This is an optimization exercise on Yosys and OpenROAD, whose aim is small area, not a production implementation. At most, simulation tests tie the RTL to the original design; equivalence was not proved. Some runs may be left out. An edit can pass the tests and still lose a function that they never use. The RTL of runs 4, 5 and 7 was laid out without a check of its function. No activity file was given, so power comes from the tool's default toggle rates.

File: design/flow/config.mk
export PLATFORM = sky130hd
export DESIGN_NAME = Proj4WhackAMole
export DESIGN_NICKNAME = Proj4WhackAMole
export VERILOG_FILES = /design/flow/design.v
export SDC_FILE = /design/flow/constraint.sdc
export NUM_CORES = 4
export LEC_CHECK = 0
export ABC_AREA = 1
export CAP_MARGIN = 20
export CORE_MARGIN = 2
export CORE_UTILIZATION = 40
export SLEW_MARGIN = 20
File: design/flow/constraint.sdc
create_clock -name core_clock -period 20.0 [get_ports {MAX10_CLK1_50}]
set_input_delay 4.0000 -clock core_clock [delete_from_list [all_inputs] [get_ports {MAX10_CLK1_50}]]
set_output_delay 4.0000 -clock core_clock [all_outputs]
set_load 0.01 [all_outputs]
File: design/flow/design.v
module Proj4WhackAMole(
    input  MAX10_CLK1_50,
    input  rst,              
    input  [9:0] SW,
    input  [3:0] BTN_N,      
    output [7:0] MATRIX_ROW_N,  
    output [7:0] MATRIX_COL,    
    output [7:0] HEX0,
    output [7:0] HEX1,
    output [7:0] HEX2,
    output [7:0] HEX3,
    output [7:0] HEX4,
    output [7:0] HEX5,
    output [9:0] LEDR
);
wire clk = MAX10_CLK1_50;
wire tick100k;    
ClockDivider100k div1(
    .clk_in(clk),
    .rst(rst),
    .tick(tick100k)
);
reg [2:0] row_sel;
always @(posedge clk)
    if (rst)
        row_sel <= 0;
    else if (tick100k)
        row_sel <= row_sel + 1;
wire tick_game;
SlowGameClock game_div(
    .clk_in(clk),
    .rst(rst),
    .en(tick100k),       
    .tick(tick_game)     
);
wire smash_TL = ~BTN_N[0];
wire smash_TR = ~BTN_N[1];
wire smash_BL = ~BTN_N[2];
wire smash_BR = ~BTN_N[3];
wire smash_any = smash_TL | smash_TR | smash_BL | smash_BR;
wire [1:0] smash_zone =
    smash_TL ? 2'b00 :
    smash_TR ? 2'b01 :
    smash_BL ? 2'b10 :
    smash_BR ? 2'b11 :
    2'b11;    
wire start      = SW[0];    
wire reset      = SW[1];    
wire stats      = SW[2];    
wire difficulty = SW[3];    
wire [1:0] mole_row_group;
wire [1:0] mole_col_group;
wire [7:0] score;
wire [7:0] timer_val;    
wire [7:0] high_score;
wire [2:0] lives;        
wire       show_mole;
WhackFSM_QSMASH fsm(
    .clk(clk),
    .rst(rst),
    .en(tick_game),           
    .start(start),
    .reset(reset),
    .smash_zone(smash_zone),
    .smash_any(smash_any),
    .stats(stats),
    .difficulty(difficulty),
    .mole_row_group(mole_row_group),
    .mole_col_group(mole_col_group),
    .score(score),
    .timer_out(timer_val),
    .high_score(high_score),
    .lives(lives),
    .show_mole(show_mole)
);
wire [7:0] row_drive;
wire [7:0] col_drive;
MatrixDriver2x2 matrix(
    .row_sel(row_sel),
    .mole_row_group(mole_row_group),
    .mole_col_group(mole_col_group),
    .show(show_mole),
    .row_out(row_drive),
    .col_out(col_drive)
);
assign MATRIX_ROW_N[0] = ~row_drive[0];
assign MATRIX_ROW_N[1] = ~row_drive[1];
assign MATRIX_ROW_N[2] = ~row_drive[2];
assign MATRIX_ROW_N[3] = ~row_drive[3];
assign MATRIX_ROW_N[4] = ~row_drive[4];
assign MATRIX_ROW_N[5] = ~row_drive[5];
assign MATRIX_ROW_N[6] = ~row_drive[6];
assign MATRIX_ROW_N[7] = ~row_drive[7];
assign MATRIX_COL[0] = col_drive[0];
assign MATRIX_COL[1] = col_drive[1];
assign MATRIX_COL[2] = col_drive[2];
assign MATRIX_COL[3] = col_drive[3];
assign MATRIX_COL[4] = col_drive[4];
assign MATRIX_COL[5] = col_drive[5];
assign MATRIX_COL[6] = col_drive[6];
assign MATRIX_COL[7] = col_drive[7];
assign LEDR[0] = (lives >= 1);
assign LEDR[1] = (lives >= 2);
assign LEDR[2] = (lives >= 3);
assign LEDR[9:3] = 7'b0000000;
reg [3:0] d0, d1, d2, d3, d4, d5;
reg [7:0] sec;
reg [7:0] hund;
wire in_idle  = (lives == 3 && score == 0 && show_mole == 0);
wire game_over = (lives == 0);
wire show_dp = !(game_over && stats);
always @(*) begin
    d5 = score / 10;
    d4 = score % 10;
    sec  = timer_val / 8'd100;    
    hund = timer_val % 8'd100;    
    d3 = sec / 10;           
    d2 = sec % 10;           
    d1 = hund / 10;          
    d0 = hund % 10;          
    if (in_idle) begin
        d5 = 4'hF;    
        d4 = 4'd5;    
        d3 = 4'hC;    
        d2 = 4'hA;    
        d1 = 4'hD;    
        d0 = 4'hC;    
    end
    else if (game_over && !stats) begin
        d5 = 4'hF;
        d4 = 4'hB;    
        d3 = 4'd0;    
        d2 = 4'd5;    
        d1 = 4'hE;    
        d0 = 4'hF;
    end
    else if (game_over && stats) begin
        d5 = 4'hF;               
        d4 = 4'hF;               
        d3 = 4'hF;               
        d2 = 4'hF;               
        d1 = high_score / 10;    
        d0 = high_score % 10;    
    end
end
wire [7:0] h0, h1, h2, h3, h4, h5;
SevenSeg s0(d0, h0);
SevenSeg s1(d1, h1);
SevenSeg s2(d2, h2);
SevenSeg s3(d3, h3);
SevenSeg s4(d4, h4);
SevenSeg s5(d5, h5);
assign HEX0 = h0;
assign HEX1 = h1;
assign HEX2 = show_dp ? (h2 & 8'b01111111) : h2;  
assign HEX3 = h3;
assign HEX4 = h4;
assign HEX5 = h5;
endmodule
module WhackFSM_QSMASH(
    input clk,
    input rst,
    input en,
    input start,
    input reset,
    input [1:0] smash_zone,
    input smash_any,
    input stats,
    input difficulty,
    output reg [1:0] mole_row_group,
    output reg [1:0] mole_col_group,
    output reg [7:0] score,
    output reg [7:0] timer_out,       
    output reg [7:0] high_score,
    output reg [2:0] lives,           
    output reg show_mole
);
reg [2:0] state;
localparam IDLE         = 3'd0;
localparam LIGHT_MOLE   = 3'd1;
localparam WAIT_INPUT   = 3'd2;
localparam CHECK        = 3'd3;
localparam SCORE_UPDATE = 3'd4;
localparam NEXT_ROUND   = 3'd5;
localparam GAME_OVER    = 3'd6;
reg [15:0] timer;
reg [15:0] allowed_time;    
reg [7:0] lfsr;
wire [1:0] mole_zone =
    (mole_row_group < 2 && mole_col_group < 2) ? 2'b00 :
    (mole_row_group < 2 && mole_col_group > 1) ? 2'b01 :
    (mole_row_group > 1 && mole_col_group < 2) ? 2'b10 :
                                                 2'b11;
reg prev_smash_any;
wire smash_edge = smash_any & ~prev_smash_any;
reg prev_start;
wire start_edge = start & ~prev_start;
reg [7:0] new_score;
always @(posedge clk) begin
  if (rst) begin
    state          <= IDLE;
    score          <= 0;
    lives          <= 3;
    show_mole      <= 0;
    timer_out      <= 0;
    allowed_time   <= 16'd200;
    lfsr           <= 8'hA3;
    high_score     <= 0;
    prev_smash_any <= 0;
    prev_start     <= 0;
    timer          <= 0;
    mole_row_group <= 0;
    mole_col_group <= 0;
  end else if (en) begin
    prev_smash_any <= smash_any;
    prev_start     <= start;
    if (reset) begin
        state        <= IDLE;
        score        <= 0;
        lives        <= 3;          
        show_mole    <= 0;
        timer_out    <= 0;
        allowed_time <= difficulty ? 16'd120 : 16'd200;
        lfsr         <= 8'hA3;
        high_score   <= 0;
    end else begin
        case(state)
            IDLE: begin
                show_mole    <= 0;
                timer_out    <= 0;
                allowed_time <= difficulty ? 16'd120 : 16'd200;
                score        <= 0;
                lives        <= 3;    
                if (start)
                    state <= LIGHT_MOLE;
            end
            LIGHT_MOLE: begin
                lfsr <= {lfsr[6:0], lfsr[7] ^ lfsr[5]};
                mole_row_group <= lfsr[1:0];
                mole_col_group <= lfsr[3:2];
                show_mole      <= 1;
                timer          <= allowed_time;
                timer_out      <= 0;
                state          <= WAIT_INPUT;
            end
            WAIT_INPUT: begin
                if (timer != 0)
                    timer <= timer - 1;
                timer_out <= timer_out + 1;
                if (smash_edge) begin
                    if (smash_zone == mole_zone)
                        state <= SCORE_UPDATE;
                    else
                        state <= CHECK;   
                end else if (timer == 0) begin
                    state <= CHECK;       
                end
            end
            CHECK: begin
                if (lives <= 1) begin
                    lives     <= 0;
                    show_mole <= 0;
                    state     <= GAME_OVER;
                end else begin
                    lives <= lives - 1;
                    state <= NEXT_ROUND;
                end
            end
            SCORE_UPDATE: begin
                new_score = score + 1;
                score     <= new_score;
                if (new_score > high_score)
                    high_score <= new_score;
                if (allowed_time > 16'd60)
                    allowed_time <= allowed_time - 16'd10;
                state <= NEXT_ROUND;
            end
            NEXT_ROUND: begin
                show_mole <= 0;
                state     <= LIGHT_MOLE;
            end
            GAME_OVER: begin
                show_mole <= 0;
                if (start_edge) begin
                    state <= IDLE;
                end
            end
            default: begin
                state <= IDLE;
            end
        endcase
    end
  end
end
endmodule
module MatrixDriver2x2(
    input  [2:0] row_sel,
    input  [1:0] mole_row_group,
    input  [1:0] mole_col_group,
    input        show,
    output reg [7:0] row_out,
    output reg [7:0] col_out
);
    parameter FLIP_ROW = 0;
    parameter FLIP_COL = 0;
    wire [2:0] mole_row_raw = {mole_row_group, 1'b0};
    wire [2:0] mole_col_raw = {mole_col_group, 1'b0};
    wire [2:0] mole_row = FLIP_ROW ? (3'd7 - mole_row_raw) : mole_row_raw;
    wire [2:0] mole_col = FLIP_COL ? (3'd7 - mole_col_raw) : mole_col_raw;
    wire [2:0] real_row_sel = FLIP_ROW ? (3'd7 - row_sel) : row_sel;
    always @(*) begin
        row_out = 8'b11111111;
        col_out = 8'b11111111;
        row_out[real_row_sel] = 1'b0;
        if (show && (real_row_sel == mole_row)) begin
            col_out[mole_col] = 1'b0;
        end
    end
endmodule
module SevenSeg(
    input [3:0] val,
    output reg [7:0] seg
);
always @(*) begin
    case(val)
        4'd0: seg = 8'b11000000;  
        4'd1: seg = 8'b11111001;  
        4'd2: seg = 8'b10100100;  
        4'd3: seg = 8'b10110000;  
        4'd4: seg = 8'b10011001;  
        4'd5: seg = 8'b10010010;  
        4'd6: seg = 8'b10000010;  
        4'd7: seg = 8'b11111000;  
        4'd8: seg = 8'b10000000;  
        4'd9: seg = 8'b10010000;  
        4'hA: seg = 8'b10001000;  
        4'hB: seg = 8'b11000111;  
        4'hC: seg = 8'b10000111;  
        4'hD: seg = 8'b10101111;  
        4'hE: seg = 8'b10000110;  
        4'hF: seg = 8'b11111111;  
        default: seg = 8'b11111111;
    endcase
end
endmodule
module ClockDivider100k(
    input  clk_in,
    input  rst,
    output tick
);
parameter HALF = 9'd3;    
reg [8:0] count;
reg clk_out;
assign tick = (count == HALF - 9'd1) && !clk_out;
always @(posedge clk_in) begin
    if (rst) begin
        count   <= 0;
        clk_out <= 0;
    end else if (count == HALF - 9'd1) begin
        count   <= 0;
        clk_out <= ~clk_out;
    end else begin
        count <= count + 1;
    end
end
endmodule
module SlowGameClock(
    input  clk_in,
    input  rst,
    input  en,
    output tick
);
    parameter HALF = 10'd5;    
    reg [9:0] count;
    reg clk_out;
    assign tick = en && (count == HALF - 10'd1) && !clk_out;
    always @(posedge clk_in) begin
        if (rst) begin
            count   <= 0;
            clk_out <= 0;
        end else if (en) begin
            if (count == HALF - 10'd1) begin
                count   <= 0;
                clk_out <= ~clk_out;
            end else begin
                count <= count + 1;
            end
        end
    end
endmodule
File: design/flow/run.sh
#!/bin/bash
# synth_recipe.tcl (not shown) runs the flow's synth.tcl, then flattens the netlist and writes it again
# the make line also repeats each setting of config.mk as NAME=value (left out here)
make -C /OpenROAD-flow-scripts/flow DESIGN_CONFIG=/design/flow/config.mk WORK_HOME=/design/flow/orfs CLKGATE_MAP_FILE= SYNTH_SCRIPT=/design/flow/synth_recipe.tcl finish
run_1/met2.png
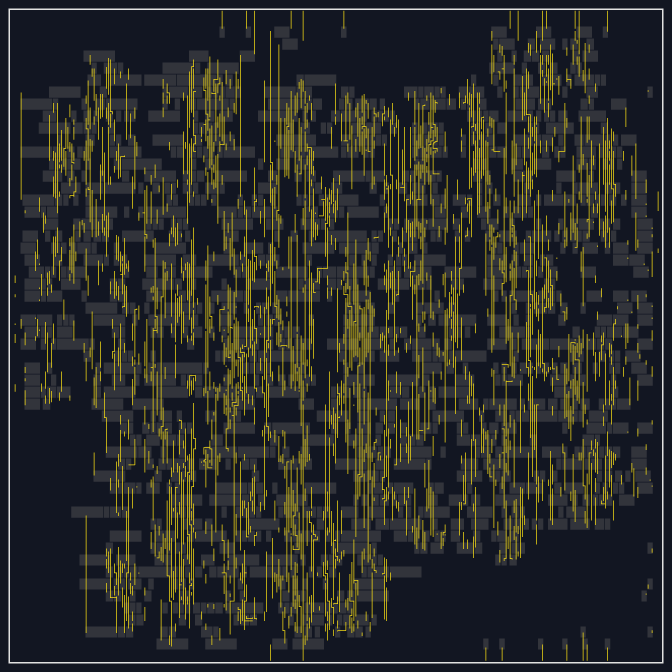
nets with wire on the layer: 1,039
longest straight run: 58.0 microns
wire length on this layer: 8,840 microns
share of all routed wire: 46%
via count: 7,969
grt met2 use: 30.40%

run_1/registers.png
Bar = 50 microns. Other sequential cells in the stronger grey, the rest of the logic in the fainter grey.
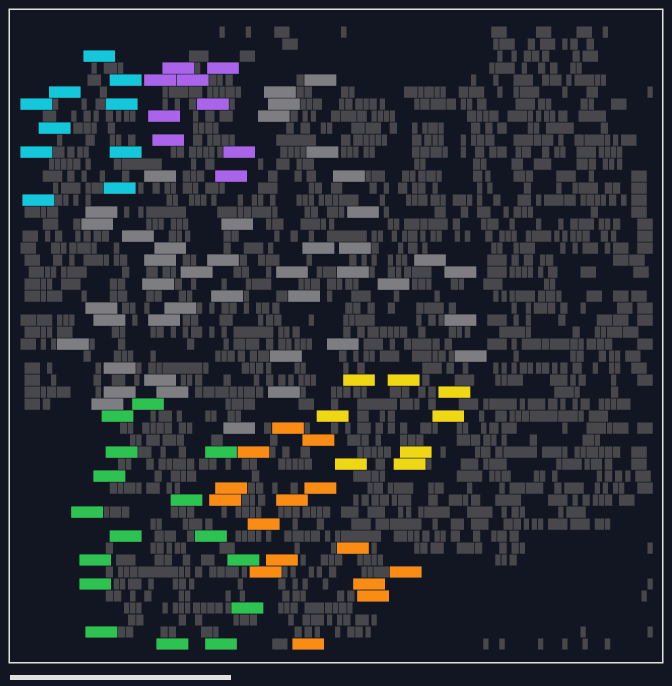
| netlist name | colour | flops |
|---|---|---|
| fsm.allowed_time | orange | 15 |
| game_div.count | cyan | 10 |
| div1.count | purple | 9 |
| fsm.score | yellow | 8 |
| fsm.timer | green | 16 |
not coloured: 42
seq pwr: 205 uW
Reg area: 2002 sq um

run_1/final_congestion.png
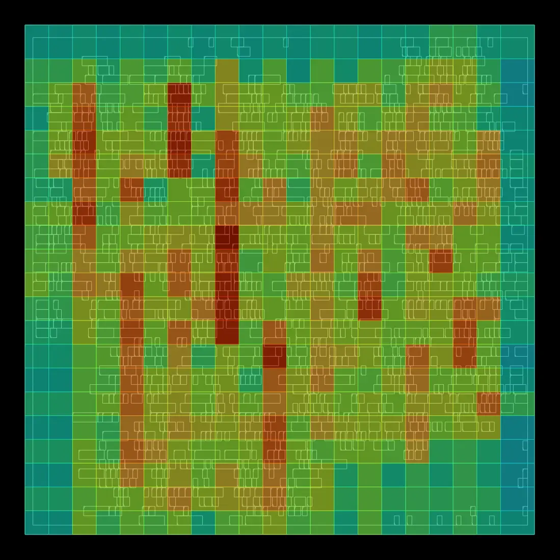
Total Routing Usage GR: 17.77%
GR peak layer: met2

==> metrics.csv, run 1 <==
metric,value,unit
largest net degree at the start of global routing,42,
Final Worst Setup Slack,6.839,ns
Fin Setup TNS,0,ns
"CP delay by family, top",simple AND/OR/NAND/NOR gates,
Max Cap Viol,0,
CTS Buf Count,9,
WHS Endpoint,game_div.count[9],
Clock group,171,uW
CTS-repair resized insts,0,
Crit Path Max Fanout,12,
Layout clock area frac,3.028,%
footprint of the multi-input gates,5330,sq um
number of global-route vias before repair,7298,
# rows,52,
Repair and plain buffers,70,
gp weighted congestion,0.8164,
"Req. time, crit path",16.00,ns
ANT nets after route,0,
Fmax achieved,0.07598,GHz
DRT Pass-1 Iters,6,
"EDFF count, synth",0,
drt total wl,19230,microns
final instance area,9420,sq um
post-synthesis compound-gate area fraction,16.98,%
Worst Skew,0.01091,ns
RSZ-0062 raised after global routing,false,
CTS Hold Bufs,0,
Top Layer Used,met4,
Worst Setup Start Kind,input pin,
post-DP HPWL,14920,microns
P_comb,36.9,uW
Root Buffer,clkbuf_16,
PortBufs,67,
NonClk Buf Share,7.358,%
status,no timing/DRC/antenna violations,
clk_buf instances,9,
layout cell share with drive strength beyond 1,8.036,%
Final Power,413.0,uW
Clk pwr share,41.4,%
## Run 2: files that changed since run 1, shown whole
==> design/flow/design.v <==
module Proj4WhackAMole(
    input  MAX10_CLK1_50,
    input  rst,              
    input  [9:0] SW,
    input  [3:0] BTN_N,
    output [7:0] MATRIX_ROW_N,
    output [7:0] MATRIX_COL,
    output [7:0] HEX0,
    output [7:0] HEX1,
    output [7:0] HEX2,
    output [7:0] HEX3,
    output [7:0] HEX4,
    output [7:0] HEX5,
    output [9:0] LEDR
);
wire clk = MAX10_CLK1_50;
reg [2:0] c6;        
reg [3:0] c10;       
reg [2:0] row_sel;
wire tick_scan = (c6 == 3'd2);
wire tick_game = tick_scan && (c10 == 4'd4);
always @(posedge clk) begin
    if (rst) begin
        c6      <= 3'd0;
        c10     <= 4'd0;
        row_sel <= 3'd0;
    end else begin
        c6 <= (c6 == 3'd5) ? 3'd0 : c6 + 3'd1;
        if (tick_scan) begin
            row_sel <= row_sel + 3'd1;
            c10     <= (c10 == 4'd9) ? 4'd0 : c10 + 4'd1;
        end
    end
end
wire smash_TL = ~BTN_N[0];
wire smash_TR = ~BTN_N[1];
wire smash_BL = ~BTN_N[2];
wire smash_any = ~&BTN_N;
wire [1:0] smash_zone =
    smash_TL ? 2'b00 :
    smash_TR ? 2'b01 :
    smash_BL ? 2'b10 : 2'b11;
wire start      = SW[0];
wire greset     = SW[1];
wire stats      = SW[2];
wire difficulty = SW[3];
localparam IDLE         = 3'd0;
localparam LIGHT_MOLE   = 3'd1;
localparam GAME_OVER    = 3'd2;
localparam WAIT_INPUT   = 3'd4;
localparam CHECK        = 3'd5;
localparam SCORE_UPDATE = 3'd6;
localparam NEXT_ROUND   = 3'd7;
reg [2:0] state;
wire show_mole = state[2];
reg [4:0] sc_t;  reg [3:0] sc_o;    
reg [4:0] hi_t;  reg [3:0] hi_o;    
reg [1:0] t_h;   reg [3:0] t_t;  reg [3:0] t_o;    
reg [1:0] a_h;   reg [3:0] a_t;     
reg [1:0] lives;
reg [7:0] lfsr;
reg prev_smash_any, prev_start;
wire [1:0] mole_row_group = lfsr[2:1];
wire [1:0] mole_col_group = lfsr[4:3];
wire [1:0] mole_zone = {lfsr[2], lfsr[4]};
wire smash_edge = smash_any & ~prev_smash_any;
wire start_edge = start & ~prev_start;
wire sc_wrap  = (sc_t == 5'd25) && (sc_o == 4'd5);
wire sc_o9    = (sc_o == 4'd9);
wire sc_eq_hi = (sc_t == hi_t) && (sc_o == hi_o);
wire [4:0] sc_t_n = sc_wrap ? 5'd0 : sc_o9 ? sc_t + 5'd1 : sc_t;
wire [3:0] sc_o_n = (sc_wrap || sc_o9) ? 4'd0 : sc_o + 4'd1;
wire timeout = (t_o == 4'd0) && (t_t == a_t) && (t_h == a_h);
always @(posedge clk) begin
  if (rst) begin
    state <= IDLE;
    sc_t  <= 5'd0;
    sc_o  <= 4'd0;
    hi_t  <= 5'd0;
    hi_o  <= 4'd0;
    lives <= 2'd3;
    lfsr  <= 8'hA3;
  end else if (tick_game) begin
    if (greset) begin
        state <= IDLE;
        sc_t  <= 5'd0;
        sc_o  <= 4'd0;
        lives <= 2'd3;
        lfsr  <= 8'hA3;
        hi_t  <= 5'd0;
        hi_o  <= 4'd0;
    end else begin
        case (state)
            IDLE: begin
                sc_t  <= 5'd0;
                sc_o  <= 4'd0;
                lives <= 2'd3;
                if (start) state <= LIGHT_MOLE;
            end
            LIGHT_MOLE: begin
                lfsr  <= {lfsr[6:0], lfsr[7] ^ lfsr[5]};
                state <= WAIT_INPUT;
            end
            WAIT_INPUT: begin
                if (smash_edge)
                    state <= (smash_zone == mole_zone) ? SCORE_UPDATE : CHECK;
                else if (timeout)
                    state <= CHECK;
            end
            CHECK: begin
                lives <= lives - 2'd1;
                state <= (lives == 2'd1) ? GAME_OVER : NEXT_ROUND;
            end
            SCORE_UPDATE: begin
                sc_t <= sc_t_n;
                sc_o <= sc_o_n;
                if (sc_eq_hi && !sc_wrap) begin
                    hi_t <= sc_t_n;
                    hi_o <= sc_o_n;
                end
                state <= NEXT_ROUND;
            end
            NEXT_ROUND: state <= LIGHT_MOLE;
            GAME_OVER:  if (start_edge) state <= IDLE;
            default:    state <= IDLE;
        endcase
    end
  end
end
always @(posedge clk) begin
  if (tick_game) begin
    prev_smash_any <= smash_any;
    prev_start     <= start;
    if (!greset) begin
        case (state)
            IDLE: begin
                t_h <= 2'd0; t_t <= 4'd0; t_o <= 4'd0;
                a_h <= difficulty ? 2'd1 : 2'd2;
                a_t <= difficulty ? 4'd2 : 4'd0;
            end
            LIGHT_MOLE: begin
                t_h <= 2'd0; t_t <= 4'd0; t_o <= 4'd0;
            end
            WAIT_INPUT: begin
                if (t_o == 4'd9) begin
                    t_o <= 4'd0;
                    if (t_t == 4'd9) begin
                        t_t <= 4'd0;
                        t_h <= t_h + 2'd1;
                    end else
                        t_t <= t_t + 4'd1;
                end else
                    t_o <= t_o + 4'd1;
            end
            SCORE_UPDATE: begin
                if (a_h != 2'd0 || a_t != 4'd6) begin
                    if (a_t == 4'd0) begin
                        a_t <= 4'd9;
                        a_h <= a_h - 2'd1;
                    end else
                        a_t <= a_t - 4'd1;
                end
            end
            default: ;
        endcase
    end
  end
end
wire row_hit = show_mole && !row_sel[0] && (row_sel[2:1] == mole_row_group);
genvar gi;
generate
    for (gi = 0; gi < 8; gi = gi + 1) begin : g_mat
        assign MATRIX_ROW_N[gi] = (row_sel == gi);
        if (gi % 2 == 0)
            assign MATRIX_COL[gi] = ~(row_hit && (mole_col_group == gi / 2));
        else
            assign MATRIX_COL[gi] = 1'b1;
    end
endgenerate
assign LEDR[0] = (lives != 2'd0);
assign LEDR[1] = lives[1];
assign LEDR[2] = (lives == 2'd3);
assign LEDR[9:3] = 7'b0000000;
wire in_idle   = (lives == 2'd3) && (sc_t == 5'd0) && (sc_o == 4'd0) && !show_mole;
wire game_over = (lives == 2'd0);
reg [3:0] d0, d1, d2, d3, d4, d5;
always @(*) begin
    d5 = sc_t[3:0];
    d4 = sc_o;
    d3 = 4'd0;
    d2 = {2'b00, t_h};
    d1 = t_t;
    d0 = t_o;
    if (in_idle) begin
        d5 = 4'hF; d4 = 4'd5; d3 = 4'hC; d2 = 4'hA; d1 = 4'hD; d0 = 4'hC;
    end else if (game_over && !stats) begin
        d5 = 4'hF; d4 = 4'hB; d3 = 4'd0; d2 = 4'd5; d1 = 4'hE; d0 = 4'hF;
    end else if (game_over && stats) begin
        d5 = 4'hF; d4 = 4'hF; d3 = 4'hF; d2 = 4'hF; d1 = hi_t[3:0]; d0 = hi_o;
    end
end
wire [7:0] h0, h1, h2, h3, h4, h5;
SevenSeg s0(d0, h0);
SevenSeg s1(d1, h1);
SevenSeg s2(d2, h2);
SevenSeg s3(d3, h3);
SevenSeg s4(d4, h4);
SevenSeg s5(d5, h5);
assign HEX0 = h0;
assign HEX1 = h1;
assign HEX2 = {h2[7] & game_over & stats, h2[6:0]};
assign HEX3 = h3;
assign HEX4 = h4;
assign HEX5 = h5;
endmodule
module SevenSeg(
    input [3:0] val,
    output reg [7:0] seg
);
always @(*) begin
    case (val)
        4'd0: seg = 8'b11000000;
        4'd1: seg = 8'b11111001;
        4'd2: seg = 8'b10100100;
        4'd3: seg = 8'b10110000;
        4'd4: seg = 8'b10011001;
        4'd5: seg = 8'b10010010;
        4'd6: seg = 8'b10000010;
        4'd7: seg = 8'b11111000;
        4'd8: seg = 8'b10000000;
        4'd9: seg = 8'b10010000;
        4'hA: seg = 8'b10001000;
        4'hB: seg = 8'b11000111;
        4'hC: seg = 8'b10000111;
        4'hD: seg = 8'b10101111;
        4'hE: seg = 8'b10000110;
        default: seg = 8'b11111111;
    endcase
end
endmodule
==> design/flow/config.mk <==
export PLATFORM = sky130hd
export DESIGN_NAME = Proj4WhackAMole
export DESIGN_NICKNAME = Proj4WhackAMole
export VERILOG_FILES = /design/flow/design.v
export SDC_FILE = /design/flow/constraint.sdc
export NUM_CORES = 4
export LEC_CHECK = 0
export ABC_AREA = 1
export CAP_MARGIN = 20
export CORE_MARGIN = 2
export CORE_UTILIZATION = 40
export CTS_BUF_LIST = sky130_fd_sc_hd__clkbuf_4
export SLEW_MARGIN = 20
==> run 2 against run 1 <==
Against the previous run:
- still clean on timing, DRC and antenna
- hold slack improved by 0.017 ns
- final area shrank 37%
- register-to-register slack better by 1.5 ns
- die area down 38%
- wire length down 38%
- global-route usage rose by 0.59 points
- count of clock-buffer cells in the layout up 1
- flip-flop and latch count shrank 41
- non-clock buffer count shrank 3
- first-iteration DRC count decreased by 19%
- critical path type unchanged
- largest cell class unchanged
==> metrics.csv, run 2 <==
metric,value,unit,change
status,no timing/DRC/antenna violations,,
Max Cap Viol,0,,unchanged
NonClk Buf Share,11.30,%,+3.9 points
Crit Path Max Fanout,13,,+1
Fin Setup TNS,0,ns,unchanged
gp weighted congestion,0.8806,,+7.9%
clk_buf instances,10,,+1
post-DP HPWL,9549,microns,-36%
DRT Pass-1 Iters,6,,unchanged
Final Hold Viols,0,,
Root Buffer,clkbuf_4,,
"commonest non-fill, non-tap cells in the layout","nand2_1, inv_1, nor2_1, clkdlybuf4s50_1, ha_1",,
post-synthesis compound-gate area fraction,15.11,%,-1.9 points
Clk pwr share,40.3,%,-1.1 points
final setup fails,0,,
final instance area,5934,sq um,-37%
P_comb,17.0,uW,-54%
number of global-route vias before repair,4390,,-40%
ANT nets after route,0,,unchanged
footprint of the multi-input gates,3113,sq um,-42%
# rows,41,,-21%
PortBufs,67,,unchanged
CTS Buf Count,9,,unchanged
comb_multi_in,541,,
CTS-repair resized insts,0,,unchanged
Async SR Flop Fraction,0,%,
Clock group,96.3,uW,-44%
"EDFF count, synth",18,,+18
Top reg by flops,lfsr,,
"Req. time, crit path",16.00,ns,about the same
Top Layer Used,met4,,
Worst Setup Start Kind,input pin,,
Repair and plain buffers,67,,-4.3%
"CP delay by family, top",buffers and inverters,,
CP Capture Point,HEX2[3],,
GR peak layer,met2,,
"Largest area class, layout",multi-input gates,,
Worst Skew,0.02001,ns,+0.009095 ns
Final Worst Setup Slack,9.350,ns,+2.511 ns
CTS Hold Bufs,0,,unchanged
drt total wl,12000,microns,-38%
Layout clock area frac,2.635,%,-0.39 points
Total Routing Usage GR,18.36,%,+0.59 points
run_2/pdn.png
Bar = 20 microns. Pins as bars on the die edge.
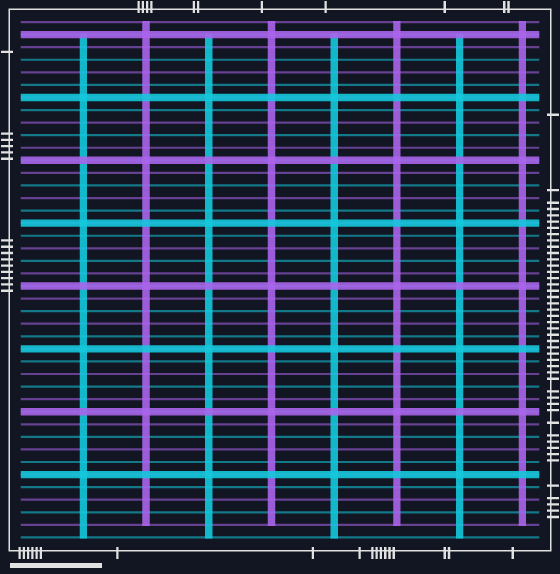
| net | colour |
|---|---|
| VSS | cyan |
| VDD | purple |
met4 straps: 8
met5 straps: 8
signal pins: 90
met1 rails: 42
worst vdd ir: 0.02820 mV
Die H: 116.8 microns
Core ar.: 12,520 sq um

run_2/registers.png
Bar = 20 microns. Other sequential cells in the stronger grey, the rest of the logic in the fainter grey.
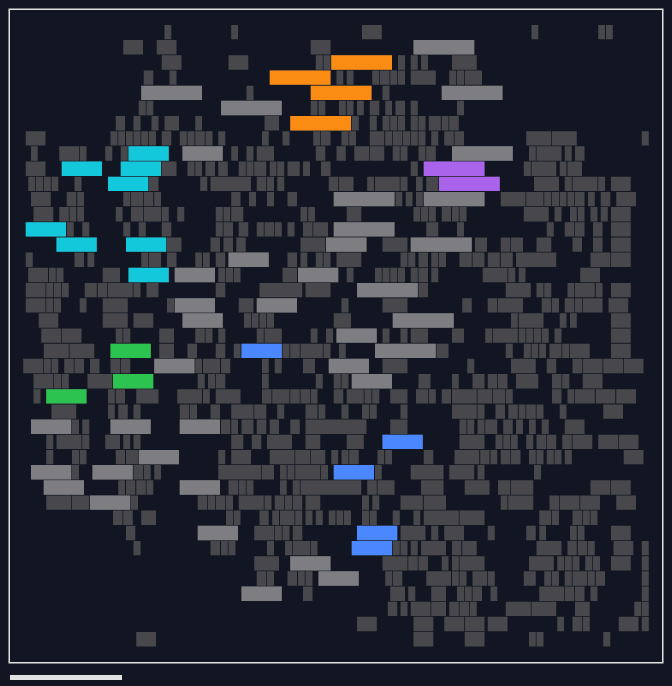
| netlist name | colour | flops |
|---|---|---|
| a_t | orange | 4 |
| lfsr | cyan | 8 |
| t_h | purple | 2 |
| row_sel | green | 3 |
| hi_t | blue | 5 |
not coloured: 37
Seq area share: 22.94%
seq pwr: 126 uW
Final Core Density: 47.41%
Reg area: 1361 sq um

--- run 3 (diff from run 2) ---
--- a/design/flow/config.mk
+++ b/design/flow/config.mk
@@ -11,3 +11,2 @@
 export CORE_UTILIZATION = 40
-export CTS_BUF_LIST = sky130_fd_sc_hd__clkbuf_4
 export SLEW_MARGIN = 20
==> run 3 against run 2 <==
Against the previous run:
- worst setup slack better by 0.039 ns
- sequential power about the same
- cell count unchanged
- fmax up 0.37%
- wire length up 1.2%
- final area up 2.7%
- first-iteration DRC count down 2.5%
- combinational power about the same
- non-clock buffer count unchanged
- area after synthesis unchanged
- flip-flop and latch count unchanged
- critical endpoint unchanged
==> metrics.csv, run 3 <==
metric,value,unit,change
Repair and plain buffers,67,,unchanged
Post-Synth Adder-Cell Area,13.26,%,
Root Buffer,clkbuf_16,,
seq pwr,126,uW,about the same
"EDFF count, synth",18,,unchanged
ANT nets after route,0,,unchanged
Worst Setup Start Kind,input pin,,
Final Hold Viols,0,,unchanged
Top Layer Used,met4,,
CTS-repair resized insts,0,,unchanged
Die H,116.8,microns,unchanged
P_comb,17.2,uW,about the same
comb_multi_in,541,,unchanged
drt total wl,12150,microns,+1.2%
PortBufs,67,,unchanged
gp weighted congestion,0.8806,,unchanged
Clk pwr share,52.7,%,+12 points
Max Root-Sink Buffers,2,,
NonClk Buf Share,11.01,%,-0.29 points
CTS Buf Count,9,,unchanged
Gate power share,5.7,%,
Final Worst Setup Slack,9.389,ns,+0.03904 ns
Worst Skew,0.008387,ns,-0.01162 ns
"CP delay by family, top",buffers and inverters,,
placed insts,949,,
worst vdd ir,0.04414,mV,+57%
Top reg by flops,lfsr,,
Max Cap Viol,0,,unchanged
footprint of the multi-input gates,3113,sq um,unchanged
final setup fails,0,,unchanged
Core ar.,12520,sq um,unchanged
CP Capture Point,HEX2[3],,
Fin Setup TNS,0,ns,unchanged
GR peak layer,met2,,
DRT Pass-1 Iters,5,,-1
DR WL/cell,12.59,microns,
Total Routing Usage GR,18.61,%,+0.25 points
first-pass GRT wire length,20440,microns,
sw frac,21.27,%,
postcts setup bufs,0,,
clk_buf instances,12,,+2
Clock group,159,uW,+65%
# rows,41,,unchanged
"Req. time, crit path",16.00,ns,about the same
total gr overflow,0,,
diode count,0,,
Async SR Flop Fraction,0,%,unchanged
pre-CTS setup slack,9.362,ns,
Layout clock area frac,5.175,%,+2.5 points
post-DP HPWL,9549,microns,unchanged
Crit Path Max Fanout,13,,unchanged
status,no timing/DRC/antenna violations,,
"commonest non-fill, non-tap cells in the layout","nand2_1, inv_1, nor2_1, clkdlybuf4s50_1, ha_1",,
number of global-route vias before repair,4426,,+0.82%
Reg area,1361,sq um,unchanged
post-synthesis compound-gate area fraction,15.11,%,unchanged
#FFs+latches synth,59,,
final instance area,6093,sq um,+2.7%
run_3/registers.png
Bar = 20 microns. Other sequential cells in the stronger grey, the rest of the logic in the fainter grey.
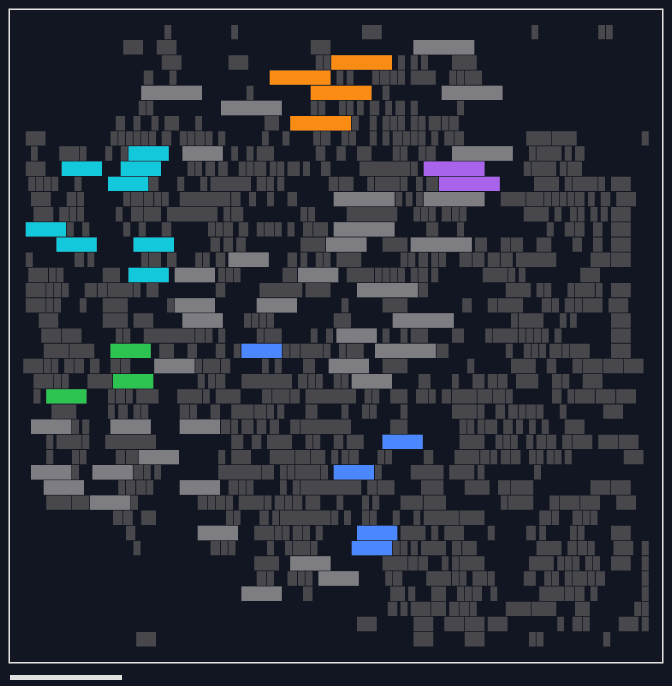
| netlist name | colour | flops |
|---|---|---|
| row_sel | green | 3 |
| lfsr | cyan | 8 |
| t_h | purple | 2 |
| a_t | orange | 4 |
| hi_t | blue | 5 |
Seq area share: 22.34%
Final Core Density: 48.68%

run_3/port_nets.png
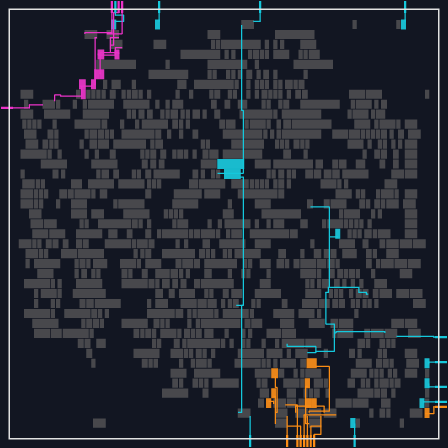
| port | colour | bits | direction | end cells | buffers | wire |
|---|---|---|---|---|---|---|
| BTN_N | magenta | 4 | input | 7 | 4 | 101 microns |
| LEDR | cyan | 10 | output | 10 | 3 | 258 microns |
| HEX5 | orange | 8 | output | 8 | 7 | 126 microns |

--- run 4 (changed files replaced; the others as in run 3) ---
removed: design/flow/run.sh
==> design/flow/design.v <==
module Proj4WhackAMole(
    input  MAX10_CLK1_50,
    input  rst,              
    input  [9:0] SW,
    input  [3:0] BTN_N,
    output [7:0] MATRIX_ROW_N,
    output [7:0] MATRIX_COL,
    output [7:0] HEX0,
    output [7:0] HEX1,
    output [7:0] HEX2,
    output [7:0] HEX3,
    output [7:0] HEX4,
    output [7:0] HEX5,
    output [9:0] LEDR
);
wire clk = MAX10_CLK1_50;
reg [2:0] c6;        
reg [3:0] c10;       
reg [2:0] row_sel;
wire tick_scan = (c6 == 3'd2);
wire tick_game = tick_scan && (c10 == 4'd4);
always @(posedge clk) begin
    if (rst) begin
        c6      <= 3'd0;
        c10     <= 4'd0;
        row_sel <= 3'd0;
    end else begin
        c6 <= (c6 == 3'd5) ? 3'd0 : c6 + 3'd1;
        if (tick_scan) begin
            row_sel <= row_sel + 3'd1;
            c10     <= (c10 == 4'd9) ? 4'd0 : c10 + 4'd1;
        end
    end
end
wire smash_TL = ~BTN_N[0];
wire smash_TR = ~BTN_N[1];
wire smash_BL = ~BTN_N[2];
wire smash_any = ~&BTN_N;
wire [1:0] smash_zone =
    smash_TL ? 2'b00 :
    smash_TR ? 2'b01 :
    smash_BL ? 2'b10 : 2'b11;
wire start      = SW[0];
wire greset     = SW[1];
wire stats      = SW[2];
wire difficulty = SW[3];
localparam IDLE         = 3'd0;
localparam LIGHT_MOLE   = 3'd1;
localparam GAME_OVER    = 3'd2;
localparam WAIT_INPUT   = 3'd4;
localparam CHECK        = 3'd5;
localparam SCORE_UPDATE = 3'd6;
localparam NEXT_ROUND   = 3'd7;
reg [2:0] state;
wire show_mole = state[2];
reg [4:0] sc_t;  reg [3:0] sc_o;    
reg [4:0] hi_t;  reg [3:0] hi_o;    
reg [1:0] t_h;   reg [3:0] t_t;  reg [3:0] t_o;    
reg [1:0] a_h;   reg [3:0] a_t;     
reg [1:0] lives;
reg [7:0] lfsr;
reg prev_smash_any, prev_start;
wire [1:0] mole_row_group = lfsr[2:1];
wire [1:0] mole_col_group = lfsr[4:3];
wire [1:0] mole_zone = {lfsr[2], lfsr[4]};
wire smash_edge = smash_any & ~prev_smash_any;
wire start_edge = start & ~prev_start;
wire sc_wrap  = (sc_t == 5'd25) && (sc_o == 4'd5);
wire sc_o9    = (sc_o == 4'd9);
wire sc_eq_hi = (sc_t == hi_t) && (sc_o == hi_o);
wire [4:0] sc_t_n = sc_wrap ? 5'd0 : sc_o9 ? sc_t + 5'd1 : sc_t;
wire [3:0] sc_o_n = (sc_wrap || sc_o9) ? 4'd0 : sc_o + 4'd1;
wire timeout = (t_o == 4'd0) && (t_t == a_t) && (t_h == a_h);
always @(posedge clk) begin
  if (rst) begin
    state <= IDLE;
    sc_t  <= 5'd0;
    sc_o  <= 4'd0;
    hi_t  <= 5'd0;
    hi_o  <= 4'd0;
    lives <= 2'd3;
    lfsr  <= 8'hA3;
  end else if (tick_game) begin
    if (greset) begin
        state <= IDLE;
        sc_t  <= 5'd0;
        sc_o  <= 4'd0;
        lives <= 2'd3;
        lfsr  <= 8'hA3;
        hi_t  <= 5'd0;
        hi_o  <= 4'd0;
    end else begin
        case (state)
            IDLE: begin
                sc_t  <= 5'd0;
                sc_o  <= 4'd0;
                lives <= 2'd3;
                if (start) state <= LIGHT_MOLE;
            end
            LIGHT_MOLE: begin
                lfsr  <= {lfsr[6:0], lfsr[7] ^ lfsr[5]};
                state <= WAIT_INPUT;
            end
            WAIT_INPUT: begin
                if (smash_edge)
                    state <= (smash_zone == mole_zone) ? SCORE_UPDATE : CHECK;
                else if (timeout)
                    state <= CHECK;
            end
            CHECK: begin
                lives <= lives - 2'd1;
                state <= (lives == 2'd1) ? GAME_OVER : NEXT_ROUND;
            end
            SCORE_UPDATE: begin
                sc_t <= sc_t_n;
                sc_o <= sc_o_n;
                if (sc_eq_hi && !sc_wrap) begin
                    hi_t <= sc_t_n;
                    hi_o <= sc_o_n;
                end
                state <= NEXT_ROUND;
            end
            NEXT_ROUND: state <= LIGHT_MOLE;
            GAME_OVER:  if (start_edge) state <= IDLE;
            default:    state <= IDLE;
        endcase
    end
  end
end
always @(posedge clk) begin
  if (tick_game) begin
    prev_smash_any <= smash_any;
    prev_start     <= start;
    case (state)
        IDLE: begin
            a_h <= difficulty ? 2'd1 : 2'd2;
            a_t <= difficulty ? 4'd2 : 4'd0;
        end
        LIGHT_MOLE: begin
            t_h <= 2'd0; t_t <= 4'd0; t_o <= 4'd0;
        end
        WAIT_INPUT: begin
            if (t_o == 4'd9) begin
                t_o <= 4'd0;
                if (t_t == 4'd9) begin
                    t_t <= 4'd0;
                    t_h <= t_h + 2'd1;
                end else
                    t_t <= t_t + 4'd1;
            end else
                t_o <= t_o + 4'd1;
        end
        SCORE_UPDATE: begin
            if (a_h != 2'd0 || a_t != 4'd6) begin
                if (a_t == 4'd0) begin
                    a_t <= 4'd9;
                    a_h <= a_h - 2'd1;
                end else
                    a_t <= a_t - 4'd1;
            end
        end
        default: ;
    endcase
  end
end
wire row_hit = show_mole && !row_sel[0] && (row_sel[2:1] == mole_row_group);
genvar gi;
generate
    for (gi = 0; gi < 8; gi = gi + 1) begin : g_mat
        assign MATRIX_ROW_N[gi] = (row_sel == gi);
        if (gi % 2 == 0)
            assign MATRIX_COL[gi] = ~(row_hit && (mole_col_group == gi / 2));
        else
            assign MATRIX_COL[gi] = 1'b1;
    end
endgenerate
assign LEDR[0] = (lives != 2'd0);
assign LEDR[1] = lives[1];
assign LEDR[2] = (lives == 2'd3);
assign LEDR[9:3] = 7'b0000000;
wire in_idle   = (lives == 2'd3) && (sc_t == 5'd0) && (sc_o == 4'd0) && !show_mole;
wire game_over = (lives == 2'd0);
reg [3:0] d0, d1, d2, d3, d4, d5;
always @(*) begin
    d5 = sc_t[3:0];
    d4 = sc_o;
    d3 = 4'd0;
    d2 = {2'b00, t_h};
    d1 = t_t;
    d0 = t_o;
    if (in_idle) begin
        d5 = 4'hF; d4 = 4'd5; d3 = 4'hC; d2 = 4'hA; d1 = 4'hD; d0 = 4'hC;
    end else if (game_over && !stats) begin
        d5 = 4'hF; d4 = 4'hB; d3 = 4'd0; d2 = 4'd5; d1 = 4'hE; d0 = 4'hF;
    end else if (game_over && stats) begin
        d5 = 4'hF; d4 = 4'hF; d3 = 4'hF; d2 = 4'hF; d1 = hi_t[3:0]; d0 = hi_o;
    end
end
wire [7:0] h0, h1, h2, h3, h4, h5;
SevenSeg s0(d0, h0);
SevenSeg s1(d1, h1);
SevenSeg s2(d2, h2);
SevenSeg s3(d3, h3);
SevenSeg s4(d4, h4);
SevenSeg s5(d5, h5);
assign HEX0 = h0;
assign HEX1 = h1;
assign HEX2 = {h2[7] & game_over & stats, h2[6:0]};
assign HEX3 = h3;
assign HEX4 = h4;
assign HEX5 = h5;
endmodule
module SevenSeg(
    input [3:0] val,
    output reg [7:0] seg
);
always @(*) begin
    case (val)
        4'd0: seg = 8'b11000000;
        4'd1: seg = 8'b11111001;
        4'd2: seg = 8'b10100100;
        4'd3: seg = 8'b10110000;
        4'd4: seg = 8'b10011001;
        4'd5: seg = 8'b10010010;
        4'd6: seg = 8'b10000010;
        4'd7: seg = 8'b11111000;
        4'd8: seg = 8'b10000000;
        4'd9: seg = 8'b10010000;
        4'hA: seg = 8'b10001000;
        4'hB: seg = 8'b11000111;
        4'hC: seg = 8'b10000111;
        4'hD: seg = 8'b10101111;
        4'hE: seg = 8'b10000110;
        default: seg = 8'b11111111;
    endcase
end
endmodule
==> design/flow/flow/run.sh <==
#!/bin/bash
# Own layout flow: the standard synthesis, then the combinational logic re-mapped for
# area (registers untouched), then the standard ORFS layout with small port buffers
# and a small clock tree.
set -euo pipefail
W=$(pwd)
R=$W/orfs/results/$FLOW_PLATFORM/Proj4WhackAMole/base
YOSYS=$FLOW_HOME/../tools/install/yosys/bin/yosys
LIB=$FLOW_HOME/platforms/$FLOW_PLATFORM/lib/sky130_fd_sc_hd__tt_025C_1v80.lib

bash standard.sh synth > $W/log_1_standard_synth.log 2>&1
cp $R/1_2_yosys.v $W/standard_synth.v

LIBFILE=$LIB TOP=$FLOW_TOP NETLIST_IN=$W/standard_synth.v NETLIST_OUT=$W/resynth.v \
  STAT_OUT=$W/resynth_stat.txt ABC_SCRIPT=$W/flow/area.abc DONT_USE_FILE=$W/flow/dont_use.txt \
  $YOSYS -c $W/flow/resynth.tcl > $W/log_2_resynth.log 2>&1

cp $W/resynth.v $R/1_2_yosys.v
rm -f $R/1_synth.odb $R/1_synth.sdc
export BUFFER_PORTS_ARGS="-buffer_cell sky130_fd_sc_hd__buf_1"
export CTS_ARGS="$(cat $W/flow/cts_args.txt)"
bash standard.sh finish > $W/log_3_standard_layout.log 2>&1
==> design/flow/flow/area.abc <==
strash; &get -n; &deepsyn -T 30 -S 2; &put; dch -f; amap; topo
==> design/flow/flow/cts_args.txt <==
-sink_clustering_enable -repair_clock_nets -dont_use_dummy_load -buf_list sky130_fd_sc_hd__clkbuf_16 -sink_clustering_size 60 -sink_clustering_max_diameter 300
==> design/flow/flow/dont_use.txt <==

sky130_fd_sc_hd__a2111o_2
sky130_fd_sc_hd__a2111o_4
sky130_fd_sc_hd__a2111oi_2
sky130_fd_sc_hd__a2111oi_4
sky130_fd_sc_hd__a211o_2
sky130_fd_sc_hd__a211o_4
sky130_fd_sc_hd__a211oi_2
sky130_fd_sc_hd__a211oi_4
sky130_fd_sc_hd__a21bo_2
sky130_fd_sc_hd__a21bo_4
sky130_fd_sc_hd__a21boi_2
sky130_fd_sc_hd__a21boi_4
sky130_fd_sc_hd__a21o_2
sky130_fd_sc_hd__a21o_4
sky130_fd_sc_hd__a21oi_2
sky130_fd_sc_hd__a21oi_4
sky130_fd_sc_hd__a221o_2
sky130_fd_sc_hd__a221o_4
sky130_fd_sc_hd__a221oi_2
sky130_fd_sc_hd__a221oi_4
sky130_fd_sc_hd__a22o_2
sky130_fd_sc_hd__a22o_4
sky130_fd_sc_hd__a22oi_2
sky130_fd_sc_hd__a22oi_4
sky130_fd_sc_hd__a2bb2o_2
sky130_fd_sc_hd__a2bb2o_4
sky130_fd_sc_hd__a2bb2oi_2
sky130_fd_sc_hd__a2bb2oi_4
sky130_fd_sc_hd__a311o_2
sky130_fd_sc_hd__a311o_4
sky130_fd_sc_hd__a311oi_2
sky130_fd_sc_hd__a311oi_4
sky130_fd_sc_hd__a31o_2
sky130_fd_sc_hd__a31o_4
sky130_fd_sc_hd__a31oi_2
sky130_fd_sc_hd__a31oi_4
sky130_fd_sc_hd__a32o_2
sky130_fd_sc_hd__a32o_4
sky130_fd_sc_hd__a32oi_2
sky130_fd_sc_hd__a32oi_4
sky130_fd_sc_hd__a41o_2
sky130_fd_sc_hd__a41o_4
sky130_fd_sc_hd__a41oi_2
sky130_fd_sc_hd__a41oi_4
sky130_fd_sc_hd__and2_2
sky130_fd_sc_hd__and2_4
sky130_fd_sc_hd__and2b_2
sky130_fd_sc_hd__and2b_4
sky130_fd_sc_hd__and3_2
sky130_fd_sc_hd__and3_4
sky130_fd_sc_hd__and3b_2
sky130_fd_sc_hd__and3b_4
sky130_fd_sc_hd__and4_2
sky130_fd_sc_hd__and4_4
sky130_fd_sc_hd__and4b_2
sky130_fd_sc_hd__and4b_4
sky130_fd_sc_hd__and4bb_2
sky130_fd_sc_hd__and4bb_4
sky130_fd_sc_hd__buf_12
sky130_fd_sc_hd__buf_16
sky130_fd_sc_hd__buf_2
sky130_fd_sc_hd__buf_4
sky130_fd_sc_hd__buf_6
sky130_fd_sc_hd__buf_8
sky130_fd_sc_hd__bufbuf_16
sky130_fd_sc_hd__bufbuf_8
sky130_fd_sc_hd__bufinv_16
sky130_fd_sc_hd__bufinv_8
sky130_fd_sc_hd__clkbuf_1
sky130_fd_sc_hd__clkbuf_16
sky130_fd_sc_hd__clkbuf_2
sky130_fd_sc_hd__clkbuf_4
sky130_fd_sc_hd__clkbuf_8
sky130_fd_sc_hd__clkdlybuf4s15_1
sky130_fd_sc_hd__clkdlybuf4s15_2
sky130_fd_sc_hd__clkdlybuf4s18_1
sky130_fd_sc_hd__clkdlybuf4s18_2
sky130_fd_sc_hd__clkdlybuf4s25_1
sky130_fd_sc_hd__clkdlybuf4s25_2
sky130_fd_sc_hd__clkdlybuf4s50_1
sky130_fd_sc_hd__clkdlybuf4s50_2
sky130_fd_sc_hd__clkinv_1
sky130_fd_sc_hd__clkinv_16
sky130_fd_sc_hd__clkinv_2
sky130_fd_sc_hd__clkinv_4
sky130_fd_sc_hd__clkinv_8
sky130_fd_sc_hd__clkinvlp_2
sky130_fd_sc_hd__clkinvlp_4
sky130_fd_sc_hd__conb_1
sky130_fd_sc_hd__decap_12
sky130_fd_sc_hd__decap_3
sky130_fd_sc_hd__decap_4
sky130_fd_sc_hd__decap_6
sky130_fd_sc_hd__decap_8
sky130_fd_sc_hd__dfbbn_2
sky130_fd_sc_hd__dfrbp_2
sky130_fd_sc_hd__dfrtp_2
sky130_fd_sc_hd__dfrtp_4
sky130_fd_sc_hd__dfsbp_2
sky130_fd_sc_hd__dfstp_2
sky130_fd_sc_hd__dfstp_4
sky130_fd_sc_hd__dfxbp_2
sky130_fd_sc_hd__dfxtp_2
sky130_fd_sc_hd__dfxtp_4
sky130_fd_sc_hd__diode_2
sky130_fd_sc_hd__dlclkp_1
sky130_fd_sc_hd__dlclkp_2
sky130_fd_sc_hd__dlclkp_4
sky130_fd_sc_hd__dlrbn_2
sky130_fd_sc_hd__dlrbp_2
sky130_fd_sc_hd__dlrtn_2
sky130_fd_sc_hd__dlrtn_4
sky130_fd_sc_hd__dlrtp_2
sky130_fd_sc_hd__dlrtp_4
sky130_fd_sc_hd__dlxbn_2
sky130_fd_sc_hd__dlxtn_2
sky130_fd_sc_hd__dlxtn_4
sky130_fd_sc_hd__dlygate4sd1_1
sky130_fd_sc_hd__dlygate4sd2_1
sky130_fd_sc_hd__dlygate4sd3_1
sky130_fd_sc_hd__dlymetal6s2s_1
sky130_fd_sc_hd__dlymetal6s4s_1
sky130_fd_sc_hd__dlymetal6s6s_1
sky130_fd_sc_hd__ebufn_1
sky130_fd_sc_hd__ebufn_2
sky130_fd_sc_hd__ebufn_4
sky130_fd_sc_hd__ebufn_8
sky130_fd_sc_hd__einvn_2
sky130_fd_sc_hd__einvn_4
sky130_fd_sc_hd__einvn_8
sky130_fd_sc_hd__einvp_2
sky130_fd_sc_hd__einvp_4
sky130_fd_sc_hd__einvp_8
sky130_fd_sc_hd__fa_1
sky130_fd_sc_hd__fa_2
sky130_fd_sc_hd__fa_4
sky130_fd_sc_hd__ha_1
sky130_fd_sc_hd__ha_2
sky130_fd_sc_hd__ha_4
sky130_fd_sc_hd__inv_12
sky130_fd_sc_hd__inv_16
sky130_fd_sc_hd__inv_2
sky130_fd_sc_hd__inv_4
sky130_fd_sc_hd__inv_6
sky130_fd_sc_hd__inv_8
sky130_fd_sc_hd__lpflow_bleeder_1
sky130_fd_sc_hd__lpflow_clkbufkapwr_1
sky130_fd_sc_hd__lpflow_clkbufkapwr_16
sky130_fd_sc_hd__lpflow_clkbufkapwr_2
sky130_fd_sc_hd__lpflow_clkbufkapwr_4
sky130_fd_sc_hd__lpflow_clkbufkapwr_8
sky130_fd_sc_hd__lpflow_clkinvkapwr_1
sky130_fd_sc_hd__lpflow_clkinvkapwr_16
sky130_fd_sc_hd__lpflow_clkinvkapwr_2
sky130_fd_sc_hd__lpflow_clkinvkapwr_4
sky130_fd_sc_hd__lpflow_clkinvkapwr_8
sky130_fd_sc_hd__lpflow_decapkapwr_12
sky130_fd_sc_hd__lpflow_decapkapwr_3
sky130_fd_sc_hd__lpflow_decapkapwr_4
sky130_fd_sc_hd__lpflow_decapkapwr_6
sky130_fd_sc_hd__lpflow_decapkapwr_8
sky130_fd_sc_hd__lpflow_inputiso0n_1
sky130_fd_sc_hd__lpflow_inputiso0p_1
sky130_fd_sc_hd__lpflow_inputiso1n_1
sky130_fd_sc_hd__lpflow_inputiso1p_1
sky130_fd_sc_hd__lpflow_inputisolatch_1
sky130_fd_sc_hd__lpflow_isobufsrc_1
sky130_fd_sc_hd__lpflow_isobufsrc_16
sky130_fd_sc_hd__lpflow_isobufsrc_2
sky130_fd_sc_hd__lpflow_isobufsrc_4
sky130_fd_sc_hd__lpflow_isobufsrc_8
sky130_fd_sc_hd__lpflow_isobufsrckapwr_16
sky130_fd_sc_hd__lpflow_lsbuf_lh_hl_isowell_tap_1
sky130_fd_sc_hd__lpflow_lsbuf_lh_hl_isowell_tap_2
sky130_fd_sc_hd__lpflow_lsbuf_lh_hl_isowell_tap_4
sky130_fd_sc_hd__lpflow_lsbuf_lh_isowell_4
sky130_fd_sc_hd__lpflow_lsbuf_lh_isowell_tap_1
sky130_fd_sc_hd__lpflow_lsbuf_lh_isowell_tap_2
sky130_fd_sc_hd__lpflow_lsbuf_lh_isowell_tap_4
sky130_fd_sc_hd__macro_sparecell
sky130_fd_sc_hd__maj3_2
sky130_fd_sc_hd__maj3_4
sky130_fd_sc_hd__mux2_2
sky130_fd_sc_hd__mux2_4
sky130_fd_sc_hd__mux2_8
sky130_fd_sc_hd__mux2i_2
sky130_fd_sc_hd__mux2i_4
sky130_fd_sc_hd__mux4_2
sky130_fd_sc_hd__mux4_4
sky130_fd_sc_hd__nand2_2
sky130_fd_sc_hd__nand2_4
sky130_fd_sc_hd__nand2_8
sky130_fd_sc_hd__nand2b_2
sky130_fd_sc_hd__nand2b_4
sky130_fd_sc_hd__nand3_2
sky130_fd_sc_hd__nand3_4
sky130_fd_sc_hd__nand3b_2
sky130_fd_sc_hd__nand3b_4
sky130_fd_sc_hd__nand4_2
sky130_fd_sc_hd__nand4_4
sky130_fd_sc_hd__nand4b_2
sky130_fd_sc_hd__nand4b_4
sky130_fd_sc_hd__nand4bb_2
sky130_fd_sc_hd__nand4bb_4
sky130_fd_sc_hd__nor2_2
sky130_fd_sc_hd__nor2_4
sky130_fd_sc_hd__nor2_8
sky130_fd_sc_hd__nor2b_2
sky130_fd_sc_hd__nor2b_4
sky130_fd_sc_hd__nor3_2
sky130_fd_sc_hd__nor3_4
sky130_fd_sc_hd__nor3b_2
sky130_fd_sc_hd__nor3b_4
sky130_fd_sc_hd__nor4_2
sky130_fd_sc_hd__nor4_4
sky130_fd_sc_hd__nor4b_2
sky130_fd_sc_hd__nor4b_4
sky130_fd_sc_hd__nor4bb_2
sky130_fd_sc_hd__nor4bb_4
sky130_fd_sc_hd__o2111a_2
sky130_fd_sc_hd__o2111a_4
sky130_fd_sc_hd__o2111ai_2
sky130_fd_sc_hd__o2111ai_4
sky130_fd_sc_hd__o211a_2
sky130_fd_sc_hd__o211a_4
sky130_fd_sc_hd__o211ai_2
sky130_fd_sc_hd__o211ai_4
sky130_fd_sc_hd__o21a_2
sky130_fd_sc_hd__o21a_4
sky130_fd_sc_hd__o21ai_2
sky130_fd_sc_hd__o21ai_4
sky130_fd_sc_hd__o21ba_2
sky130_fd_sc_hd__o21ba_4
sky130_fd_sc_hd__o21bai_2
sky130_fd_sc_hd__o21bai_4
sky130_fd_sc_hd__o221a_2
sky130_fd_sc_hd__o221a_4
sky130_fd_sc_hd__o221ai_2
sky130_fd_sc_hd__o221ai_4
sky130_fd_sc_hd__o22a_2
sky130_fd_sc_hd__o22a_4
sky130_fd_sc_hd__o22ai_2
sky130_fd_sc_hd__o22ai_4
sky130_fd_sc_hd__o2bb2a_2
sky130_fd_sc_hd__o2bb2a_4
sky130_fd_sc_hd__o2bb2ai_2
sky130_fd_sc_hd__o2bb2ai_4
sky130_fd_sc_hd__o311a_2
sky130_fd_sc_hd__o311a_4
sky130_fd_sc_hd__o311ai_2
sky130_fd_sc_hd__o311ai_4
sky130_fd_sc_hd__o31a_2
sky130_fd_sc_hd__o31a_4
sky130_fd_sc_hd__o31ai_2
sky130_fd_sc_hd__o31ai_4
sky130_fd_sc_hd__o32a_2
sky130_fd_sc_hd__o32a_4
sky130_fd_sc_hd__o32ai_2
sky130_fd_sc_hd__o32ai_4
sky130_fd_sc_hd__o41a_2
sky130_fd_sc_hd__o41a_4
sky130_fd_sc_hd__o41ai_2
sky130_fd_sc_hd__o41ai_4
sky130_fd_sc_hd__or2_2
sky130_fd_sc_hd__or2_4
sky130_fd_sc_hd__or2b_2
sky130_fd_sc_hd__or2b_4
sky130_fd_sc_hd__or3_2
sky130_fd_sc_hd__or3_4
sky130_fd_sc_hd__or3b_2
sky130_fd_sc_hd__or3b_4
sky130_fd_sc_hd__or4_2
sky130_fd_sc_hd__or4_4
sky130_fd_sc_hd__or4b_2
sky130_fd_sc_hd__or4b_4
sky130_fd_sc_hd__or4bb_2
sky130_fd_sc_hd__or4bb_4
sky130_fd_sc_hd__probe_p_8
sky130_fd_sc_hd__probec_p_8
sky130_fd_sc_hd__sdfbbn_2
sky130_fd_sc_hd__sdfrbp_2
sky130_fd_sc_hd__sdfrtp_2
sky130_fd_sc_hd__sdfrtp_4
sky130_fd_sc_hd__sdfsbp_2
sky130_fd_sc_hd__sdfstp_2
sky130_fd_sc_hd__sdfstp_4
sky130_fd_sc_hd__sdfxbp_2
sky130_fd_sc_hd__sdfxtp_2
sky130_fd_sc_hd__sdfxtp_4
sky130_fd_sc_hd__sdlclkp_1
sky130_fd_sc_hd__sdlclkp_2
sky130_fd_sc_hd__sdlclkp_4
sky130_fd_sc_hd__sedfxbp_2
sky130_fd_sc_hd__sedfxtp_2
sky130_fd_sc_hd__sedfxtp_4
sky130_fd_sc_hd__xnor2_2
sky130_fd_sc_hd__xnor2_4
sky130_fd_sc_hd__xnor3_2
sky130_fd_sc_hd__xnor3_4
sky130_fd_sc_hd__xor2_2
sky130_fd_sc_hd__xor2_4
sky130_fd_sc_hd__xor3_2
sky130_fd_sc_hd__xor3_4
==> design/flow/flow/resynth.tcl <==
# Re-map the combinational logic of the standard synthesis netlist for area.
# Flip-flops and tie cells are kept exactly as the standard synthesis made them.
yosys -import
set lib $::env(LIBFILE)
set top $::env(TOP)
read_liberty -ignore_miss_func $lib
read_verilog $::env(NETLIST_IN)
hierarchy -top $top
set fh [open $::env(NETLIST_IN)]
set txt [read $fh]
close $fh
set mods [lsort -unique [regexp -all -inline {sky130_fd_sc_hd__[a-z0-9_]+} $txt]]
set keep [list]
foreach m $mods {
  if {[regexp {^sky130_fd_sc_hd__(df|edf|sdf|dl|sdl|conb)} $m]} { lappend keep $m }
}
foreach m $keep { setattr -mod -set keep_hierarchy 1 $m }
flatten
foreach m $keep { blackbox $m }
select $top
opt_clean -purge
opt -full
set du [list]
set fh [open $::env(DONT_USE_FILE)]
foreach c [split [string trim [read $fh]] "\n"] { lappend du -dont_use $c }
close $fh
abc -script $::env(ABC_SCRIPT) -liberty $lib {*}$du
opt_clean -purge
hilomap -singleton -hicell sky130_fd_sc_hd__conb_1 HI -locell sky130_fd_sc_hd__conb_1 LO
insbuf -buf sky130_fd_sc_hd__buf_1 A X
splitnets
opt_clean -purge
select -clear
tee -o $::env(STAT_OUT) stat -liberty $lib -top $top
write_verilog -noattr -nohex -nodec -selected $::env(NETLIST_OUT)
==> design/flow/standard.sh <==
#!/bin/bash
# synth_recipe.tcl (not shown) runs the flow's synth.tcl, then flattens the netlist and writes it again
# the make line also repeats each setting of config.mk as NAME=value (left out here)
make -C /OpenROAD-flow-scripts/flow DESIGN_CONFIG=/design/flow/config.mk WORK_HOME=/design/flow/orfs CLKGATE_MAP_FILE= SYNTH_SCRIPT=/design/flow/synth_recipe.tcl "${@:-finish}"
==> design/flow/config.mk <==
export PLATFORM = sky130hd
export DESIGN_NAME = Proj4WhackAMole
export DESIGN_NICKNAME = Proj4WhackAMole
export VERILOG_FILES = /design/flow/design.v
export SDC_FILE = /design/flow/constraint.sdc
export NUM_CORES = 4
export LEC_CHECK = 0
export ABC_AREA = 1
export CAP_MARGIN = 20
export CORE_MARGIN = 2
export CORE_UTILIZATION = 40
export CTS_BUF_LIST = sky130_fd_sc_hd__clkbuf_4
export SLEW_MARGIN = 20
==> run 4 against run 3 <==
Against the previous run:
- worst setup slack better by 0.73 ns
- power down 14%
- final area down 33%
- count of clock-buffer cells in the layout down 3
- fmax up 7.4%
- clock skew up 0.0036 ns
- first-iteration DRC count down 43%
- non-clock buffer count up 1
- critical path depth down 1
- global-route usage up 1.2 points
- via count down 23%
- critical endpoint is now HEX1[4]
==> metrics.csv, run 4 <==
metric,value,unit,change
worst vdd ir,0.05126,mV,+16%
postcts setup bufs,0,,unchanged
GR peak layer,met2,,
Fin Setup TNS,0,ns,unchanged
Seq area share,33.20,%,+11 points
comb_multi_in,345,,-36%
first-pass GRT wire length,15610,microns,-24%
Crit Path Max Fanout,9,,-4
Worst Setup Start Kind,input pin,,
Final Worst Setup Slack,10.12,ns,+0.7329 ns
diode count,0,,unchanged
"commonest non-fill, non-tap cells in the layout","nor2_1, inv_1, buf_1, dfxtp_1, o21ai_0",,
Top reg by flops,lfsr,,
Core ar.,8593,sq um,-31%
sw frac,20.81,%,-0.46 points
Gate power share,3.5,%,-2.2 points
Max Root-Sink Buffers,2,,unchanged
final setup fails,0,,unchanged
placed insts,657,,-31%
Final Hold Viols,0,,unchanged
"Req. time, crit path",16.00,ns,about the same
CP Capture Point,HEX1[4],,
clk_buf instances,9,,-3
final instance area,4100,sq um,-33%
pre-CTS setup slack,10.20,ns,+0.8404 ns
status,no timing/DRC/antenna violations,,
Die H,97.61,microns,-16%
CTS-repair resized insts,0,,unchanged
run_4/final_congestion.png
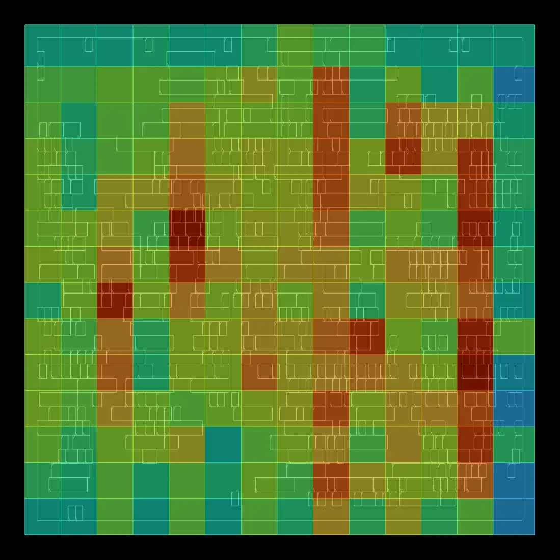
grt met1 use: 25.43%
grt met2 use: 32.79%
met3 usage: 3.669%
Total Routing Usage GR: 19.82%

run_4/port_nets.png
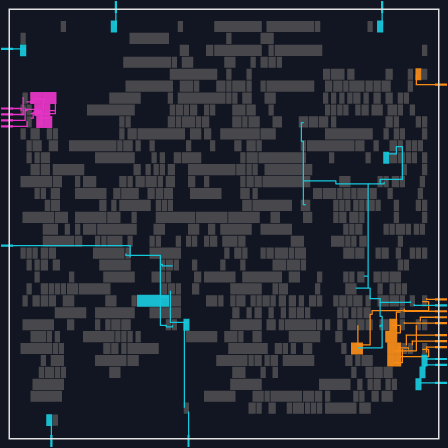
| port | colour | bits | direction | end cells | buffers | wire |
|---|---|---|---|---|---|---|
| HEX5 | orange | 8 | output | 8 | 7 | 115 microns |
| LEDR | cyan | 10 | output | 10 | 3 | 242 microns |
| BTN_N | magenta | 4 | input | 6 | 4 | 50.1 microns |
PortBufs: 67
Boundary Pins: 90

--- run 5 (diff from run 4) ---
==> design/flow/flow/cts_args.txt (replaced) <==
-sink_clustering_enable -repair_clock_nets -dont_use_dummy_load -buf_list sky130_fd_sc_hd__clkbuf_8 -sink_clustering_size 30 -sink_clustering_max_diameter 100
==> run 5 against run 4 <==
Against the previous run:
- still clean on timing, DRC and antenna
- first-iteration DRC count rose by 34%
- critical path depth rose by 6
- count of clock-buffer cells in the layout did not move
- final area fell by 2.8%
- worst setup slack got worse by 0.23 ns
- utilization fell by 1.3 points
- largest power group unchanged
- highest routed layer unchanged
==> metrics.csv, run 5 <==
metric,value,unit,change
footprint of the multi-input gates,1807,sq um,
Total Routing Usage GR,19.51,%,-0.31 points
Top Layer Used,met4,,
"commonest non-fill, non-tap cell in the layout",nor2_1,,
postcts setup bufs,0,,unchanged
Seq area share,34.15,%,+0.95 points
first-pass GRT wire length,15270,microns,-2.2%
pre-CTS setup slack,9.964,ns,-0.2385 ns
antenna violations before repair,0,,
diode count,0,,unchanged
GR peak layer,met2,,
CP Capture Point,HEX0[3],,
Crit Path Max Fanout,7,,-2
Worst Skew,0.01837,ns,
WS Path Type,in2out,,
Gate power share,3.9,%,+0.4 points
final instance area,3986,sq um,-2.8%
final period utilization,50.55,%,
element type at the critical path end,output port,,
Core ar.,8593,sq um,unchanged
worst-path cell chain,buf_1 -> nand2_1 -> o22ai_1 -> inv_1 -> nor2_1 -> inv_1 -> nor2_1 -> inv_1 -> o21ai_0 -> o21ai_0 -> nor2_1 -> a31oi_1 -> o21a_1 -> nor2_1 -> nor2_1 -> buf_1,,
clk_buf instances,9,,unchanged
RSZ-0062 raised after global routing,false,,
placed insts,669,,+1.8%
worst vdd ir,0.03441,mV,-33%
Final Worst Setup Slack,9.890,ns,-0.2318 ns
PortBufs,67,,unchanged
Hold WC Path Type,reg2reg,,
Fin Setup TNS,0,ns,unchanged
DR WL/cell,13.82,microns,
"Req. time, crit path",16.00,ns,about the same
Max Root-Sink Buffers,2,,unchanged
Final Power,211.9,uW,
CTS-repair resized insts,0,,unchanged
grt met1 use,25.06,%,-0.37 points
met3 usage,3.453,%,-0.22 points
TAP cells,108,,
NonClk Buf Share,6.497,%,
CTS Hold Bufs,0,,
Die H,97.52,microns,about the same
CP startpoint,SW[2],,
initial DRC count,208,,
Worst path depth,16,,
comb_multi_in,354,,+2.6%
sw frac,21.74,%,+0.93 points
startpoint of the worst hold path,c6[2],,
"commonest non-fill, non-tap cells in the layout","nor2_1, inv_1, buf_1, dfxtp_1, a21oi_1",,
Top reg by flops,lfsr,,
Worst Setup Start Kind,input pin,,
Boundary Pins,90,,unchanged
status,no timing/DRC/antenna violations,,
Final Hold Viols,0,,unchanged
Worst R2R Path Depth,16,,
final setup fails,0,,unchanged
CTS tree,yes,,
run_5/port_nets.png
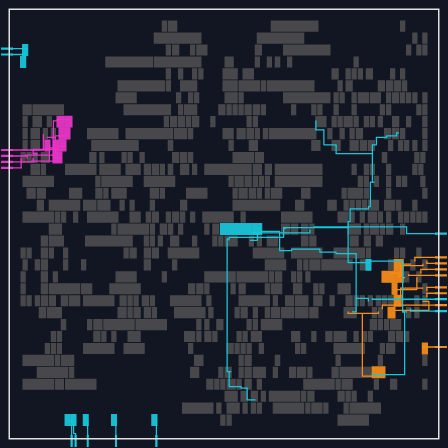

run_5/met2.png
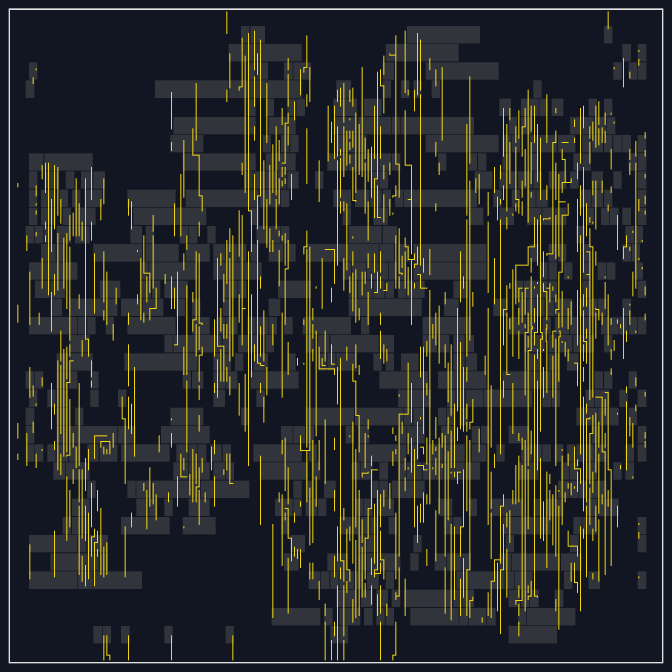
grt met2 use: 32.36%
via count: 3,694
drt total wl: 9368 microns

--- run 6 (diff from run 5) ---
--- a/design/flow/design.v
+++ b/design/flow/design.v
@@ -133,32 +133,35 @@
     prev_start     <= start;
-    case (state)
-        IDLE: begin
-            a_h <= difficulty ? 2'd1 : 2'd2;
-            a_t <= difficulty ? 4'd2 : 4'd0;
-        end
-        LIGHT_MOLE: begin
-            t_h <= 2'd0; t_t <= 4'd0; t_o <= 4'd0;
-        end
-        WAIT_INPUT: begin
-            if (t_o == 4'd9) begin
-                t_o <= 4'd0;
-                if (t_t == 4'd9) begin
-                    t_t <= 4'd0;
-                    t_h <= t_h + 2'd1;
+    if (!greset) begin
+        case (state)
+            IDLE: begin
+                t_h <= 2'd0; t_t <= 4'd0; t_o <= 4'd0;
+                a_h <= difficulty ? 2'd1 : 2'd2;
+                a_t <= difficulty ? 4'd2 : 4'd0;
+            end
+            LIGHT_MOLE: begin
+                t_h <= 2'd0; t_t <= 4'd0; t_o <= 4'd0;
+            end
+            WAIT_INPUT: begin
+                if (t_o == 4'd9) begin
+                    t_o <= 4'd0;
+                    if (t_t == 4'd9) begin
+                        t_t <= 4'd0;
+                        t_h <= t_h + 2'd1;
+                    end else
+                        t_t <= t_t + 4'd1;
                 end else
-                    t_t <= t_t + 4'd1;
-            end else
-                t_o <= t_o + 4'd1;
-        end
-        SCORE_UPDATE: begin
-            if (a_h != 2'd0 || a_t != 4'd6) begin
-                if (a_t == 4'd0) begin
-                    a_t <= 4'd9;
-                    a_h <= a_h - 2'd1;
-                end else
-                    a_t <= a_t - 4'd1;
-            end
-        end
-        default: ;
-    endcase
+                    t_o <= t_o + 4'd1;
+            end
+            SCORE_UPDATE: begin
+                if (a_h != 2'd0 || a_t != 4'd6) begin
+                    if (a_t == 4'd0) begin
+                        a_t <= 4'd9;
+                        a_h <= a_h - 2'd1;
+                    end else
+                        a_t <= a_t - 4'd1;
+                end
+            end
+            default: ;
+        endcase
+    end
   end
--- a/design/flow/flow/run.sh
+++ b/design/flow/flow/run.sh
@@ -2,4 +2,3 @@
 # Own layout flow: the standard synthesis, then the combinational logic re-mapped for
-# area (registers untouched), then the standard ORFS layout with small port buffers
-# and a small clock tree.
+# area (registers untouched), then the standard ORFS layout with small port buffers.
 set -euo pipefail
@@ -20,3 +19,2 @@
 export BUFFER_PORTS_ARGS="-buffer_cell sky130_fd_sc_hd__buf_1"
-export CTS_ARGS="$(cat $W/flow/cts_args.txt)"
 bash standard.sh finish > $W/log_3_standard_layout.log 2>&1
==> design/flow/flow/area.abc (replaced) <==
strash; dc2; dch -f; amap; topo
removed: design/flow/flow/cts_args.txt
==> run 6 against run 5 <==
Against the previous run:
- power increased by 14%
- count of clock-buffer cells in the layout increased by 1
- non-clock buffer count increased by 1
- wire length increased by 8.6%
- synthesized cell count increased by 6.8%
- first-iteration DRC count increased by 35%
- global-route usage increased by 0.76 points
- sequential power about the same
- area after synthesis increased by 6.5%
- cell count increased by 6.6%
==> metrics.csv, run 6 <==
metric,value,unit,change
Max Root-Sink Buffers,2,,unchanged
worst vdd ir,0.03629,mV,+5.5%
Worst Skew,0.01933,ns,+0.0009556 ns
worst-path cell chain,buf_1 -> nand2_1 -> o22ai_1 -> nand2_1 -> nand3_1 -> a21oi_1 -> or3_1 -> buf_1,,
via count,4054,,+9.7%
CP startpoint,SW[2],,
Top reg by flops,lfsr,,
Top Layer Used,met4,,
status,no timing/DRC/antenna violations,,
Core ar.,9153,sq um,+6.5%
CTS Hold Bufs,0,,unchanged
Worst Setup Start Kind,input pin,,
CTS tree,yes,,
R2R Setup Slk,16.85,ns,
CP Capture Point,HEX1[3],,
Final Power,240.9,uW,+14%
Final Worst Setup Slack,10.18,ns,+0.2908 ns
Final Hold Viols,0,,unchanged
Seq area share,31.80,%,-2.3 points
DR WL/cell,14.07,microns,+1.8%
pre-CTS setup slack,10.20,ns,+0.2342 ns
comb_multi_in,398,,+12%
"commonest non-fill, non-tap cells in the layout","nor2_1, inv_1, buf_1, o21ai_0, dfxtp_1",,
Hold WC Path Type,reg2reg,,
Crit Path Max Fanout,12,,+5
"commonest non-fill, non-tap cell in the layout",nor2_1,,
Gate power share,3.5,%,-0.4 points
clk_buf instances,10,,+1
grt met1 use,26.78,%,+1.7 points
CTS-repair resized insts,0,,unchanged
PortBufs,67,,unchanged
TAP cells,111,,+2.8%
grt met2 use,33.25,%,+0.89 points
Worst R2R Path Depth,10,,-6
NonClk Buf Share,6.226,%,-0.27 points
RSZ-0062 raised after global routing,false,,
Pint,189.7,uW,
drt total wl,10170,microns,+8.6%
footprint of the multi-input gates,2072,sq um,+15%
Fin Setup TNS,0,ns,unchanged
WS Path Type,in2out,,
antenna violations before repair,0,,unchanged
Die H,100.5,microns,+3.1%
GR peak layer,met2,,
Worst path depth,8,,-8
initial DRC count,281,,+35%
final instance area,4280,sq um,+7.4%
Boundary Pins,90,,unchanged
first-pass GRT wire length,16520,microns,+8.2%
met3 usage,4.022,%,+0.57 points
run_6/met2.png
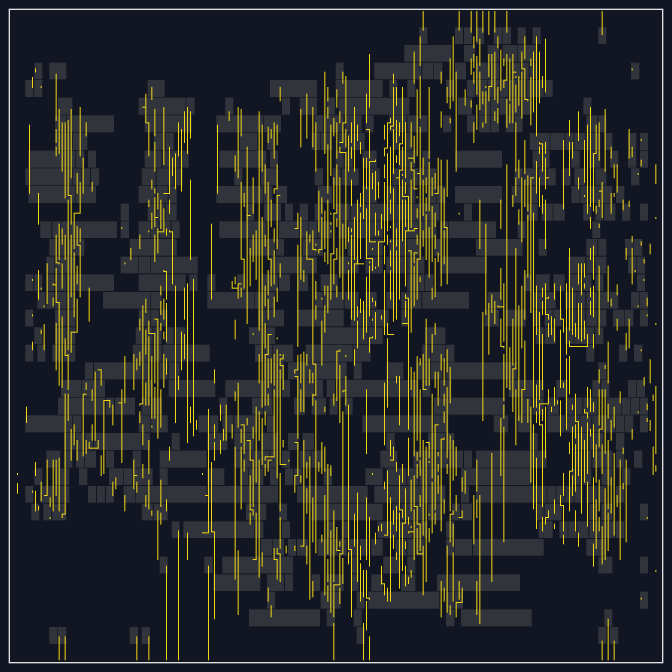
main direction: vertical
wire length on this layer: 4,640 microns
share of all routed wire: 46%

run_6/registers.png
Bar = 20 microns. Other sequential cells in the stronger grey, the rest of the logic in the fainter grey.
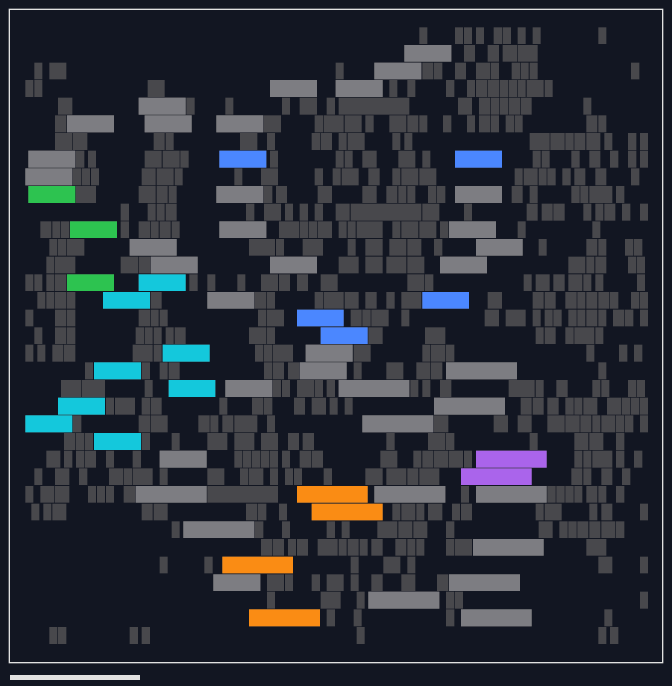
| netlist name | colour | flops |
|---|---|---|
| a_t | orange | 4 |
| t_h | purple | 2 |
| row_sel | green | 3 |
| lfsr | cyan | 8 |
| hi_t | blue | 5 |
not coloured: 37

--- run 7 (diff from run 6) ---
--- a/design/flow/design.v
+++ b/design/flow/design.v
@@ -133,35 +133,32 @@
     prev_start     <= start;
-    if (!greset) begin
-        case (state)
-            IDLE: begin
-                t_h <= 2'd0; t_t <= 4'd0; t_o <= 4'd0;
-                a_h <= difficulty ? 2'd1 : 2'd2;
-                a_t <= difficulty ? 4'd2 : 4'd0;
-            end
-            LIGHT_MOLE: begin
-                t_h <= 2'd0; t_t <= 4'd0; t_o <= 4'd0;
-            end
-            WAIT_INPUT: begin
-                if (t_o == 4'd9) begin
-                    t_o <= 4'd0;
-                    if (t_t == 4'd9) begin
-                        t_t <= 4'd0;
-                        t_h <= t_h + 2'd1;
-                    end else
-                        t_t <= t_t + 4'd1;
+    case (state)
+        IDLE: begin
+            a_h <= difficulty ? 2'd1 : 2'd2;
+            a_t <= difficulty ? 4'd2 : 4'd0;
+        end
+        LIGHT_MOLE: begin
+            t_h <= 2'd0; t_t <= 4'd0; t_o <= 4'd0;
+        end
+        WAIT_INPUT: begin
+            if (t_o == 4'd9) begin
+                t_o <= 4'd0;
+                if (t_t == 4'd9) begin
+                    t_t <= 4'd0;
+                    t_h <= t_h + 2'd1;
                 end else
-                    t_o <= t_o + 4'd1;
-            end
-            SCORE_UPDATE: begin
-                if (a_h != 2'd0 || a_t != 4'd6) begin
-                    if (a_t == 4'd0) begin
-                        a_t <= 4'd9;
-                        a_h <= a_h - 2'd1;
-                    end else
-                        a_t <= a_t - 4'd1;
-                end
-            end
-            default: ;
-        endcase
-    end
+                    t_t <= t_t + 4'd1;
+            end else
+                t_o <= t_o + 4'd1;
+        end
+        SCORE_UPDATE: begin
+            if (a_h != 2'd0 || a_t != 4'd6) begin
+                if (a_t == 4'd0) begin
+                    a_t <= 4'd9;
+                    a_h <= a_h - 2'd1;
+                end else
+                    a_t <= a_t - 4'd1;
+            end
+        end
+        default: ;
+    endcase
   end
@@ -185,56 +182,38 @@
 wire game_over = (lives == 2'd0);
-reg [3:0] d0, d1, d2, d3, d4, d5;
-always @(*) begin
-    d5 = sc_t[3:0];
-    d4 = sc_o;
-    d3 = 4'd0;
-    d2 = {2'b00, t_h};
-    d1 = t_t;
-    d0 = t_o;
-    if (in_idle) begin
-        d5 = 4'hF; d4 = 4'd5; d3 = 4'hC; d2 = 4'hA; d1 = 4'hD; d0 = 4'hC;
-    end else if (game_over && !stats) begin
-        d5 = 4'hF; d4 = 4'hB; d3 = 4'd0; d2 = 4'd5; d1 = 4'hE; d0 = 4'hF;
-    end else if (game_over && stats) begin
-        d5 = 4'hF; d4 = 4'hF; d3 = 4'hF; d2 = 4'hF; d1 = hi_t[3:0]; d0 = hi_o;
-    end
-end
-wire [7:0] h0, h1, h2, h3, h4, h5;
-SevenSeg s0(d0, h0);
-SevenSeg s1(d1, h1);
-SevenSeg s2(d2, h2);
-SevenSeg s3(d3, h3);
-SevenSeg s4(d4, h4);
-SevenSeg s5(d5, h5);
-assign HEX0 = h0;
-assign HEX1 = h1;
-assign HEX2 = {h2[7] & game_over & stats, h2[6:0]};
-assign HEX3 = h3;
-assign HEX4 = h4;
-assign HEX5 = h5;
+wire m_lose    = game_over && !stats;
+wire m_stats   = game_over && stats;
+wire m_num     = !in_idle && !game_over;
+wire [6:0] seg_hex0 = seg_bcd(m_stats ? hi_o : t_o);
+wire [6:0] seg_hex1 = seg_hex(m_stats ? hi_t[3:0] : t_t);
+wire [6:0] seg_hex4 = seg_bcd(sc_o);
+wire [6:0] seg_hex5 = seg_hex(sc_t[3:0]);
+wire [6:0] seg_hex2 = {~t_h[1], ~(~t_h[1] & ~t_h[0]), t_h[0], t_h[0], t_h[1], 1'b0, t_h[0]};
+assign HEX0 = {1'b1, in_idle ? 7'h07 : m_lose ? 7'h7F : seg_hex0};
+assign HEX1 = {1'b1, in_idle ? 7'h2F : m_lose ? 7'h06 : seg_hex1};
+assign HEX2 = {m_stats, in_idle ? 7'h08 : m_lose ? 7'h12 : m_stats ? 7'h7F : seg_hex2};
+assign HEX3 = {1'b1, in_idle ? 7'h07 : m_stats ? 7'h7F : 7'h40};
+assign HEX4 = {1'b1, in_idle ? 7'h12 : m_lose ? 7'h47 : m_stats ? 7'h7F : seg_hex4};
+assign HEX5 = {1'b1, m_num ? seg_hex5 : 7'h7F};
+function [6:0] seg_bcd(input [3:0] d);
+    begin
+        seg_bcd[0] = (~d[3] & ~d[2] & ~d[1] & d[0]) | (d[2] & ~d[1] & ~d[0]);
+        seg_bcd[1] = (d[2] & d[1] & ~d[0]) | (d[2] & ~d[1] & d[0]);
+        seg_bcd[2] = (~d[2] & d[1] & ~d[0]);
+        seg_bcd[3] = (d[2] & ~d[1] & ~d[0]) | (~d[3] & ~d[2] & ~d[1] & d[0]) | (d[2] & d[1] & d[0]);
+        seg_bcd[4] = (d[2] & ~d[1]) | (d[0]);
+        seg_bcd[5] = (~d[2] & d[1]) | (~d[3] & ~d[2] & d[0]) | (d[1] & d[0]);
+        seg_bcd[6] = (~d[3] & ~d[2] & ~d[1]) | (d[2] & d[1] & d[0]);
+    end
+endfunction
+function [6:0] seg_hex(input [3:0] d);
+    begin
+        seg_hex[0] = (d[3] & d[2] & d[0]) | (d[2] & ~d[1] & ~d[0]) | (~d[3] & ~d[2] & ~d[1] & d[0]) | (d[3] & d[1] & d[0]);
+        seg_hex[1] = ~((~d[3] & ~d[1] & ~d[0]) | (~d[3] & d[1] & d[0]) | (~d[2] & ~d[0]) | (~d[2] & ~d[1]));
+        seg_hex[2] = (~d[3] & ~d[2] & d[1] & ~d[0]) | (d[3] & d[1] & d[0]) | (d[3] & d[2]);
+        seg_hex[3] = (d[3] & d[2] & d[0]) | (~d[3] & d[2] & ~d[1] & ~d[0]) | (d[3] & ~d[2] & d[1] & ~d[0]) | (~d[3] & ~d[2] & ~d[1] & d[0]) | (d[2] & d[1] & d[0]);
+        seg_hex[4] = ~((d[3] & d[2] & ~d[1]) | (~d[2] & ~d[0]) | (d[1] & ~d[0]) | (d[3] & ~d[2] & d[1]));
+        seg_hex[5] = ~((~d[1] & ~d[0]) | (d[2] & ~d[0]) | (d[3] & ~d[2]) | (~d[3] & d[2] & ~d[1]));
+        seg_hex[6] = (~d[3] & ~d[2] & ~d[1]) | (d[3] & d[1] & d[0]) | (d[2] & d[1] & d[0]);
+    end
+endfunction
 endmodule
-module SevenSeg(
-    input [3:0] val,
-    output reg [7:0] seg
-);
-always @(*) begin
-    case (val)
-        4'd0: seg = 8'b11000000;
-        4'd1: seg = 8'b11111001;
-        4'd2: seg = 8'b10100100;
-        4'd3: seg = 8'b10110000;
-        4'd4: seg = 8'b10011001;
-        4'd5: seg = 8'b10010010;
-        4'd6: seg = 8'b10000010;
-        4'd7: seg = 8'b11111000;
-        4'd8: seg = 8'b10000000;
-        4'd9: seg = 8'b10010000;
-        4'hA: seg = 8'b10001000;
-        4'hB: seg = 8'b11000111;
-        4'hC: seg = 8'b10000111;
-        4'hD: seg = 8'b10101111;
-        4'hE: seg = 8'b10000110;
-        default: seg = 8'b11111111;
-    endcase
-end
-endmodule
--- a/design/flow/flow/run.sh
+++ b/design/flow/flow/run.sh
@@ -2,3 +2,4 @@
 # Own layout flow: the standard synthesis, then the combinational logic re-mapped for
-# area (registers untouched), then the standard ORFS layout with small port buffers.
+# area (registers untouched), then the standard ORFS layout with small port buffers
+# and a small clock tree.
 set -euo pipefail
@@ -19,2 +20,4 @@
 export BUFFER_PORTS_ARGS="-buffer_cell sky130_fd_sc_hd__buf_1"
+export CTS_ARGS="$(cat $W/flow/cts_args.txt)"
+export SKIP_REPAIR_TIE_FANOUT=1
 bash standard.sh finish > $W/log_3_standard_layout.log 2>&1
==> design/flow/flow/area.abc (replaced) <==
strash; &get -n; &deepsyn -T 30 -S 2; &put; dch -f; amap; topo
==> design/flow/flow/cts_args.txt (new file) <==
-sink_clustering_enable -repair_clock_nets -dont_use_dummy_load -buf_list sky130_fd_sc_hd__clkbuf_4
==> run 7 against run 6 <==
Against the previous run:
- sequential share of layout area rose by 4.9 points
- critical path depth rose by 4
- global-route usage barely moved
- die area fell by 10%
- first-iteration DRC count fell by 46%
- hold slack got worse by 0.0015 ns
==> metrics.csv, run 7 <==
metric,value,unit,change
Hold WC Path Type,reg2reg,,
"commonest non-fill, non-tap cells in the layout","nor2_1, inv_1, buf_1, dfxtp_1, nand2_1",,
initial DRC count,153,,-46%
TAP cells,105,,-5.4%
Die H,95.27,microns,-5.2%
status,no timing/DRC/antenna violations,,
Gate power share,11.3,%,+7.8 points
Worst R2R Path Depth,16,,+6
CTS tree,yes,,
Top reg by flops,lfsr,,
CP startpoint,SW[2],,
Worst Setup Start Kind,input pin,,
clk_buf instances,9,,-1
worst-path cell chain,buf_1 -> nand2_1 -> inv_1 -> o22ai_1 -> inv_1 -> a21oi_1 -> a211oi_1 -> o21a_1 -> nor2_1 -> o21ai_0 -> o22ai_1 -> buf_1,,
Worst Skew,0.02176,ns,+0.002430 ns
Fin Setup TNS,0,ns,unchanged
RSZ-0062 raised after global routing,false,,
Pint,152.4,uW,-20%
CP Capture Point,HEX1[4],,
antenna violations before repair,0,,unchanged
CTS Hold Bufs,0,,unchanged
Final Power,208.4,uW,-14%
Core ar.,8134,sq um,-11%
final instance area,3707,sq um,-13%
PortBufs,67,,unchanged
run_7/pdn.png
Bar = 20 microns. Pins as bars on the die edge.
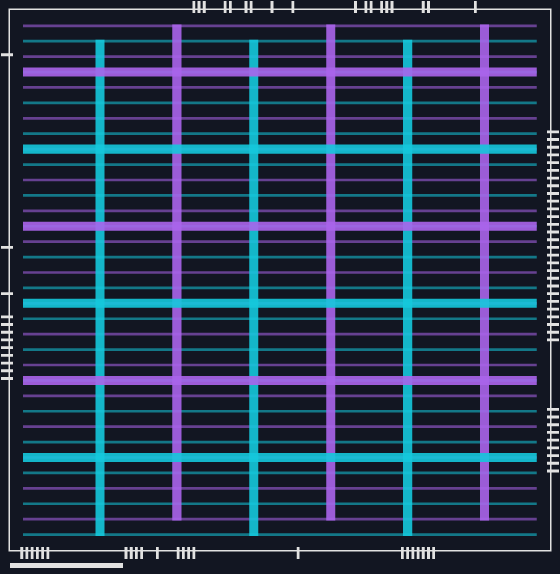
| net | colour |
|---|---|
| VSS | cyan |
| VDD | purple |
met1 rails: 34
met5 straps: 6
signal pins: 90
met4 straps: 6
rows: 33

run_7/met2.png
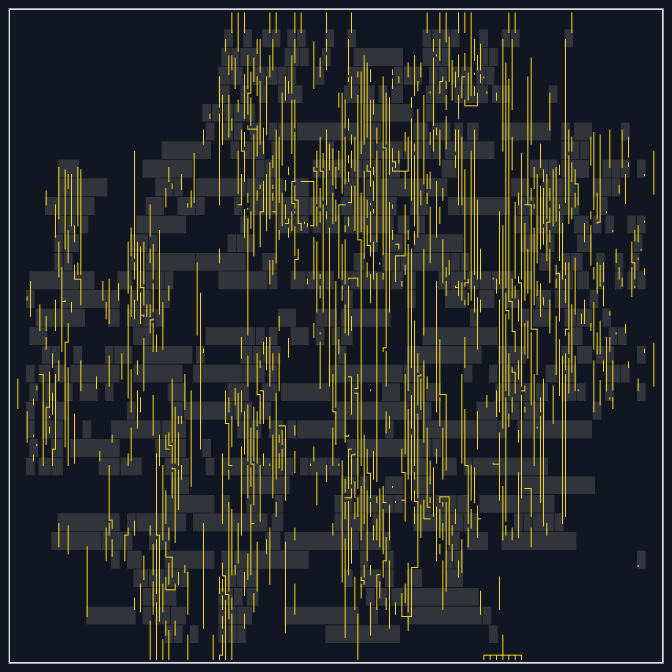
wire length on this layer: 4,010 microns
nets with wire on the layer: 470
share of all routed wire: 46%
longest straight run: 33.0 microns
via count: 3,458
grt met2 use: 33.74%
drt total wl: 8746 microns

--- run 8 (diff from run 7) ---
--- a/design/flow/design.v
+++ b/design/flow/design.v
@@ -55,2 +55,40 @@
 wire show_mole = state[2];
+localparam [3:0] E1_0 = 4'd2;
+localparam [3:0] E1_1 = 4'd1;
+localparam [3:0] E1_2 = 4'd9;
+localparam [3:0] E1_3 = 4'd8;
+localparam [3:0] E1_4 = 4'd4;
+localparam [3:0] E1_5 = 4'd15;
+localparam [3:0] E1_6 = 4'd10;
+localparam [3:0] E1_7 = 4'd0;
+localparam [3:0] E1_8 = 4'd13;
+localparam [3:0] E1_9 = 4'd14;
+function [3:0] e1_inc(input [3:0] c);   
+    begin
+        e1_inc[0] = ~c[3];
+        e1_inc[1] = c[2];
+        e1_inc[2] = ~(c[1] | (~c[2] & c[0]));
+        e1_inc[3] = c[0] | (~c[3] & ~c[1]);
+    end
+endfunction
+function [6:0] e1_seg(input [3:0] c);   
+    begin
+        e1_seg[0] = ~(c[3] | (~c[2] & ~c[0]));
+        e1_seg[1] = (c[1] & c[0]) | (c[3] & ~c[2] & c[1]);
+        e1_seg[2] = (c[3] & ~c[2] & c[0]);
+        e1_seg[3] = (~c[3] & ~c[1]);
+        e1_seg[4] = ~((~c[2] & c[1]) | (c[3] & ~c[1] & c[0]));
+        e1_seg[5] = (~c[2] & ~c[1]);
+        e1_seg[6] = (~c[3] & ~c[2]);
+    end
+endfunction
+function e1_is0(input [3:0] c);
+    e1_is0 = (~c[3] & c[1]);
+endfunction
+function e1_is5(input [3:0] c);
+    e1_is5 = (c[1] & c[0]);
+endfunction
+function e1_is9(input [3:0] c);
+    e1_is9 = (c[3] & c[2] & ~c[0]);
+endfunction
 reg [4:0] sc_t;  reg [3:0] sc_o;    
@@ -67,8 +105,8 @@
 wire start_edge = start & ~prev_start;
-wire sc_wrap  = (sc_t == 5'd25) && (sc_o == 4'd5);
-wire sc_o9    = (sc_o == 4'd9);
+wire sc_wrap  = (sc_t == 5'd25) && e1_is5(sc_o);
+wire sc_o9    = e1_is9(sc_o);
 wire sc_eq_hi = (sc_t == hi_t) && (sc_o == hi_o);
 wire [4:0] sc_t_n = sc_wrap ? 5'd0 : sc_o9 ? sc_t + 5'd1 : sc_t;
-wire [3:0] sc_o_n = (sc_wrap || sc_o9) ? 4'd0 : sc_o + 4'd1;
-wire timeout = (t_o == 4'd0) && (t_t == a_t) && (t_h == a_h);
+wire [3:0] sc_o_n = sc_wrap ? E1_0 : e1_inc(sc_o);
+wire timeout = e1_is0(t_o) && (t_t == a_t) && (t_h == a_h);
 always @(posedge clk) begin
@@ -77,5 +115,5 @@
     sc_t  <= 5'd0;
-    sc_o  <= 4'd0;
+    sc_o  <= E1_0;
     hi_t  <= 5'd0;
-    hi_o  <= 4'd0;
+    hi_o  <= E1_0;
     lives <= 2'd3;
@@ -86,3 +124,3 @@
         sc_t  <= 5'd0;
-        sc_o  <= 4'd0;
+        sc_o  <= E1_0;
         lives <= 2'd3;
@@ -90,3 +128,3 @@
         hi_t  <= 5'd0;
-        hi_o  <= 4'd0;
+        hi_o  <= E1_0;
     end else begin
@@ -95,3 +133,3 @@
                 sc_t  <= 5'd0;
-                sc_o  <= 4'd0;
+                sc_o  <= E1_0;
                 lives <= 2'd3;
@@ -139,7 +177,7 @@
         LIGHT_MOLE: begin
-            t_h <= 2'd0; t_t <= 4'd0; t_o <= 4'd0;
+            t_h <= 2'd0; t_t <= 4'd0; t_o <= E1_0;
         end
         WAIT_INPUT: begin
-            if (t_o == 4'd9) begin
-                t_o <= 4'd0;
+            t_o <= e1_inc(t_o);
+            if (e1_is9(t_o)) begin
                 if (t_t == 4'd9) begin
@@ -149,4 +187,3 @@
                     t_t <= t_t + 4'd1;
-            end else
-                t_o <= t_o + 4'd1;
+            end
         end
@@ -180,3 +217,3 @@
 assign LEDR[9:3] = 7'b0000000;
-wire in_idle   = (lives == 2'd3) && (sc_t == 5'd0) && (sc_o == 4'd0) && !show_mole;
+wire in_idle   = (lives == 2'd3) && (sc_t == 5'd0) && e1_is0(sc_o) && !show_mole;
 wire game_over = (lives == 2'd0);
@@ -185,5 +222,5 @@
 wire m_num     = !in_idle && !game_over;
-wire [6:0] seg_hex0 = seg_bcd(m_stats ? hi_o : t_o);
+wire [6:0] seg_hex0 = e1_seg(m_stats ? hi_o : t_o);
 wire [6:0] seg_hex1 = seg_hex(m_stats ? hi_t[3:0] : t_t);
-wire [6:0] seg_hex4 = seg_bcd(sc_o);
+wire [6:0] seg_hex4 = e1_seg(sc_o);
 wire [6:0] seg_hex5 = seg_hex(sc_t[3:0]);
@@ -196,13 +233,2 @@
 assign HEX5 = {1'b1, m_num ? seg_hex5 : 7'h7F};
-function [6:0] seg_bcd(input [3:0] d);
-    begin
-        seg_bcd[0] = (~d[3] & ~d[2] & ~d[1] & d[0]) | (d[2] & ~d[1] & ~d[0]);
-        seg_bcd[1] = (d[2] & d[1] & ~d[0]) | (d[2] & ~d[1] & d[0]);
-        seg_bcd[2] = (~d[2] & d[1] & ~d[0]);
-        seg_bcd[3] = (d[2] & ~d[1] & ~d[0]) | (~d[3] & ~d[2] & ~d[1] & d[0]) | (d[2] & d[1] & d[0]);
-        seg_bcd[4] = (d[2] & ~d[1]) | (d[0]);
-        seg_bcd[5] = (~d[2] & d[1]) | (~d[3] & ~d[2] & d[0]) | (d[1] & d[0]);
-        seg_bcd[6] = (~d[3] & ~d[2] & ~d[1]) | (d[2] & d[1] & d[0]);
-    end
-endfunction
 function [6:0] seg_hex(input [3:0] d);
==> run 8 against run 7 <==
Against the previous run:
- hold slack hardly changed
- global-route usage fell by 1.2 points
- cell count increased by 1.8%
- sequential power hardly changed
- clock skew up 0.0074 ns
- non-clock buffer count is 1 higher
- clock power is essentially flat
- worst setup slack worse by 0.018 ns
- count of clock-buffer cells in the layout unchanged
- via count decreased by 2.0%
- die area hardly changed
- sequential share of layout area is 0.086 points lower
- highest routed layer unchanged
- largest power group unchanged
==> metrics.csv, run 8 <==
metric,value,unit,change
startpoint of the worst hold path,hi_t[3],,
CP Capture Point,HEX1[1],,
Core ar.,8134,sq um,unchanged
diode count,0,,
Worst Setup Start Kind,input pin,,
final instance area,3716,sq um,+0.24%
Clock group,58.6,uW,
clk_buf instances,9,,unchanged
Die H,95.29,microns,about the same
RSZ-0062 raised after global routing,false,,
CTS tree,yes,,
TAP cells,105,,unchanged
worst-path cell chain,buf_1 -> nand2_1 -> inv_1 -> o22ai_1 -> inv_1 -> nor2_1 -> nor2_1 -> nand2_1 -> nand2_1 -> a31o_1 -> nor2_1 -> nand2_1 -> nand3_1 -> buf_1,,
Final Power,190.7,uW,-8.5%
"commonest non-fill, non-tap cells in the layout","nor2_1, inv_1, buf_1, nand2_1, dfxtp_1",,
Logic inverters,72,,
"CP delay by family, top",simple AND/OR/NAND/NOR gates,,
CTS Hold Bufs,0,,unchanged
CTS Buf Count,9,,
Worst Skew,0.02919,ns,+0.007434 ns
# H-tree levels,3,,
reg-to-reg critical path startpoint,c10[2],,
CP startpoint,SW[2],,
WL met2,3778,microns,
PortBufs,67,,unchanged
Hold Path Depth,1,,
# rows,33,,
crit path DAT,6.07,ns,
Lkg Pwr,0.001405,uW,
gp weighted congestion,0.8137,,
initial DRC count,174,,+14%
Final Hold Viols,0,,
Clock Pin Slew Worst Setup and Hold Paths,0.07,ns,
Total Routing Usage GR,19.00,%,
antenna violations before repair,0,,unchanged
Top reg by flops,lfsr,,
Max Cap Viol,0,,
Fin Setup TNS,0,ns,unchanged
final setup fails,0,,
WHS Endpoint,hi_t[3],,
drt total wl,8431,microns,-3.6%
Worst-Margin Slew,0.6156,ns,
Total Die Area,9079,sq um,
sw frac,23.17,%,
Reg area,1361,sq um,
Min Hold Slack,0.4500,ns,
Gate power share,4.2,%,-7.1 points
R2R Setup Slk,16.83,ns,
fraction of area in multi-input gates,43.57,%,
Hold WC Path Type,reg2reg,,
Worst R2R Path Depth,11,,-5
status,no timing/DRC/antenna violations,,
Pint,146.5,uW,-3.9%
GR peak layer,met2,,
CTS-repair resized insts,0,,
comb_multi_in,314,,
Post-DP Area,3649,sq um,
"commonest non-fill, non-tap cell in the layout",nor2_1,,
run_8/final_congestion.png
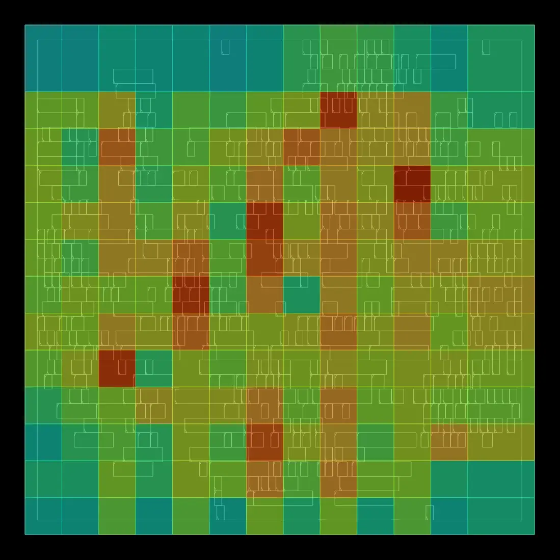
met3 usage: 4.427%
DR WL/cell: 13.43 microns
grt met1 use: 25.31%
Final Core Density: 45.69%

run_8/met2.png
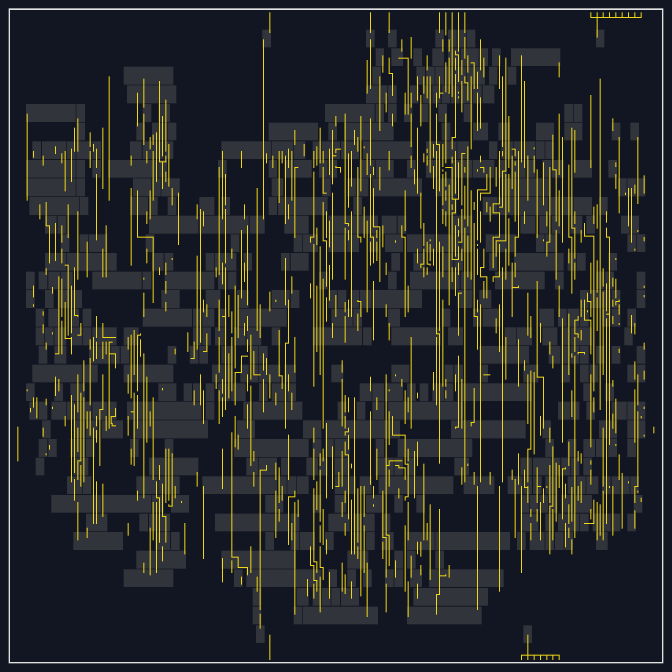
grt met2 use: 30.93%
via count: 3,389

--- run 9 (diff from run 8) ---
--- a/design/flow/design.v
+++ b/design/flow/design.v
@@ -93,2 +93,73 @@
 endfunction
+localparam [3:0] E2_0 = 4'd6;
+localparam [3:0] E2_1 = 4'd1;
+localparam [3:0] E2_2 = 4'd7;
+localparam [3:0] E2_3 = 4'd3;
+localparam [3:0] E2_4 = 4'd11;
+localparam [3:0] E2_5 = 4'd10;
+localparam [3:0] E2_6 = 4'd13;
+localparam [3:0] E2_7 = 4'd2;
+localparam [3:0] E2_8 = 4'd14;
+localparam [3:0] E2_9 = 4'd9;
+localparam [3:0] E2_10 = 4'd15;
+localparam [3:0] E2_11 = 4'd4;
+localparam [3:0] E2_12 = 4'd8;
+localparam [3:0] E2_13 = 4'd5;
+localparam [3:0] E2_14 = 4'd12;
+localparam [3:0] E2_15 = 4'd0;
+function [6:0] e2_seg(input [3:0] c);   
+    begin
+        e2_seg[0] = (~c[2] & ~c[1] & ~c[0]) | (~c[3] & ~c[1]) | (c[3] & ~c[2] & c[1] & c[0]);
+        e2_seg[1] = ~((~c[3] & c[1]) | (c[2] & c[1]) | (~c[2] & c[0]));
+        e2_seg[2] = (~c[1] & ~c[0]) | (~c[3] & c[2] & c[0]);
+        e2_seg[3] = (~c[3] & ~c[2] & ~c[0]) | (c[3] & c[1] & c[0]) | (~c[3] & ~c[1] & c[0]);
+        e2_seg[4] = ~(c[2] | (c[3] & ~c[1] & ~c[0]));
+        e2_seg[5] = ~(c[3] | (c[2] & ~c[0]));
+        e2_seg[6] = (~c[3] & ~c[2] & ~c[1]) | (~c[3] & ~c[0]);
+    end
+endfunction
+function [3:0] e2_inc16(input [3:0] c);   
+    begin
+        e2_inc16[0] = ~((~c[3] & ~c[2] & ~c[0]) | (c[2] & ~c[1]) | (c[3] & c[1] & c[0]));
+        e2_inc16[1] = (~c[3] & ~c[2]) | (~c[3] & c[1] & c[0]) | (~c[2] & c[0]) | (c[3] & ~c[1] & c[0]);
+        e2_inc16[2] = (c[3] & c[2] & c[1] & c[0]) | (~c[2] & ~c[1]) | (~c[2] & ~c[0]) | (~c[3] & ~c[1] & c[0]);
+        e2_inc16[3] = (c[3] & c[1] & ~c[0]) | (~c[2] & c[1]) | (~c[3] & c[2] & ~c[1]) | (c[3] & ~c[2] & c[0]);
+    end
+endfunction
+function [3:0] e2_inc10(input [3:0] c);   
+    begin
+        e2_inc10[0] = ~((~c[3] & ~c[2] & ~c[0]) | (c[3] & c[0]));
+        e2_inc10[1] = (~c[3] & ~c[2]) | c[0];
+        e2_inc10[2] = ~(c[2] | (c[1] & c[0]));
+        e2_inc10[3] = ~(~c[1] | (~c[3] & c[2]));
+    end
+endfunction
+function [3:0] e2_dec10(input [3:0] c);   
+    begin
+        e2_dec10[0] = ~(~c[1] | (c[3] & c[2]));
+        e2_dec10[1] = c[3] | (~c[2] & c[0]);
+        e2_dec10[2] = ~((c[3] & c[1]) | c[2]);
+        e2_dec10[3] = (~c[2] & ~c[0]) | (c[3] & ~c[1]) | (~c[3] & ~c[0]);
+    end
+endfunction
+function e2_d9(input [3:0] c);   
+    e2_d9 = (c[3] & ~c[2] & ~c[1]);
+endfunction
+function e2_d0(input [3:0] c);   
+    e2_d0 = (~c[3] & c[2] & ~c[0]);
+endfunction
+function e2_d6(input [3:0] c);   
+    e2_d6 = (c[2] & ~c[1]);
+endfunction
+function e2_is15(input [3:0] c);   
+    e2_is15 = (~c[3] & ~c[2] & ~c[1] & ~c[0]);
+endfunction
+function e2_is9(input [3:0] c);   
+    e2_is9 = (c[3] & ~c[2] & ~c[1] & c[0]);
+endfunction
+function e2_is0(input [3:0] c);   
+    e2_is0 = (~c[3] & c[2] & c[1] & ~c[0]);
+endfunction
+localparam [4:0] T_0  = {1'b0, E2_0};
+localparam [4:0] T_25 = {1'b1, E2_9};
 reg [4:0] sc_t;  reg [3:0] sc_o;    
@@ -105,6 +176,7 @@
 wire start_edge = start & ~prev_start;
-wire sc_wrap  = (sc_t == 5'd25) && e1_is5(sc_o);
+wire sc_wrap  = sc_t[4] && e2_is9(sc_t[3:0]) && e1_is5(sc_o);
 wire sc_o9    = e1_is9(sc_o);
 wire sc_eq_hi = (sc_t == hi_t) && (sc_o == hi_o);
-wire [4:0] sc_t_n = sc_wrap ? 5'd0 : sc_o9 ? sc_t + 5'd1 : sc_t;
+wire [4:0] sc_t_n = sc_wrap ? T_0 : !sc_o9 ? sc_t :
+                    {sc_t[4] | e2_is15(sc_t[3:0]), e2_inc16(sc_t[3:0])};
 wire [3:0] sc_o_n = sc_wrap ? E1_0 : e1_inc(sc_o);
@@ -114,5 +186,5 @@
     state <= IDLE;
-    sc_t  <= 5'd0;
+    sc_t  <= T_0;
     sc_o  <= E1_0;
-    hi_t  <= 5'd0;
+    hi_t  <= T_0;
     hi_o  <= E1_0;
@@ -123,3 +195,3 @@
         state <= IDLE;
-        sc_t  <= 5'd0;
+        sc_t  <= T_0;
         sc_o  <= E1_0;
@@ -127,3 +199,3 @@
         lfsr  <= 8'hA3;
-        hi_t  <= 5'd0;
+        hi_t  <= T_0;
         hi_o  <= E1_0;
@@ -132,3 +204,3 @@
             IDLE: begin
-                sc_t  <= 5'd0;
+                sc_t  <= T_0;
                 sc_o  <= E1_0;
@@ -174,6 +246,6 @@
             a_h <= difficulty ? 2'd1 : 2'd2;
-            a_t <= difficulty ? 4'd2 : 4'd0;
+            a_t <= difficulty ? E2_2 : E2_0;
         end
         LIGHT_MOLE: begin
-            t_h <= 2'd0; t_t <= 4'd0; t_o <= E1_0;
+            t_h <= 2'd0; t_t <= E2_0; t_o <= E1_0;
         end
@@ -182,7 +254,5 @@
             if (e1_is9(t_o)) begin
-                if (t_t == 4'd9) begin
-                    t_t <= 4'd0;
+                t_t <= e2_inc10(t_t);
+                if (e2_d9(t_t))
                     t_h <= t_h + 2'd1;
-                end else
-                    t_t <= t_t + 4'd1;
             end
@@ -190,8 +260,6 @@
         SCORE_UPDATE: begin
-            if (a_h != 2'd0 || a_t != 4'd6) begin
-                if (a_t == 4'd0) begin
-                    a_t <= 4'd9;
+            if (a_h != 2'd0 || !e2_d6(a_t)) begin
+                a_t <= e2_dec10(a_t);
+                if (e2_d0(a_t))
                     a_h <= a_h - 2'd1;
-                end else
-                    a_t <= a_t - 4'd1;
             end
@@ -217,3 +285,3 @@
 assign LEDR[9:3] = 7'b0000000;
-wire in_idle   = (lives == 2'd3) && (sc_t == 5'd0) && e1_is0(sc_o) && !show_mole;
+wire in_idle   = (lives == 2'd3) && (sc_t == T_0) && e1_is0(sc_o) && !show_mole;
 wire game_over = (lives == 2'd0);
@@ -223,5 +291,5 @@
 wire [6:0] seg_hex0 = e1_seg(m_stats ? hi_o : t_o);
-wire [6:0] seg_hex1 = seg_hex(m_stats ? hi_t[3:0] : t_t);
+wire [6:0] seg_hex1 = e2_seg(m_stats ? hi_t[3:0] : t_t);
 wire [6:0] seg_hex4 = e1_seg(sc_o);
-wire [6:0] seg_hex5 = seg_hex(sc_t[3:0]);
+wire [6:0] seg_hex5 = e2_seg(sc_t[3:0]);
 wire [6:0] seg_hex2 = {~t_h[1], ~(~t_h[1] & ~t_h[0]), t_h[0], t_h[0], t_h[1], 1'b0, t_h[0]};
@@ -233,13 +301,2 @@
 assign HEX5 = {1'b1, m_num ? seg_hex5 : 7'h7F};
-function [6:0] seg_hex(input [3:0] d);
-    begin
-        seg_hex[0] = (d[3] & d[2] & d[0]) | (d[2] & ~d[1] & ~d[0]) | (~d[3] & ~d[2] & ~d[1] & d[0]) | (d[3] & d[1] & d[0]);
-        seg_hex[1] = ~((~d[3] & ~d[1] & ~d[0]) | (~d[3] & d[1] & d[0]) | (~d[2] & ~d[0]) | (~d[2] & ~d[1]));
-        seg_hex[2] = (~d[3] & ~d[2] & d[1] & ~d[0]) | (d[3] & d[1] & d[0]) | (d[3] & d[2]);
-        seg_hex[3] = (d[3] & d[2] & d[0]) | (~d[3] & d[2] & ~d[1] & ~d[0]) | (d[3] & ~d[2] & d[1] & ~d[0]) | (~d[3] & ~d[2] & ~d[1] & d[0]) | (d[2] & d[1] & d[0]);
-        seg_hex[4] = ~((d[3] & d[2] & ~d[1]) | (~d[2] & ~d[0]) | (d[1] & ~d[0]) | (d[3] & ~d[2] & d[1]));
-        seg_hex[5] = ~((~d[1] & ~d[0]) | (d[2] & ~d[0]) | (d[3] & ~d[2]) | (~d[3] & d[2] & ~d[1]));
-        seg_hex[6] = (~d[3] & ~d[2] & ~d[1]) | (d[3] & d[1] & d[0]) | (d[2] & d[1] & d[0]);
-    end
-endfunction
 endmodule
==> design/flow/flow/run.sh (replaced) <==
#!/bin/bash
# Own layout flow: the standard synthesis, then its combinational logic re-mapped for
# area with several ABC seeds (registers untouched, the smallest result kept), then
# the standard ORFS layout with small port buffers, a small clock tree and shared
# tie cells. Each tool's output goes to a log_*.log file here.
set -euo pipefail
W=$(pwd)
R=$W/orfs/results/$FLOW_PLATFORM/Proj4WhackAMole/base
YOSYS=$FLOW_HOME/../tools/install/yosys/bin/yosys
LIB=$FLOW_HOME/platforms/$FLOW_PLATFORM/lib/sky130_fd_sc_hd__tt_025C_1v80.lib
SEEDS="1 2 3 4 5 6 7 8"
JOBS=${NUM_CORES:-4}

bash standard.sh synth > $W/log_1_standard_synth.log 2>&1
cp $R/1_2_yosys.v $W/standard_synth.v

mkdir -p $W/resynth
n=0
for s in $SEEDS; do
  echo "strash; &get -n; &deepsyn -T 20 -S $s; &put; dch -f; amap; topo" > $W/resynth/seed$s.abc
  LIBFILE=$LIB TOP=$FLOW_TOP NETLIST_IN=$W/standard_synth.v NETLIST_OUT=$W/resynth/seed$s.v \
    STAT_OUT=$W/resynth/seed$s.stat ABC_SCRIPT=$W/resynth/seed$s.abc DONT_USE_FILE=$W/flow/dont_use.txt \
    $YOSYS -c $W/flow/resynth.tcl > $W/log_2_resynth_seed$s.log 2>&1 &
  n=$((n+1))
  if (( n % JOBS == 0 )); then wait; fi
done
wait
best=""; besta=""
for s in $SEEDS; do
  [[ -f $W/resynth/seed$s.stat && -f $W/resynth/seed$s.v ]] || continue
  a=$(sed -n "s/.*Chip area for module.*: *\([0-9.]*\).*/\1/p" $W/resynth/seed$s.stat)
  [[ -n "$a" ]] || continue
  if [[ -z "$besta" ]] || awk "BEGIN{exit !($a < $besta)}"; then best=$s; besta=$a; fi
done
echo "resynthesis: seed $best, area $besta" | tee $W/resynth/chosen.txt
cp $W/resynth/seed$best.v $W/resynth.v

cp $W/resynth.v $R/1_2_yosys.v
rm -f $R/1_synth.odb $R/1_synth.sdc
export BUFFER_PORTS_ARGS="-buffer_cell sky130_fd_sc_hd__buf_1"
export CTS_ARGS="$(cat $W/flow/cts_args.txt)"
export SKIP_REPAIR_TIE_FANOUT=1
bash standard.sh finish > $W/log_3_standard_layout.log 2>&1
removed: design/flow/flow/area.abc
==> run 9 against run 8 <==
Against the previous run:
- sequential power about the same
- cell count fell by 3.8%
- first-iteration DRC count rose by 4.0%
- fmax grew 1.2%
- sequential share of layout area increased by 0.78 points
- hold slack better by 0.012 ns
- non-clock buffer count shrank 1
- wire length grew 4.4%
- critical endpoint is now HEX1[4]
- largest cell class unchanged
- largest power group unchanged
==> metrics.csv, run 9 <==
metric,value,unit,change
Final Power,197.5,uW,+3.6%
startpoint of the worst hold path,c6[1],,
Final Core Density,46.60,%,+0.92 points
Reg area,1361,sq um,unchanged
met3 usage,4.709,%,+0.28 points
Lkg Pwr,0.001394,uW,-0.80%
Logic inverters,76,,+5.6%
CP Capture Point,HEX1[4],,
RSZ-0062 raised after global routing,false,,
Total Die Area,8906,sq um,-1.9%
Fin Setup TNS,0,ns,unchanged
Max Cap Viol,0,,unchanged
Hold Path Depth,1,,unchanged
final instance area,3638,sq um,-2.1%
Worst Skew,0.03583,ns,+0.006640 ns
R2R Setup Slk,16.34,ns,-0.49 ns
"commonest non-fill, non-tap cells in the layout","inv_1, nor2_1, buf_1, dfxtp_1, o21ai_0",,
Worst R2R Path Depth,12,,+1
CP startpoint,SW[2],,
GR peak layer,met2,,
clk_buf instances,9,,unchanged
Total Routing Usage GR,20.42,%,+1.4 points
Worst Setup Start Kind,input pin,,
Gate power share,6.6,%,+2.4 points
Pint,149.6,uW,+2.1%
Hold WC Path Type,reg2reg,,
worst-path cell chain,buf_1 -> nand2_1 -> inv_1 -> o22ai_1 -> o21ai_0 -> o31ai_1 -> nor2_1 -> nor2_1 -> nor2_1 -> buf_1,,
CTS Buf Count,9,,unchanged
grt met1 use,27.10,%,+1.8 points
# H-tree levels,3,,unchanged
status,no timing/DRC/antenna violations,,
Clock Pin Slew Worst Setup and Hold Paths,0.10,ns,+0.03 ns
Top reg by flops,lfsr,,
CTS tree,yes,,
CTS Hold Bufs,0,,unchanged
"commonest non-fill, non-tap cell in the layout",inv_1,,
diode count,0,,unchanged
sw frac,24.28,%,+1.1 points
Post-DP Area,3571,sq um,-2.1%
Clock group,58.1,uW,-0.9%
Final Hold Viols,0,,unchanged
fraction of area in multi-input gates,42.26,%,-1.3 points
PortBufs,67,,unchanged
Worst-Margin Slew,0.8905,ns,+0.2749 ns
"CP delay by family, top",compound AO/OA/AOI/OAI gates,,
WL met2,4048,microns,+7.1%
CTS-repair resized insts,0,,unchanged
initial DRC count,181,,+4.0%
WHS Endpoint,c6[1],,
Min Hold Slack,0.4623,ns,+0.01227 ns
reg-to-reg critical path startpoint,c6[1],,
run_9/pdn.png
Bar = 20 microns. Pins as bars on the die edge.
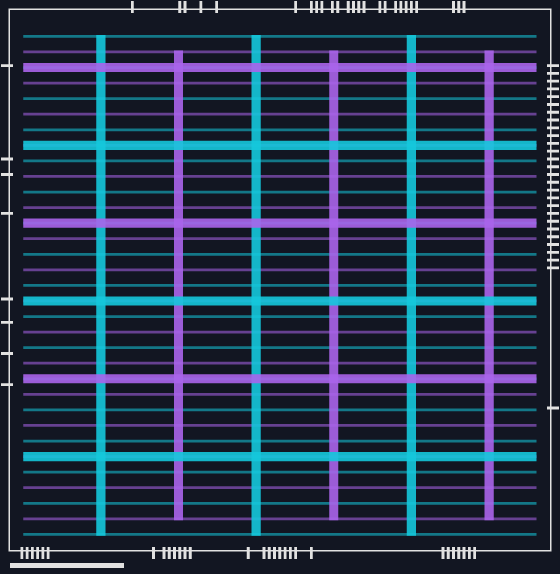
| net | colour |
|---|---|
| VDD | purple |
| VSS | cyan |
signal pins: 90
met4 straps: 6
met1 rails: 33
Die X-Extent: 94.37 microns
Core ar.: 7807 sq um
worst vdd ir: 0.02495 mV
Die H: 94.37 microns

run_9/met2.png
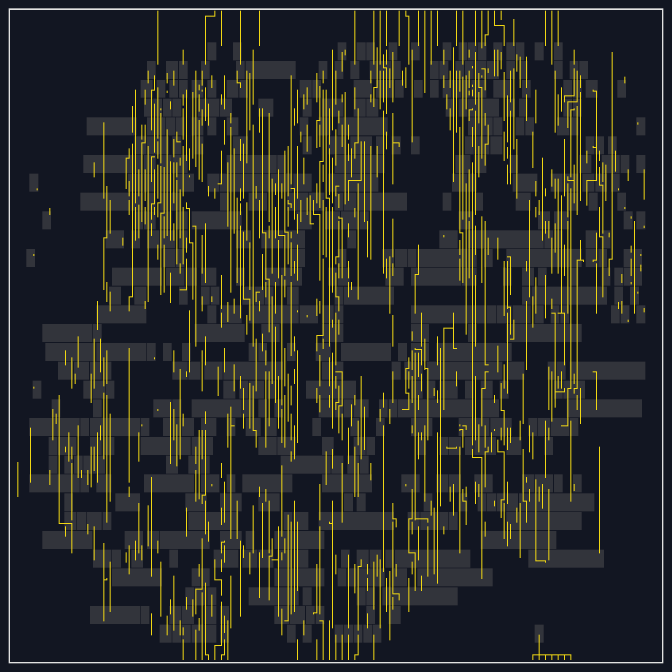
grt met2 use: 32.80%
drt total wl: 8806 microns
via count: 3,300

--- run 10 (diff from run 9) ---
--- a/design/flow/design.v
+++ b/design/flow/design.v
@@ -55,18 +55,18 @@
 wire show_mole = state[2];
-localparam [3:0] E1_0 = 4'd2;
-localparam [3:0] E1_1 = 4'd1;
-localparam [3:0] E1_2 = 4'd9;
-localparam [3:0] E1_3 = 4'd8;
-localparam [3:0] E1_4 = 4'd4;
-localparam [3:0] E1_5 = 4'd15;
-localparam [3:0] E1_6 = 4'd10;
-localparam [3:0] E1_7 = 4'd0;
-localparam [3:0] E1_8 = 4'd13;
-localparam [3:0] E1_9 = 4'd14;
+localparam [3:0] E1_0 = 4'd7;
+localparam [3:0] E1_1 = 4'd4;
+localparam [3:0] E1_2 = 4'd12;
+localparam [3:0] E1_3 = 4'd13;
+localparam [3:0] E1_4 = 4'd1;
+localparam [3:0] E1_5 = 4'd10;
+localparam [3:0] E1_6 = 4'd15;
+localparam [3:0] E1_7 = 4'd5;
+localparam [3:0] E1_8 = 4'd8;
+localparam [3:0] E1_9 = 4'd11;
 function [3:0] e1_inc(input [3:0] c);   
     begin
-        e1_inc[0] = ~c[3];
-        e1_inc[1] = c[2];
-        e1_inc[2] = ~(c[1] | (~c[2] & c[0]));
-        e1_inc[3] = c[0] | (~c[3] & ~c[1]);
+        e1_inc[0] = c[3];
+        e1_inc[1] = ~c[2];
+        e1_inc[2] = (c[2] & ~c[0]) | c[1];
+        e1_inc[3] = ~c[0] | (~c[3] & ~c[1]);
     end
@@ -75,9 +75,9 @@
     begin
-        e1_seg[0] = ~(c[3] | (~c[2] & ~c[0]));
-        e1_seg[1] = (c[1] & c[0]) | (c[3] & ~c[2] & c[1]);
-        e1_seg[2] = (c[3] & ~c[2] & c[0]);
+        e1_seg[0] = ~(c[3] | (c[2] & c[0]));
+        e1_seg[1] = (c[1] & ~c[0]) | (c[3] & c[2] & c[1]);
+        e1_seg[2] = (c[3] & c[2] & ~c[0]);
         e1_seg[3] = (~c[3] & ~c[1]);
-        e1_seg[4] = ~((~c[2] & c[1]) | (c[3] & ~c[1] & c[0]));
-        e1_seg[5] = (~c[2] & ~c[1]);
-        e1_seg[6] = (~c[3] & ~c[2]);
+        e1_seg[4] = ~((c[3] & ~c[1] & ~c[0]) | (c[2] & c[1]));
+        e1_seg[5] = (c[2] & ~c[1]);
+        e1_seg[6] = (~c[3] & c[2]);
     end
@@ -88,6 +88,6 @@
 function e1_is5(input [3:0] c);
-    e1_is5 = (c[1] & c[0]);
+    e1_is5 = (c[1] & ~c[0]);
 endfunction
 function e1_is9(input [3:0] c);
-    e1_is9 = (c[3] & c[2] & ~c[0]);
+    e1_is9 = (~c[2] & c[1] & c[0]);
 endfunction
==> run 10 against run 9 <==
Against the previous run:
- sequential share of layout area rose by 0.19 points
- count of clock-buffer cells in the layout stayed put
- cell count fell by 2.3%
- final area is 0.52% lower
- clock skew down 0.013 ns
- clock power grew 2%
- wire length decreased by 0.85%
- global-route usage rose by 0.14 points
- die area down 0.33%
- critical path type unchanged
- highest routed layer unchanged
==> metrics.csv, run 10 <==
metric,value,unit,change
Top reg by flops,lfsr,,
Fin Setup TNS,0,ns,unchanged
WL met2,3967,microns,-2.0%
Reg area,1361,sq um,unchanged
Lkg Pwr,0.001348,uW,-3.3%
Final Hold Viols,0,,unchanged
CP Capture Point,HEX1[4],,
Core ar.,7807,sq um,unchanged
# H-tree levels,3,,unchanged
fraction of area in multi-input gates,42.27,%,about the same
pins over their slew limit,0,,
Clock Pin Slew Worst Setup and Hold Paths,0.09,ns,about the same
"CP delay by family, top",compound AO/OA/AOI/OAI gates,,
status,no timing/DRC/antenna violations,,
Hold WC Path Type,reg2reg,,
startpoint of the worst hold path,c6[0],,
Worst R2R Path Depth,14,,+2
Max Cap Viol,0,,unchanged
Gate power share,4.5,%,-2.1 points
Pint,146.8,uW,-1.9%
CTS-repair resized insts,0,,unchanged
Worst Setup Start Kind,input pin,,
Total Die Area,8876,sq um,-0.33%
Hold Path Depth,1,,unchanged
worst vdd ir,0.03033,mV,+22%
RSZ-0062 raised after global routing,false,,
CTS Buf Count,9,,unchanged
Post-DP Area,3552,sq um,-0.53%
reg-to-reg critical path startpoint,c6[2],,
Worst-Margin Slew,0.8922,ns,+0.001676 ns
diode count,0,,unchanged
worst-path cell chain,buf_1 -> nand2_1 -> inv_1 -> o22ai_1 -> inv_1 -> o31ai_1 -> nor2_1 -> nor2_1 -> nor2_1 -> buf_1,,
"commonest non-fill, non-tap cell in the layout",inv_1,,
R2R Setup Slk,16.65,ns,+0.31 ns
CTS tree,yes,,
Logic inverters,75,,-1.3%
grt met2 use,33.27,%,+0.48 points
Total Routing Usage GR,20.57,%,+0.14 points
CP startpoint,SW[2],,
Worst Skew,0.02259,ns,-0.01324 ns
Die H,94.22,microns,-0.16%
via count,3325,,+0.76%
Min Hold Slack,0.4592,ns,-0.003072 ns
Clock group,59.0,uW,+2%
Final Power,192.1,uW,-2.7%
met3 usage,3.451,%,-1.3 points
run_10/pdn.png
Bar = 20 microns. Pins as bars on the die edge.
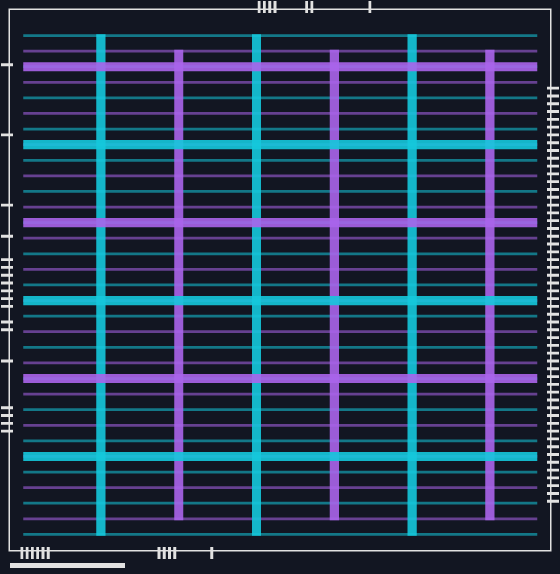
| net | colour |
|---|---|
| VSS | cyan |
| VDD | purple |
met5 straps: 6
signal pins: 90
rows: 32
met1 rails: 33

run_10/registers.png
Bar = 20 microns. Other sequential cells in the stronger grey, the rest of the logic in the fainter grey.
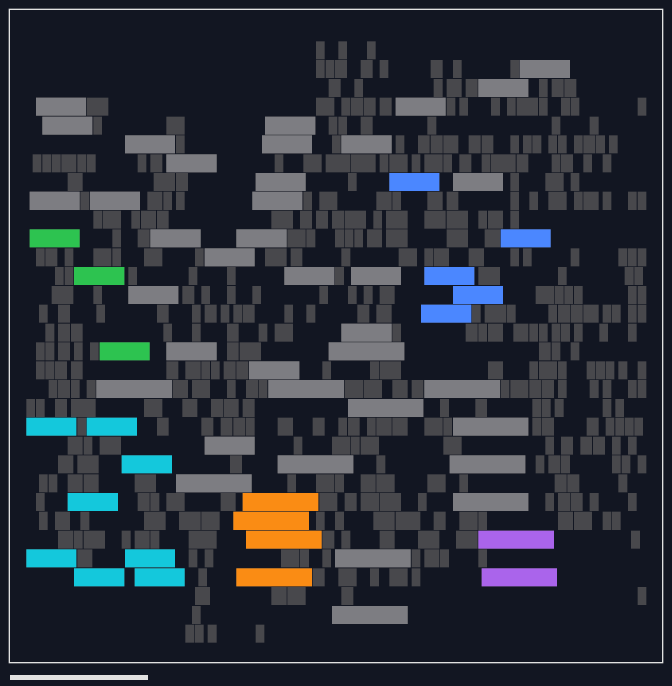
seq pwr: 124 uW
Final Core Density: 46.36%
Seq area share: 37.61%


==> screenshots <==
Sequential cells coloured by netlist name.
Bar = 20 microns. Other sequential cells in the stronger grey, the rest of the logic in the fainter grey.
image #1
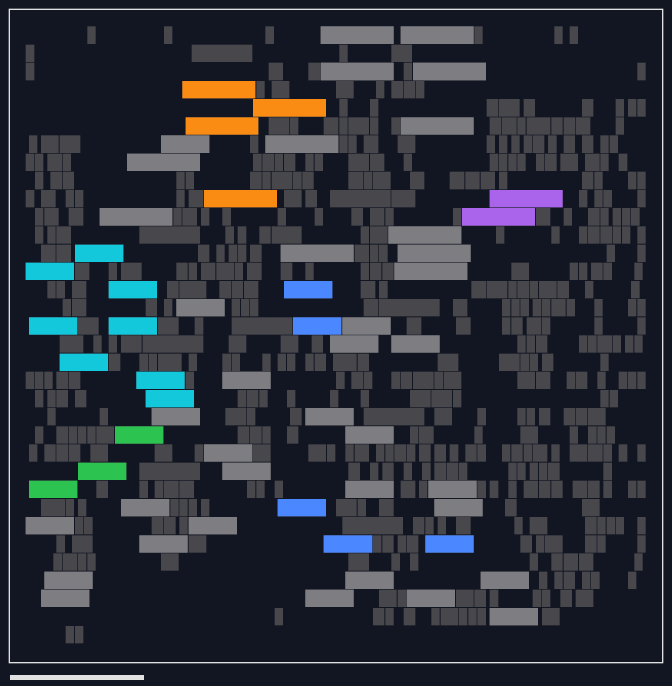
image #2
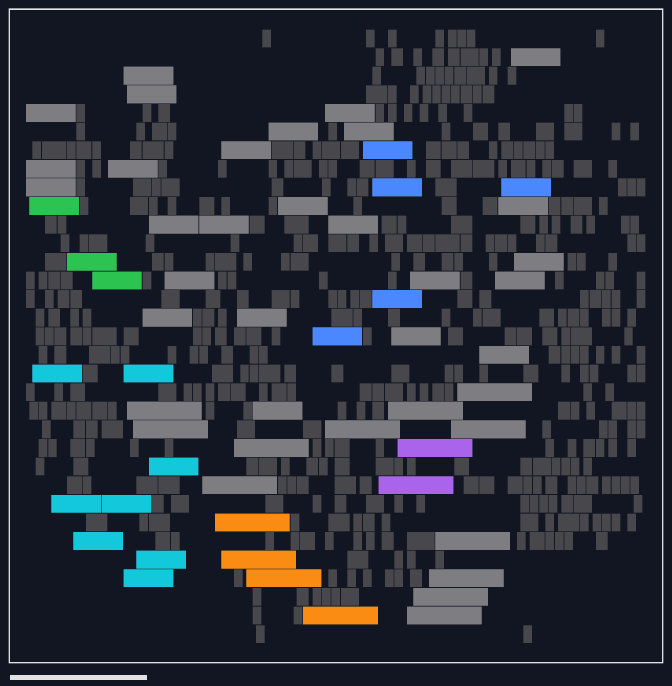
image #3
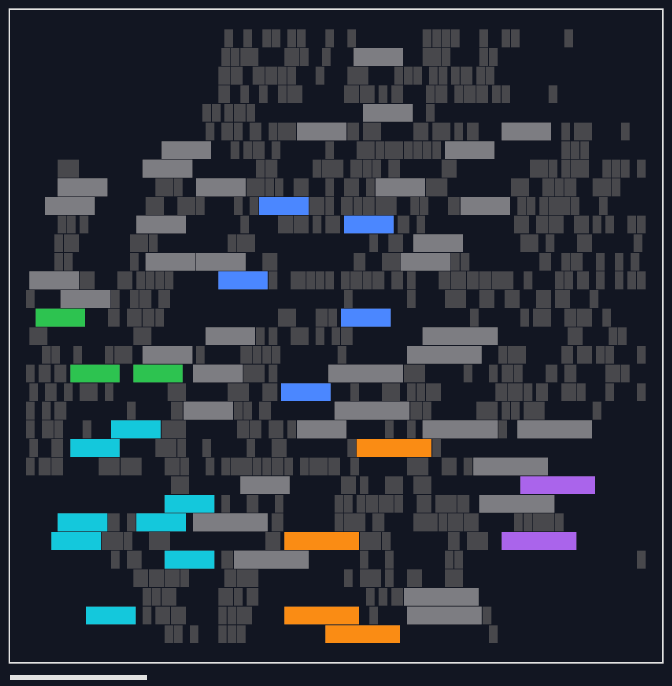
image #4
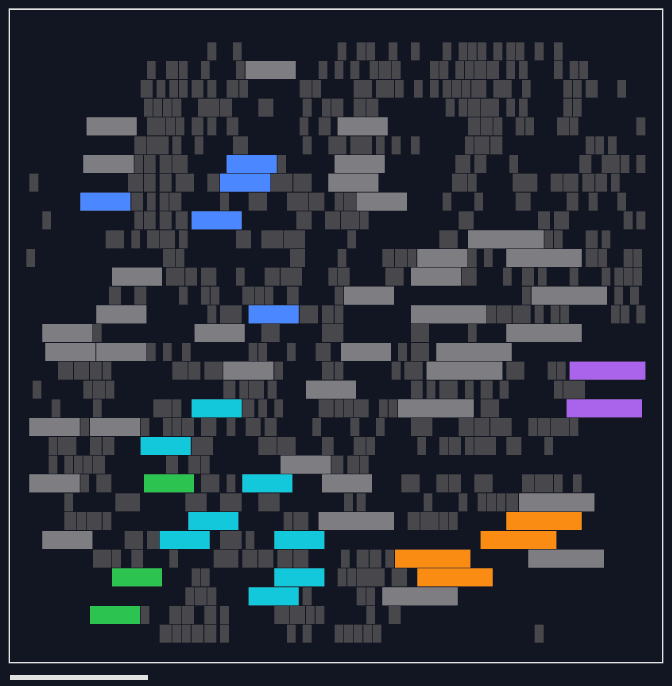
- image #4 = run 9
- image #1 = run 4
- image #3 = run 7
- image #2 = run 8


==> layout pictures side by side <==
Nets reached from selected ports.
shot_01.png
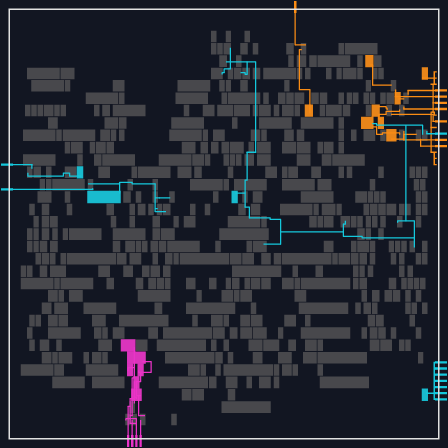
shot_02.png
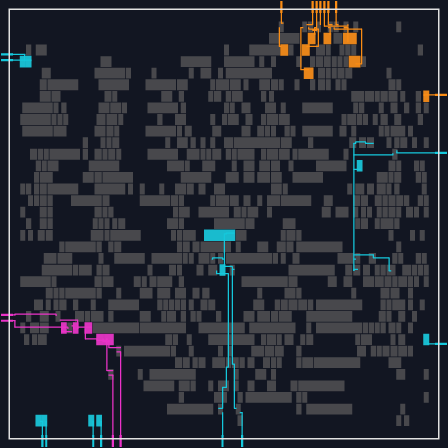
shot_03.png
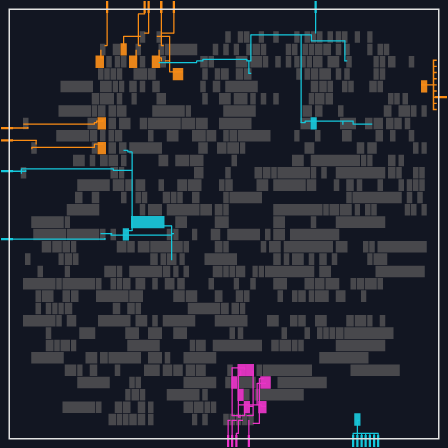
shot_04.png
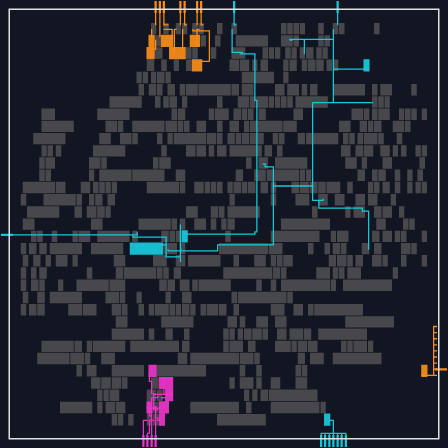
shot_05.png
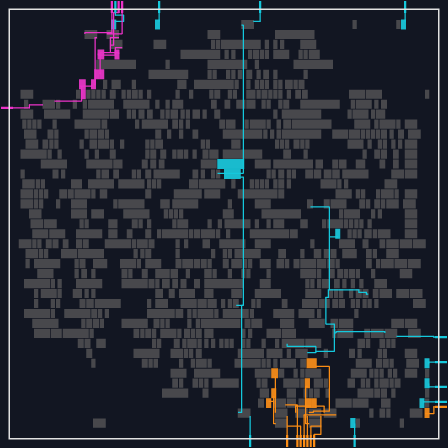
shot_06.png
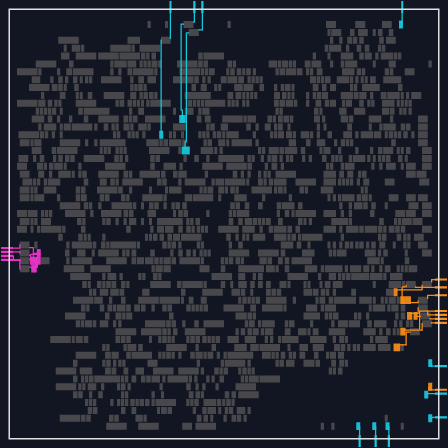
Of these, most cells: shot_06.png
shot_03.png comes from run 9.
shot_06.png comes from run 1.
shot_01.png comes from run 10.
shot_05.png comes from run 2.
shot_02.png comes from run 6.
shot_04.png comes from run 7.

afterwards: timing with drivers on the ports:
The results above use ideal ports. As a check the final layouts listed here were re-extracted and re-timed, cells and wires unchanged.
Step 1, drivers: a clkbuf_16 drives MAX10_CLK1_50 and a buf_2 each remaining input, both assumed.
Step 2 also shifts input and output timing later by t, the mid clock arrival at the registers, as if the neighbouring blocks saw the same clock.
Slacks: ideal / step 1 / step 2; pairs: ideal / step 1.
run	t, ns	setup WS [ns]	slew at the worst register clock pin (ns)
run 1	0.398	6.839 / 6.793 / 6.793	0.08 / 0.08
run 2	0.435	9.350 / 9.323 / 9.323	0.12 / 0.12
run 3	0.361	9.389 / 9.362 / 9.362	0.06 / 0.06
run 4	0.348	10.122 / 10.096 / 10.096	0.05 / 0.05
run 5	0.358	9.890 / 9.863 / 9.863	0.07 / 0.07
run 6	0.430	10.181 / 10.149 / 10.149	0.11 / 0.11
run 7	0.411	9.945 / 9.916 / 9.916	0.10 / 0.10
run 8	0.416	9.927 / 9.905 / 9.905	0.11 / 0.11
run 9	0.413	10.047 / 10.022 / 10.022	0.10 / 0.10
run 10	0.415	10.028 / 10.007 / 10.007	0.10 / 0.10
After both steps every run listed still meets setup and hold. For run 1, which loses most, drivers alone change the setup slack by -0.046 ns; drivers and shift together by -0.046 ns.
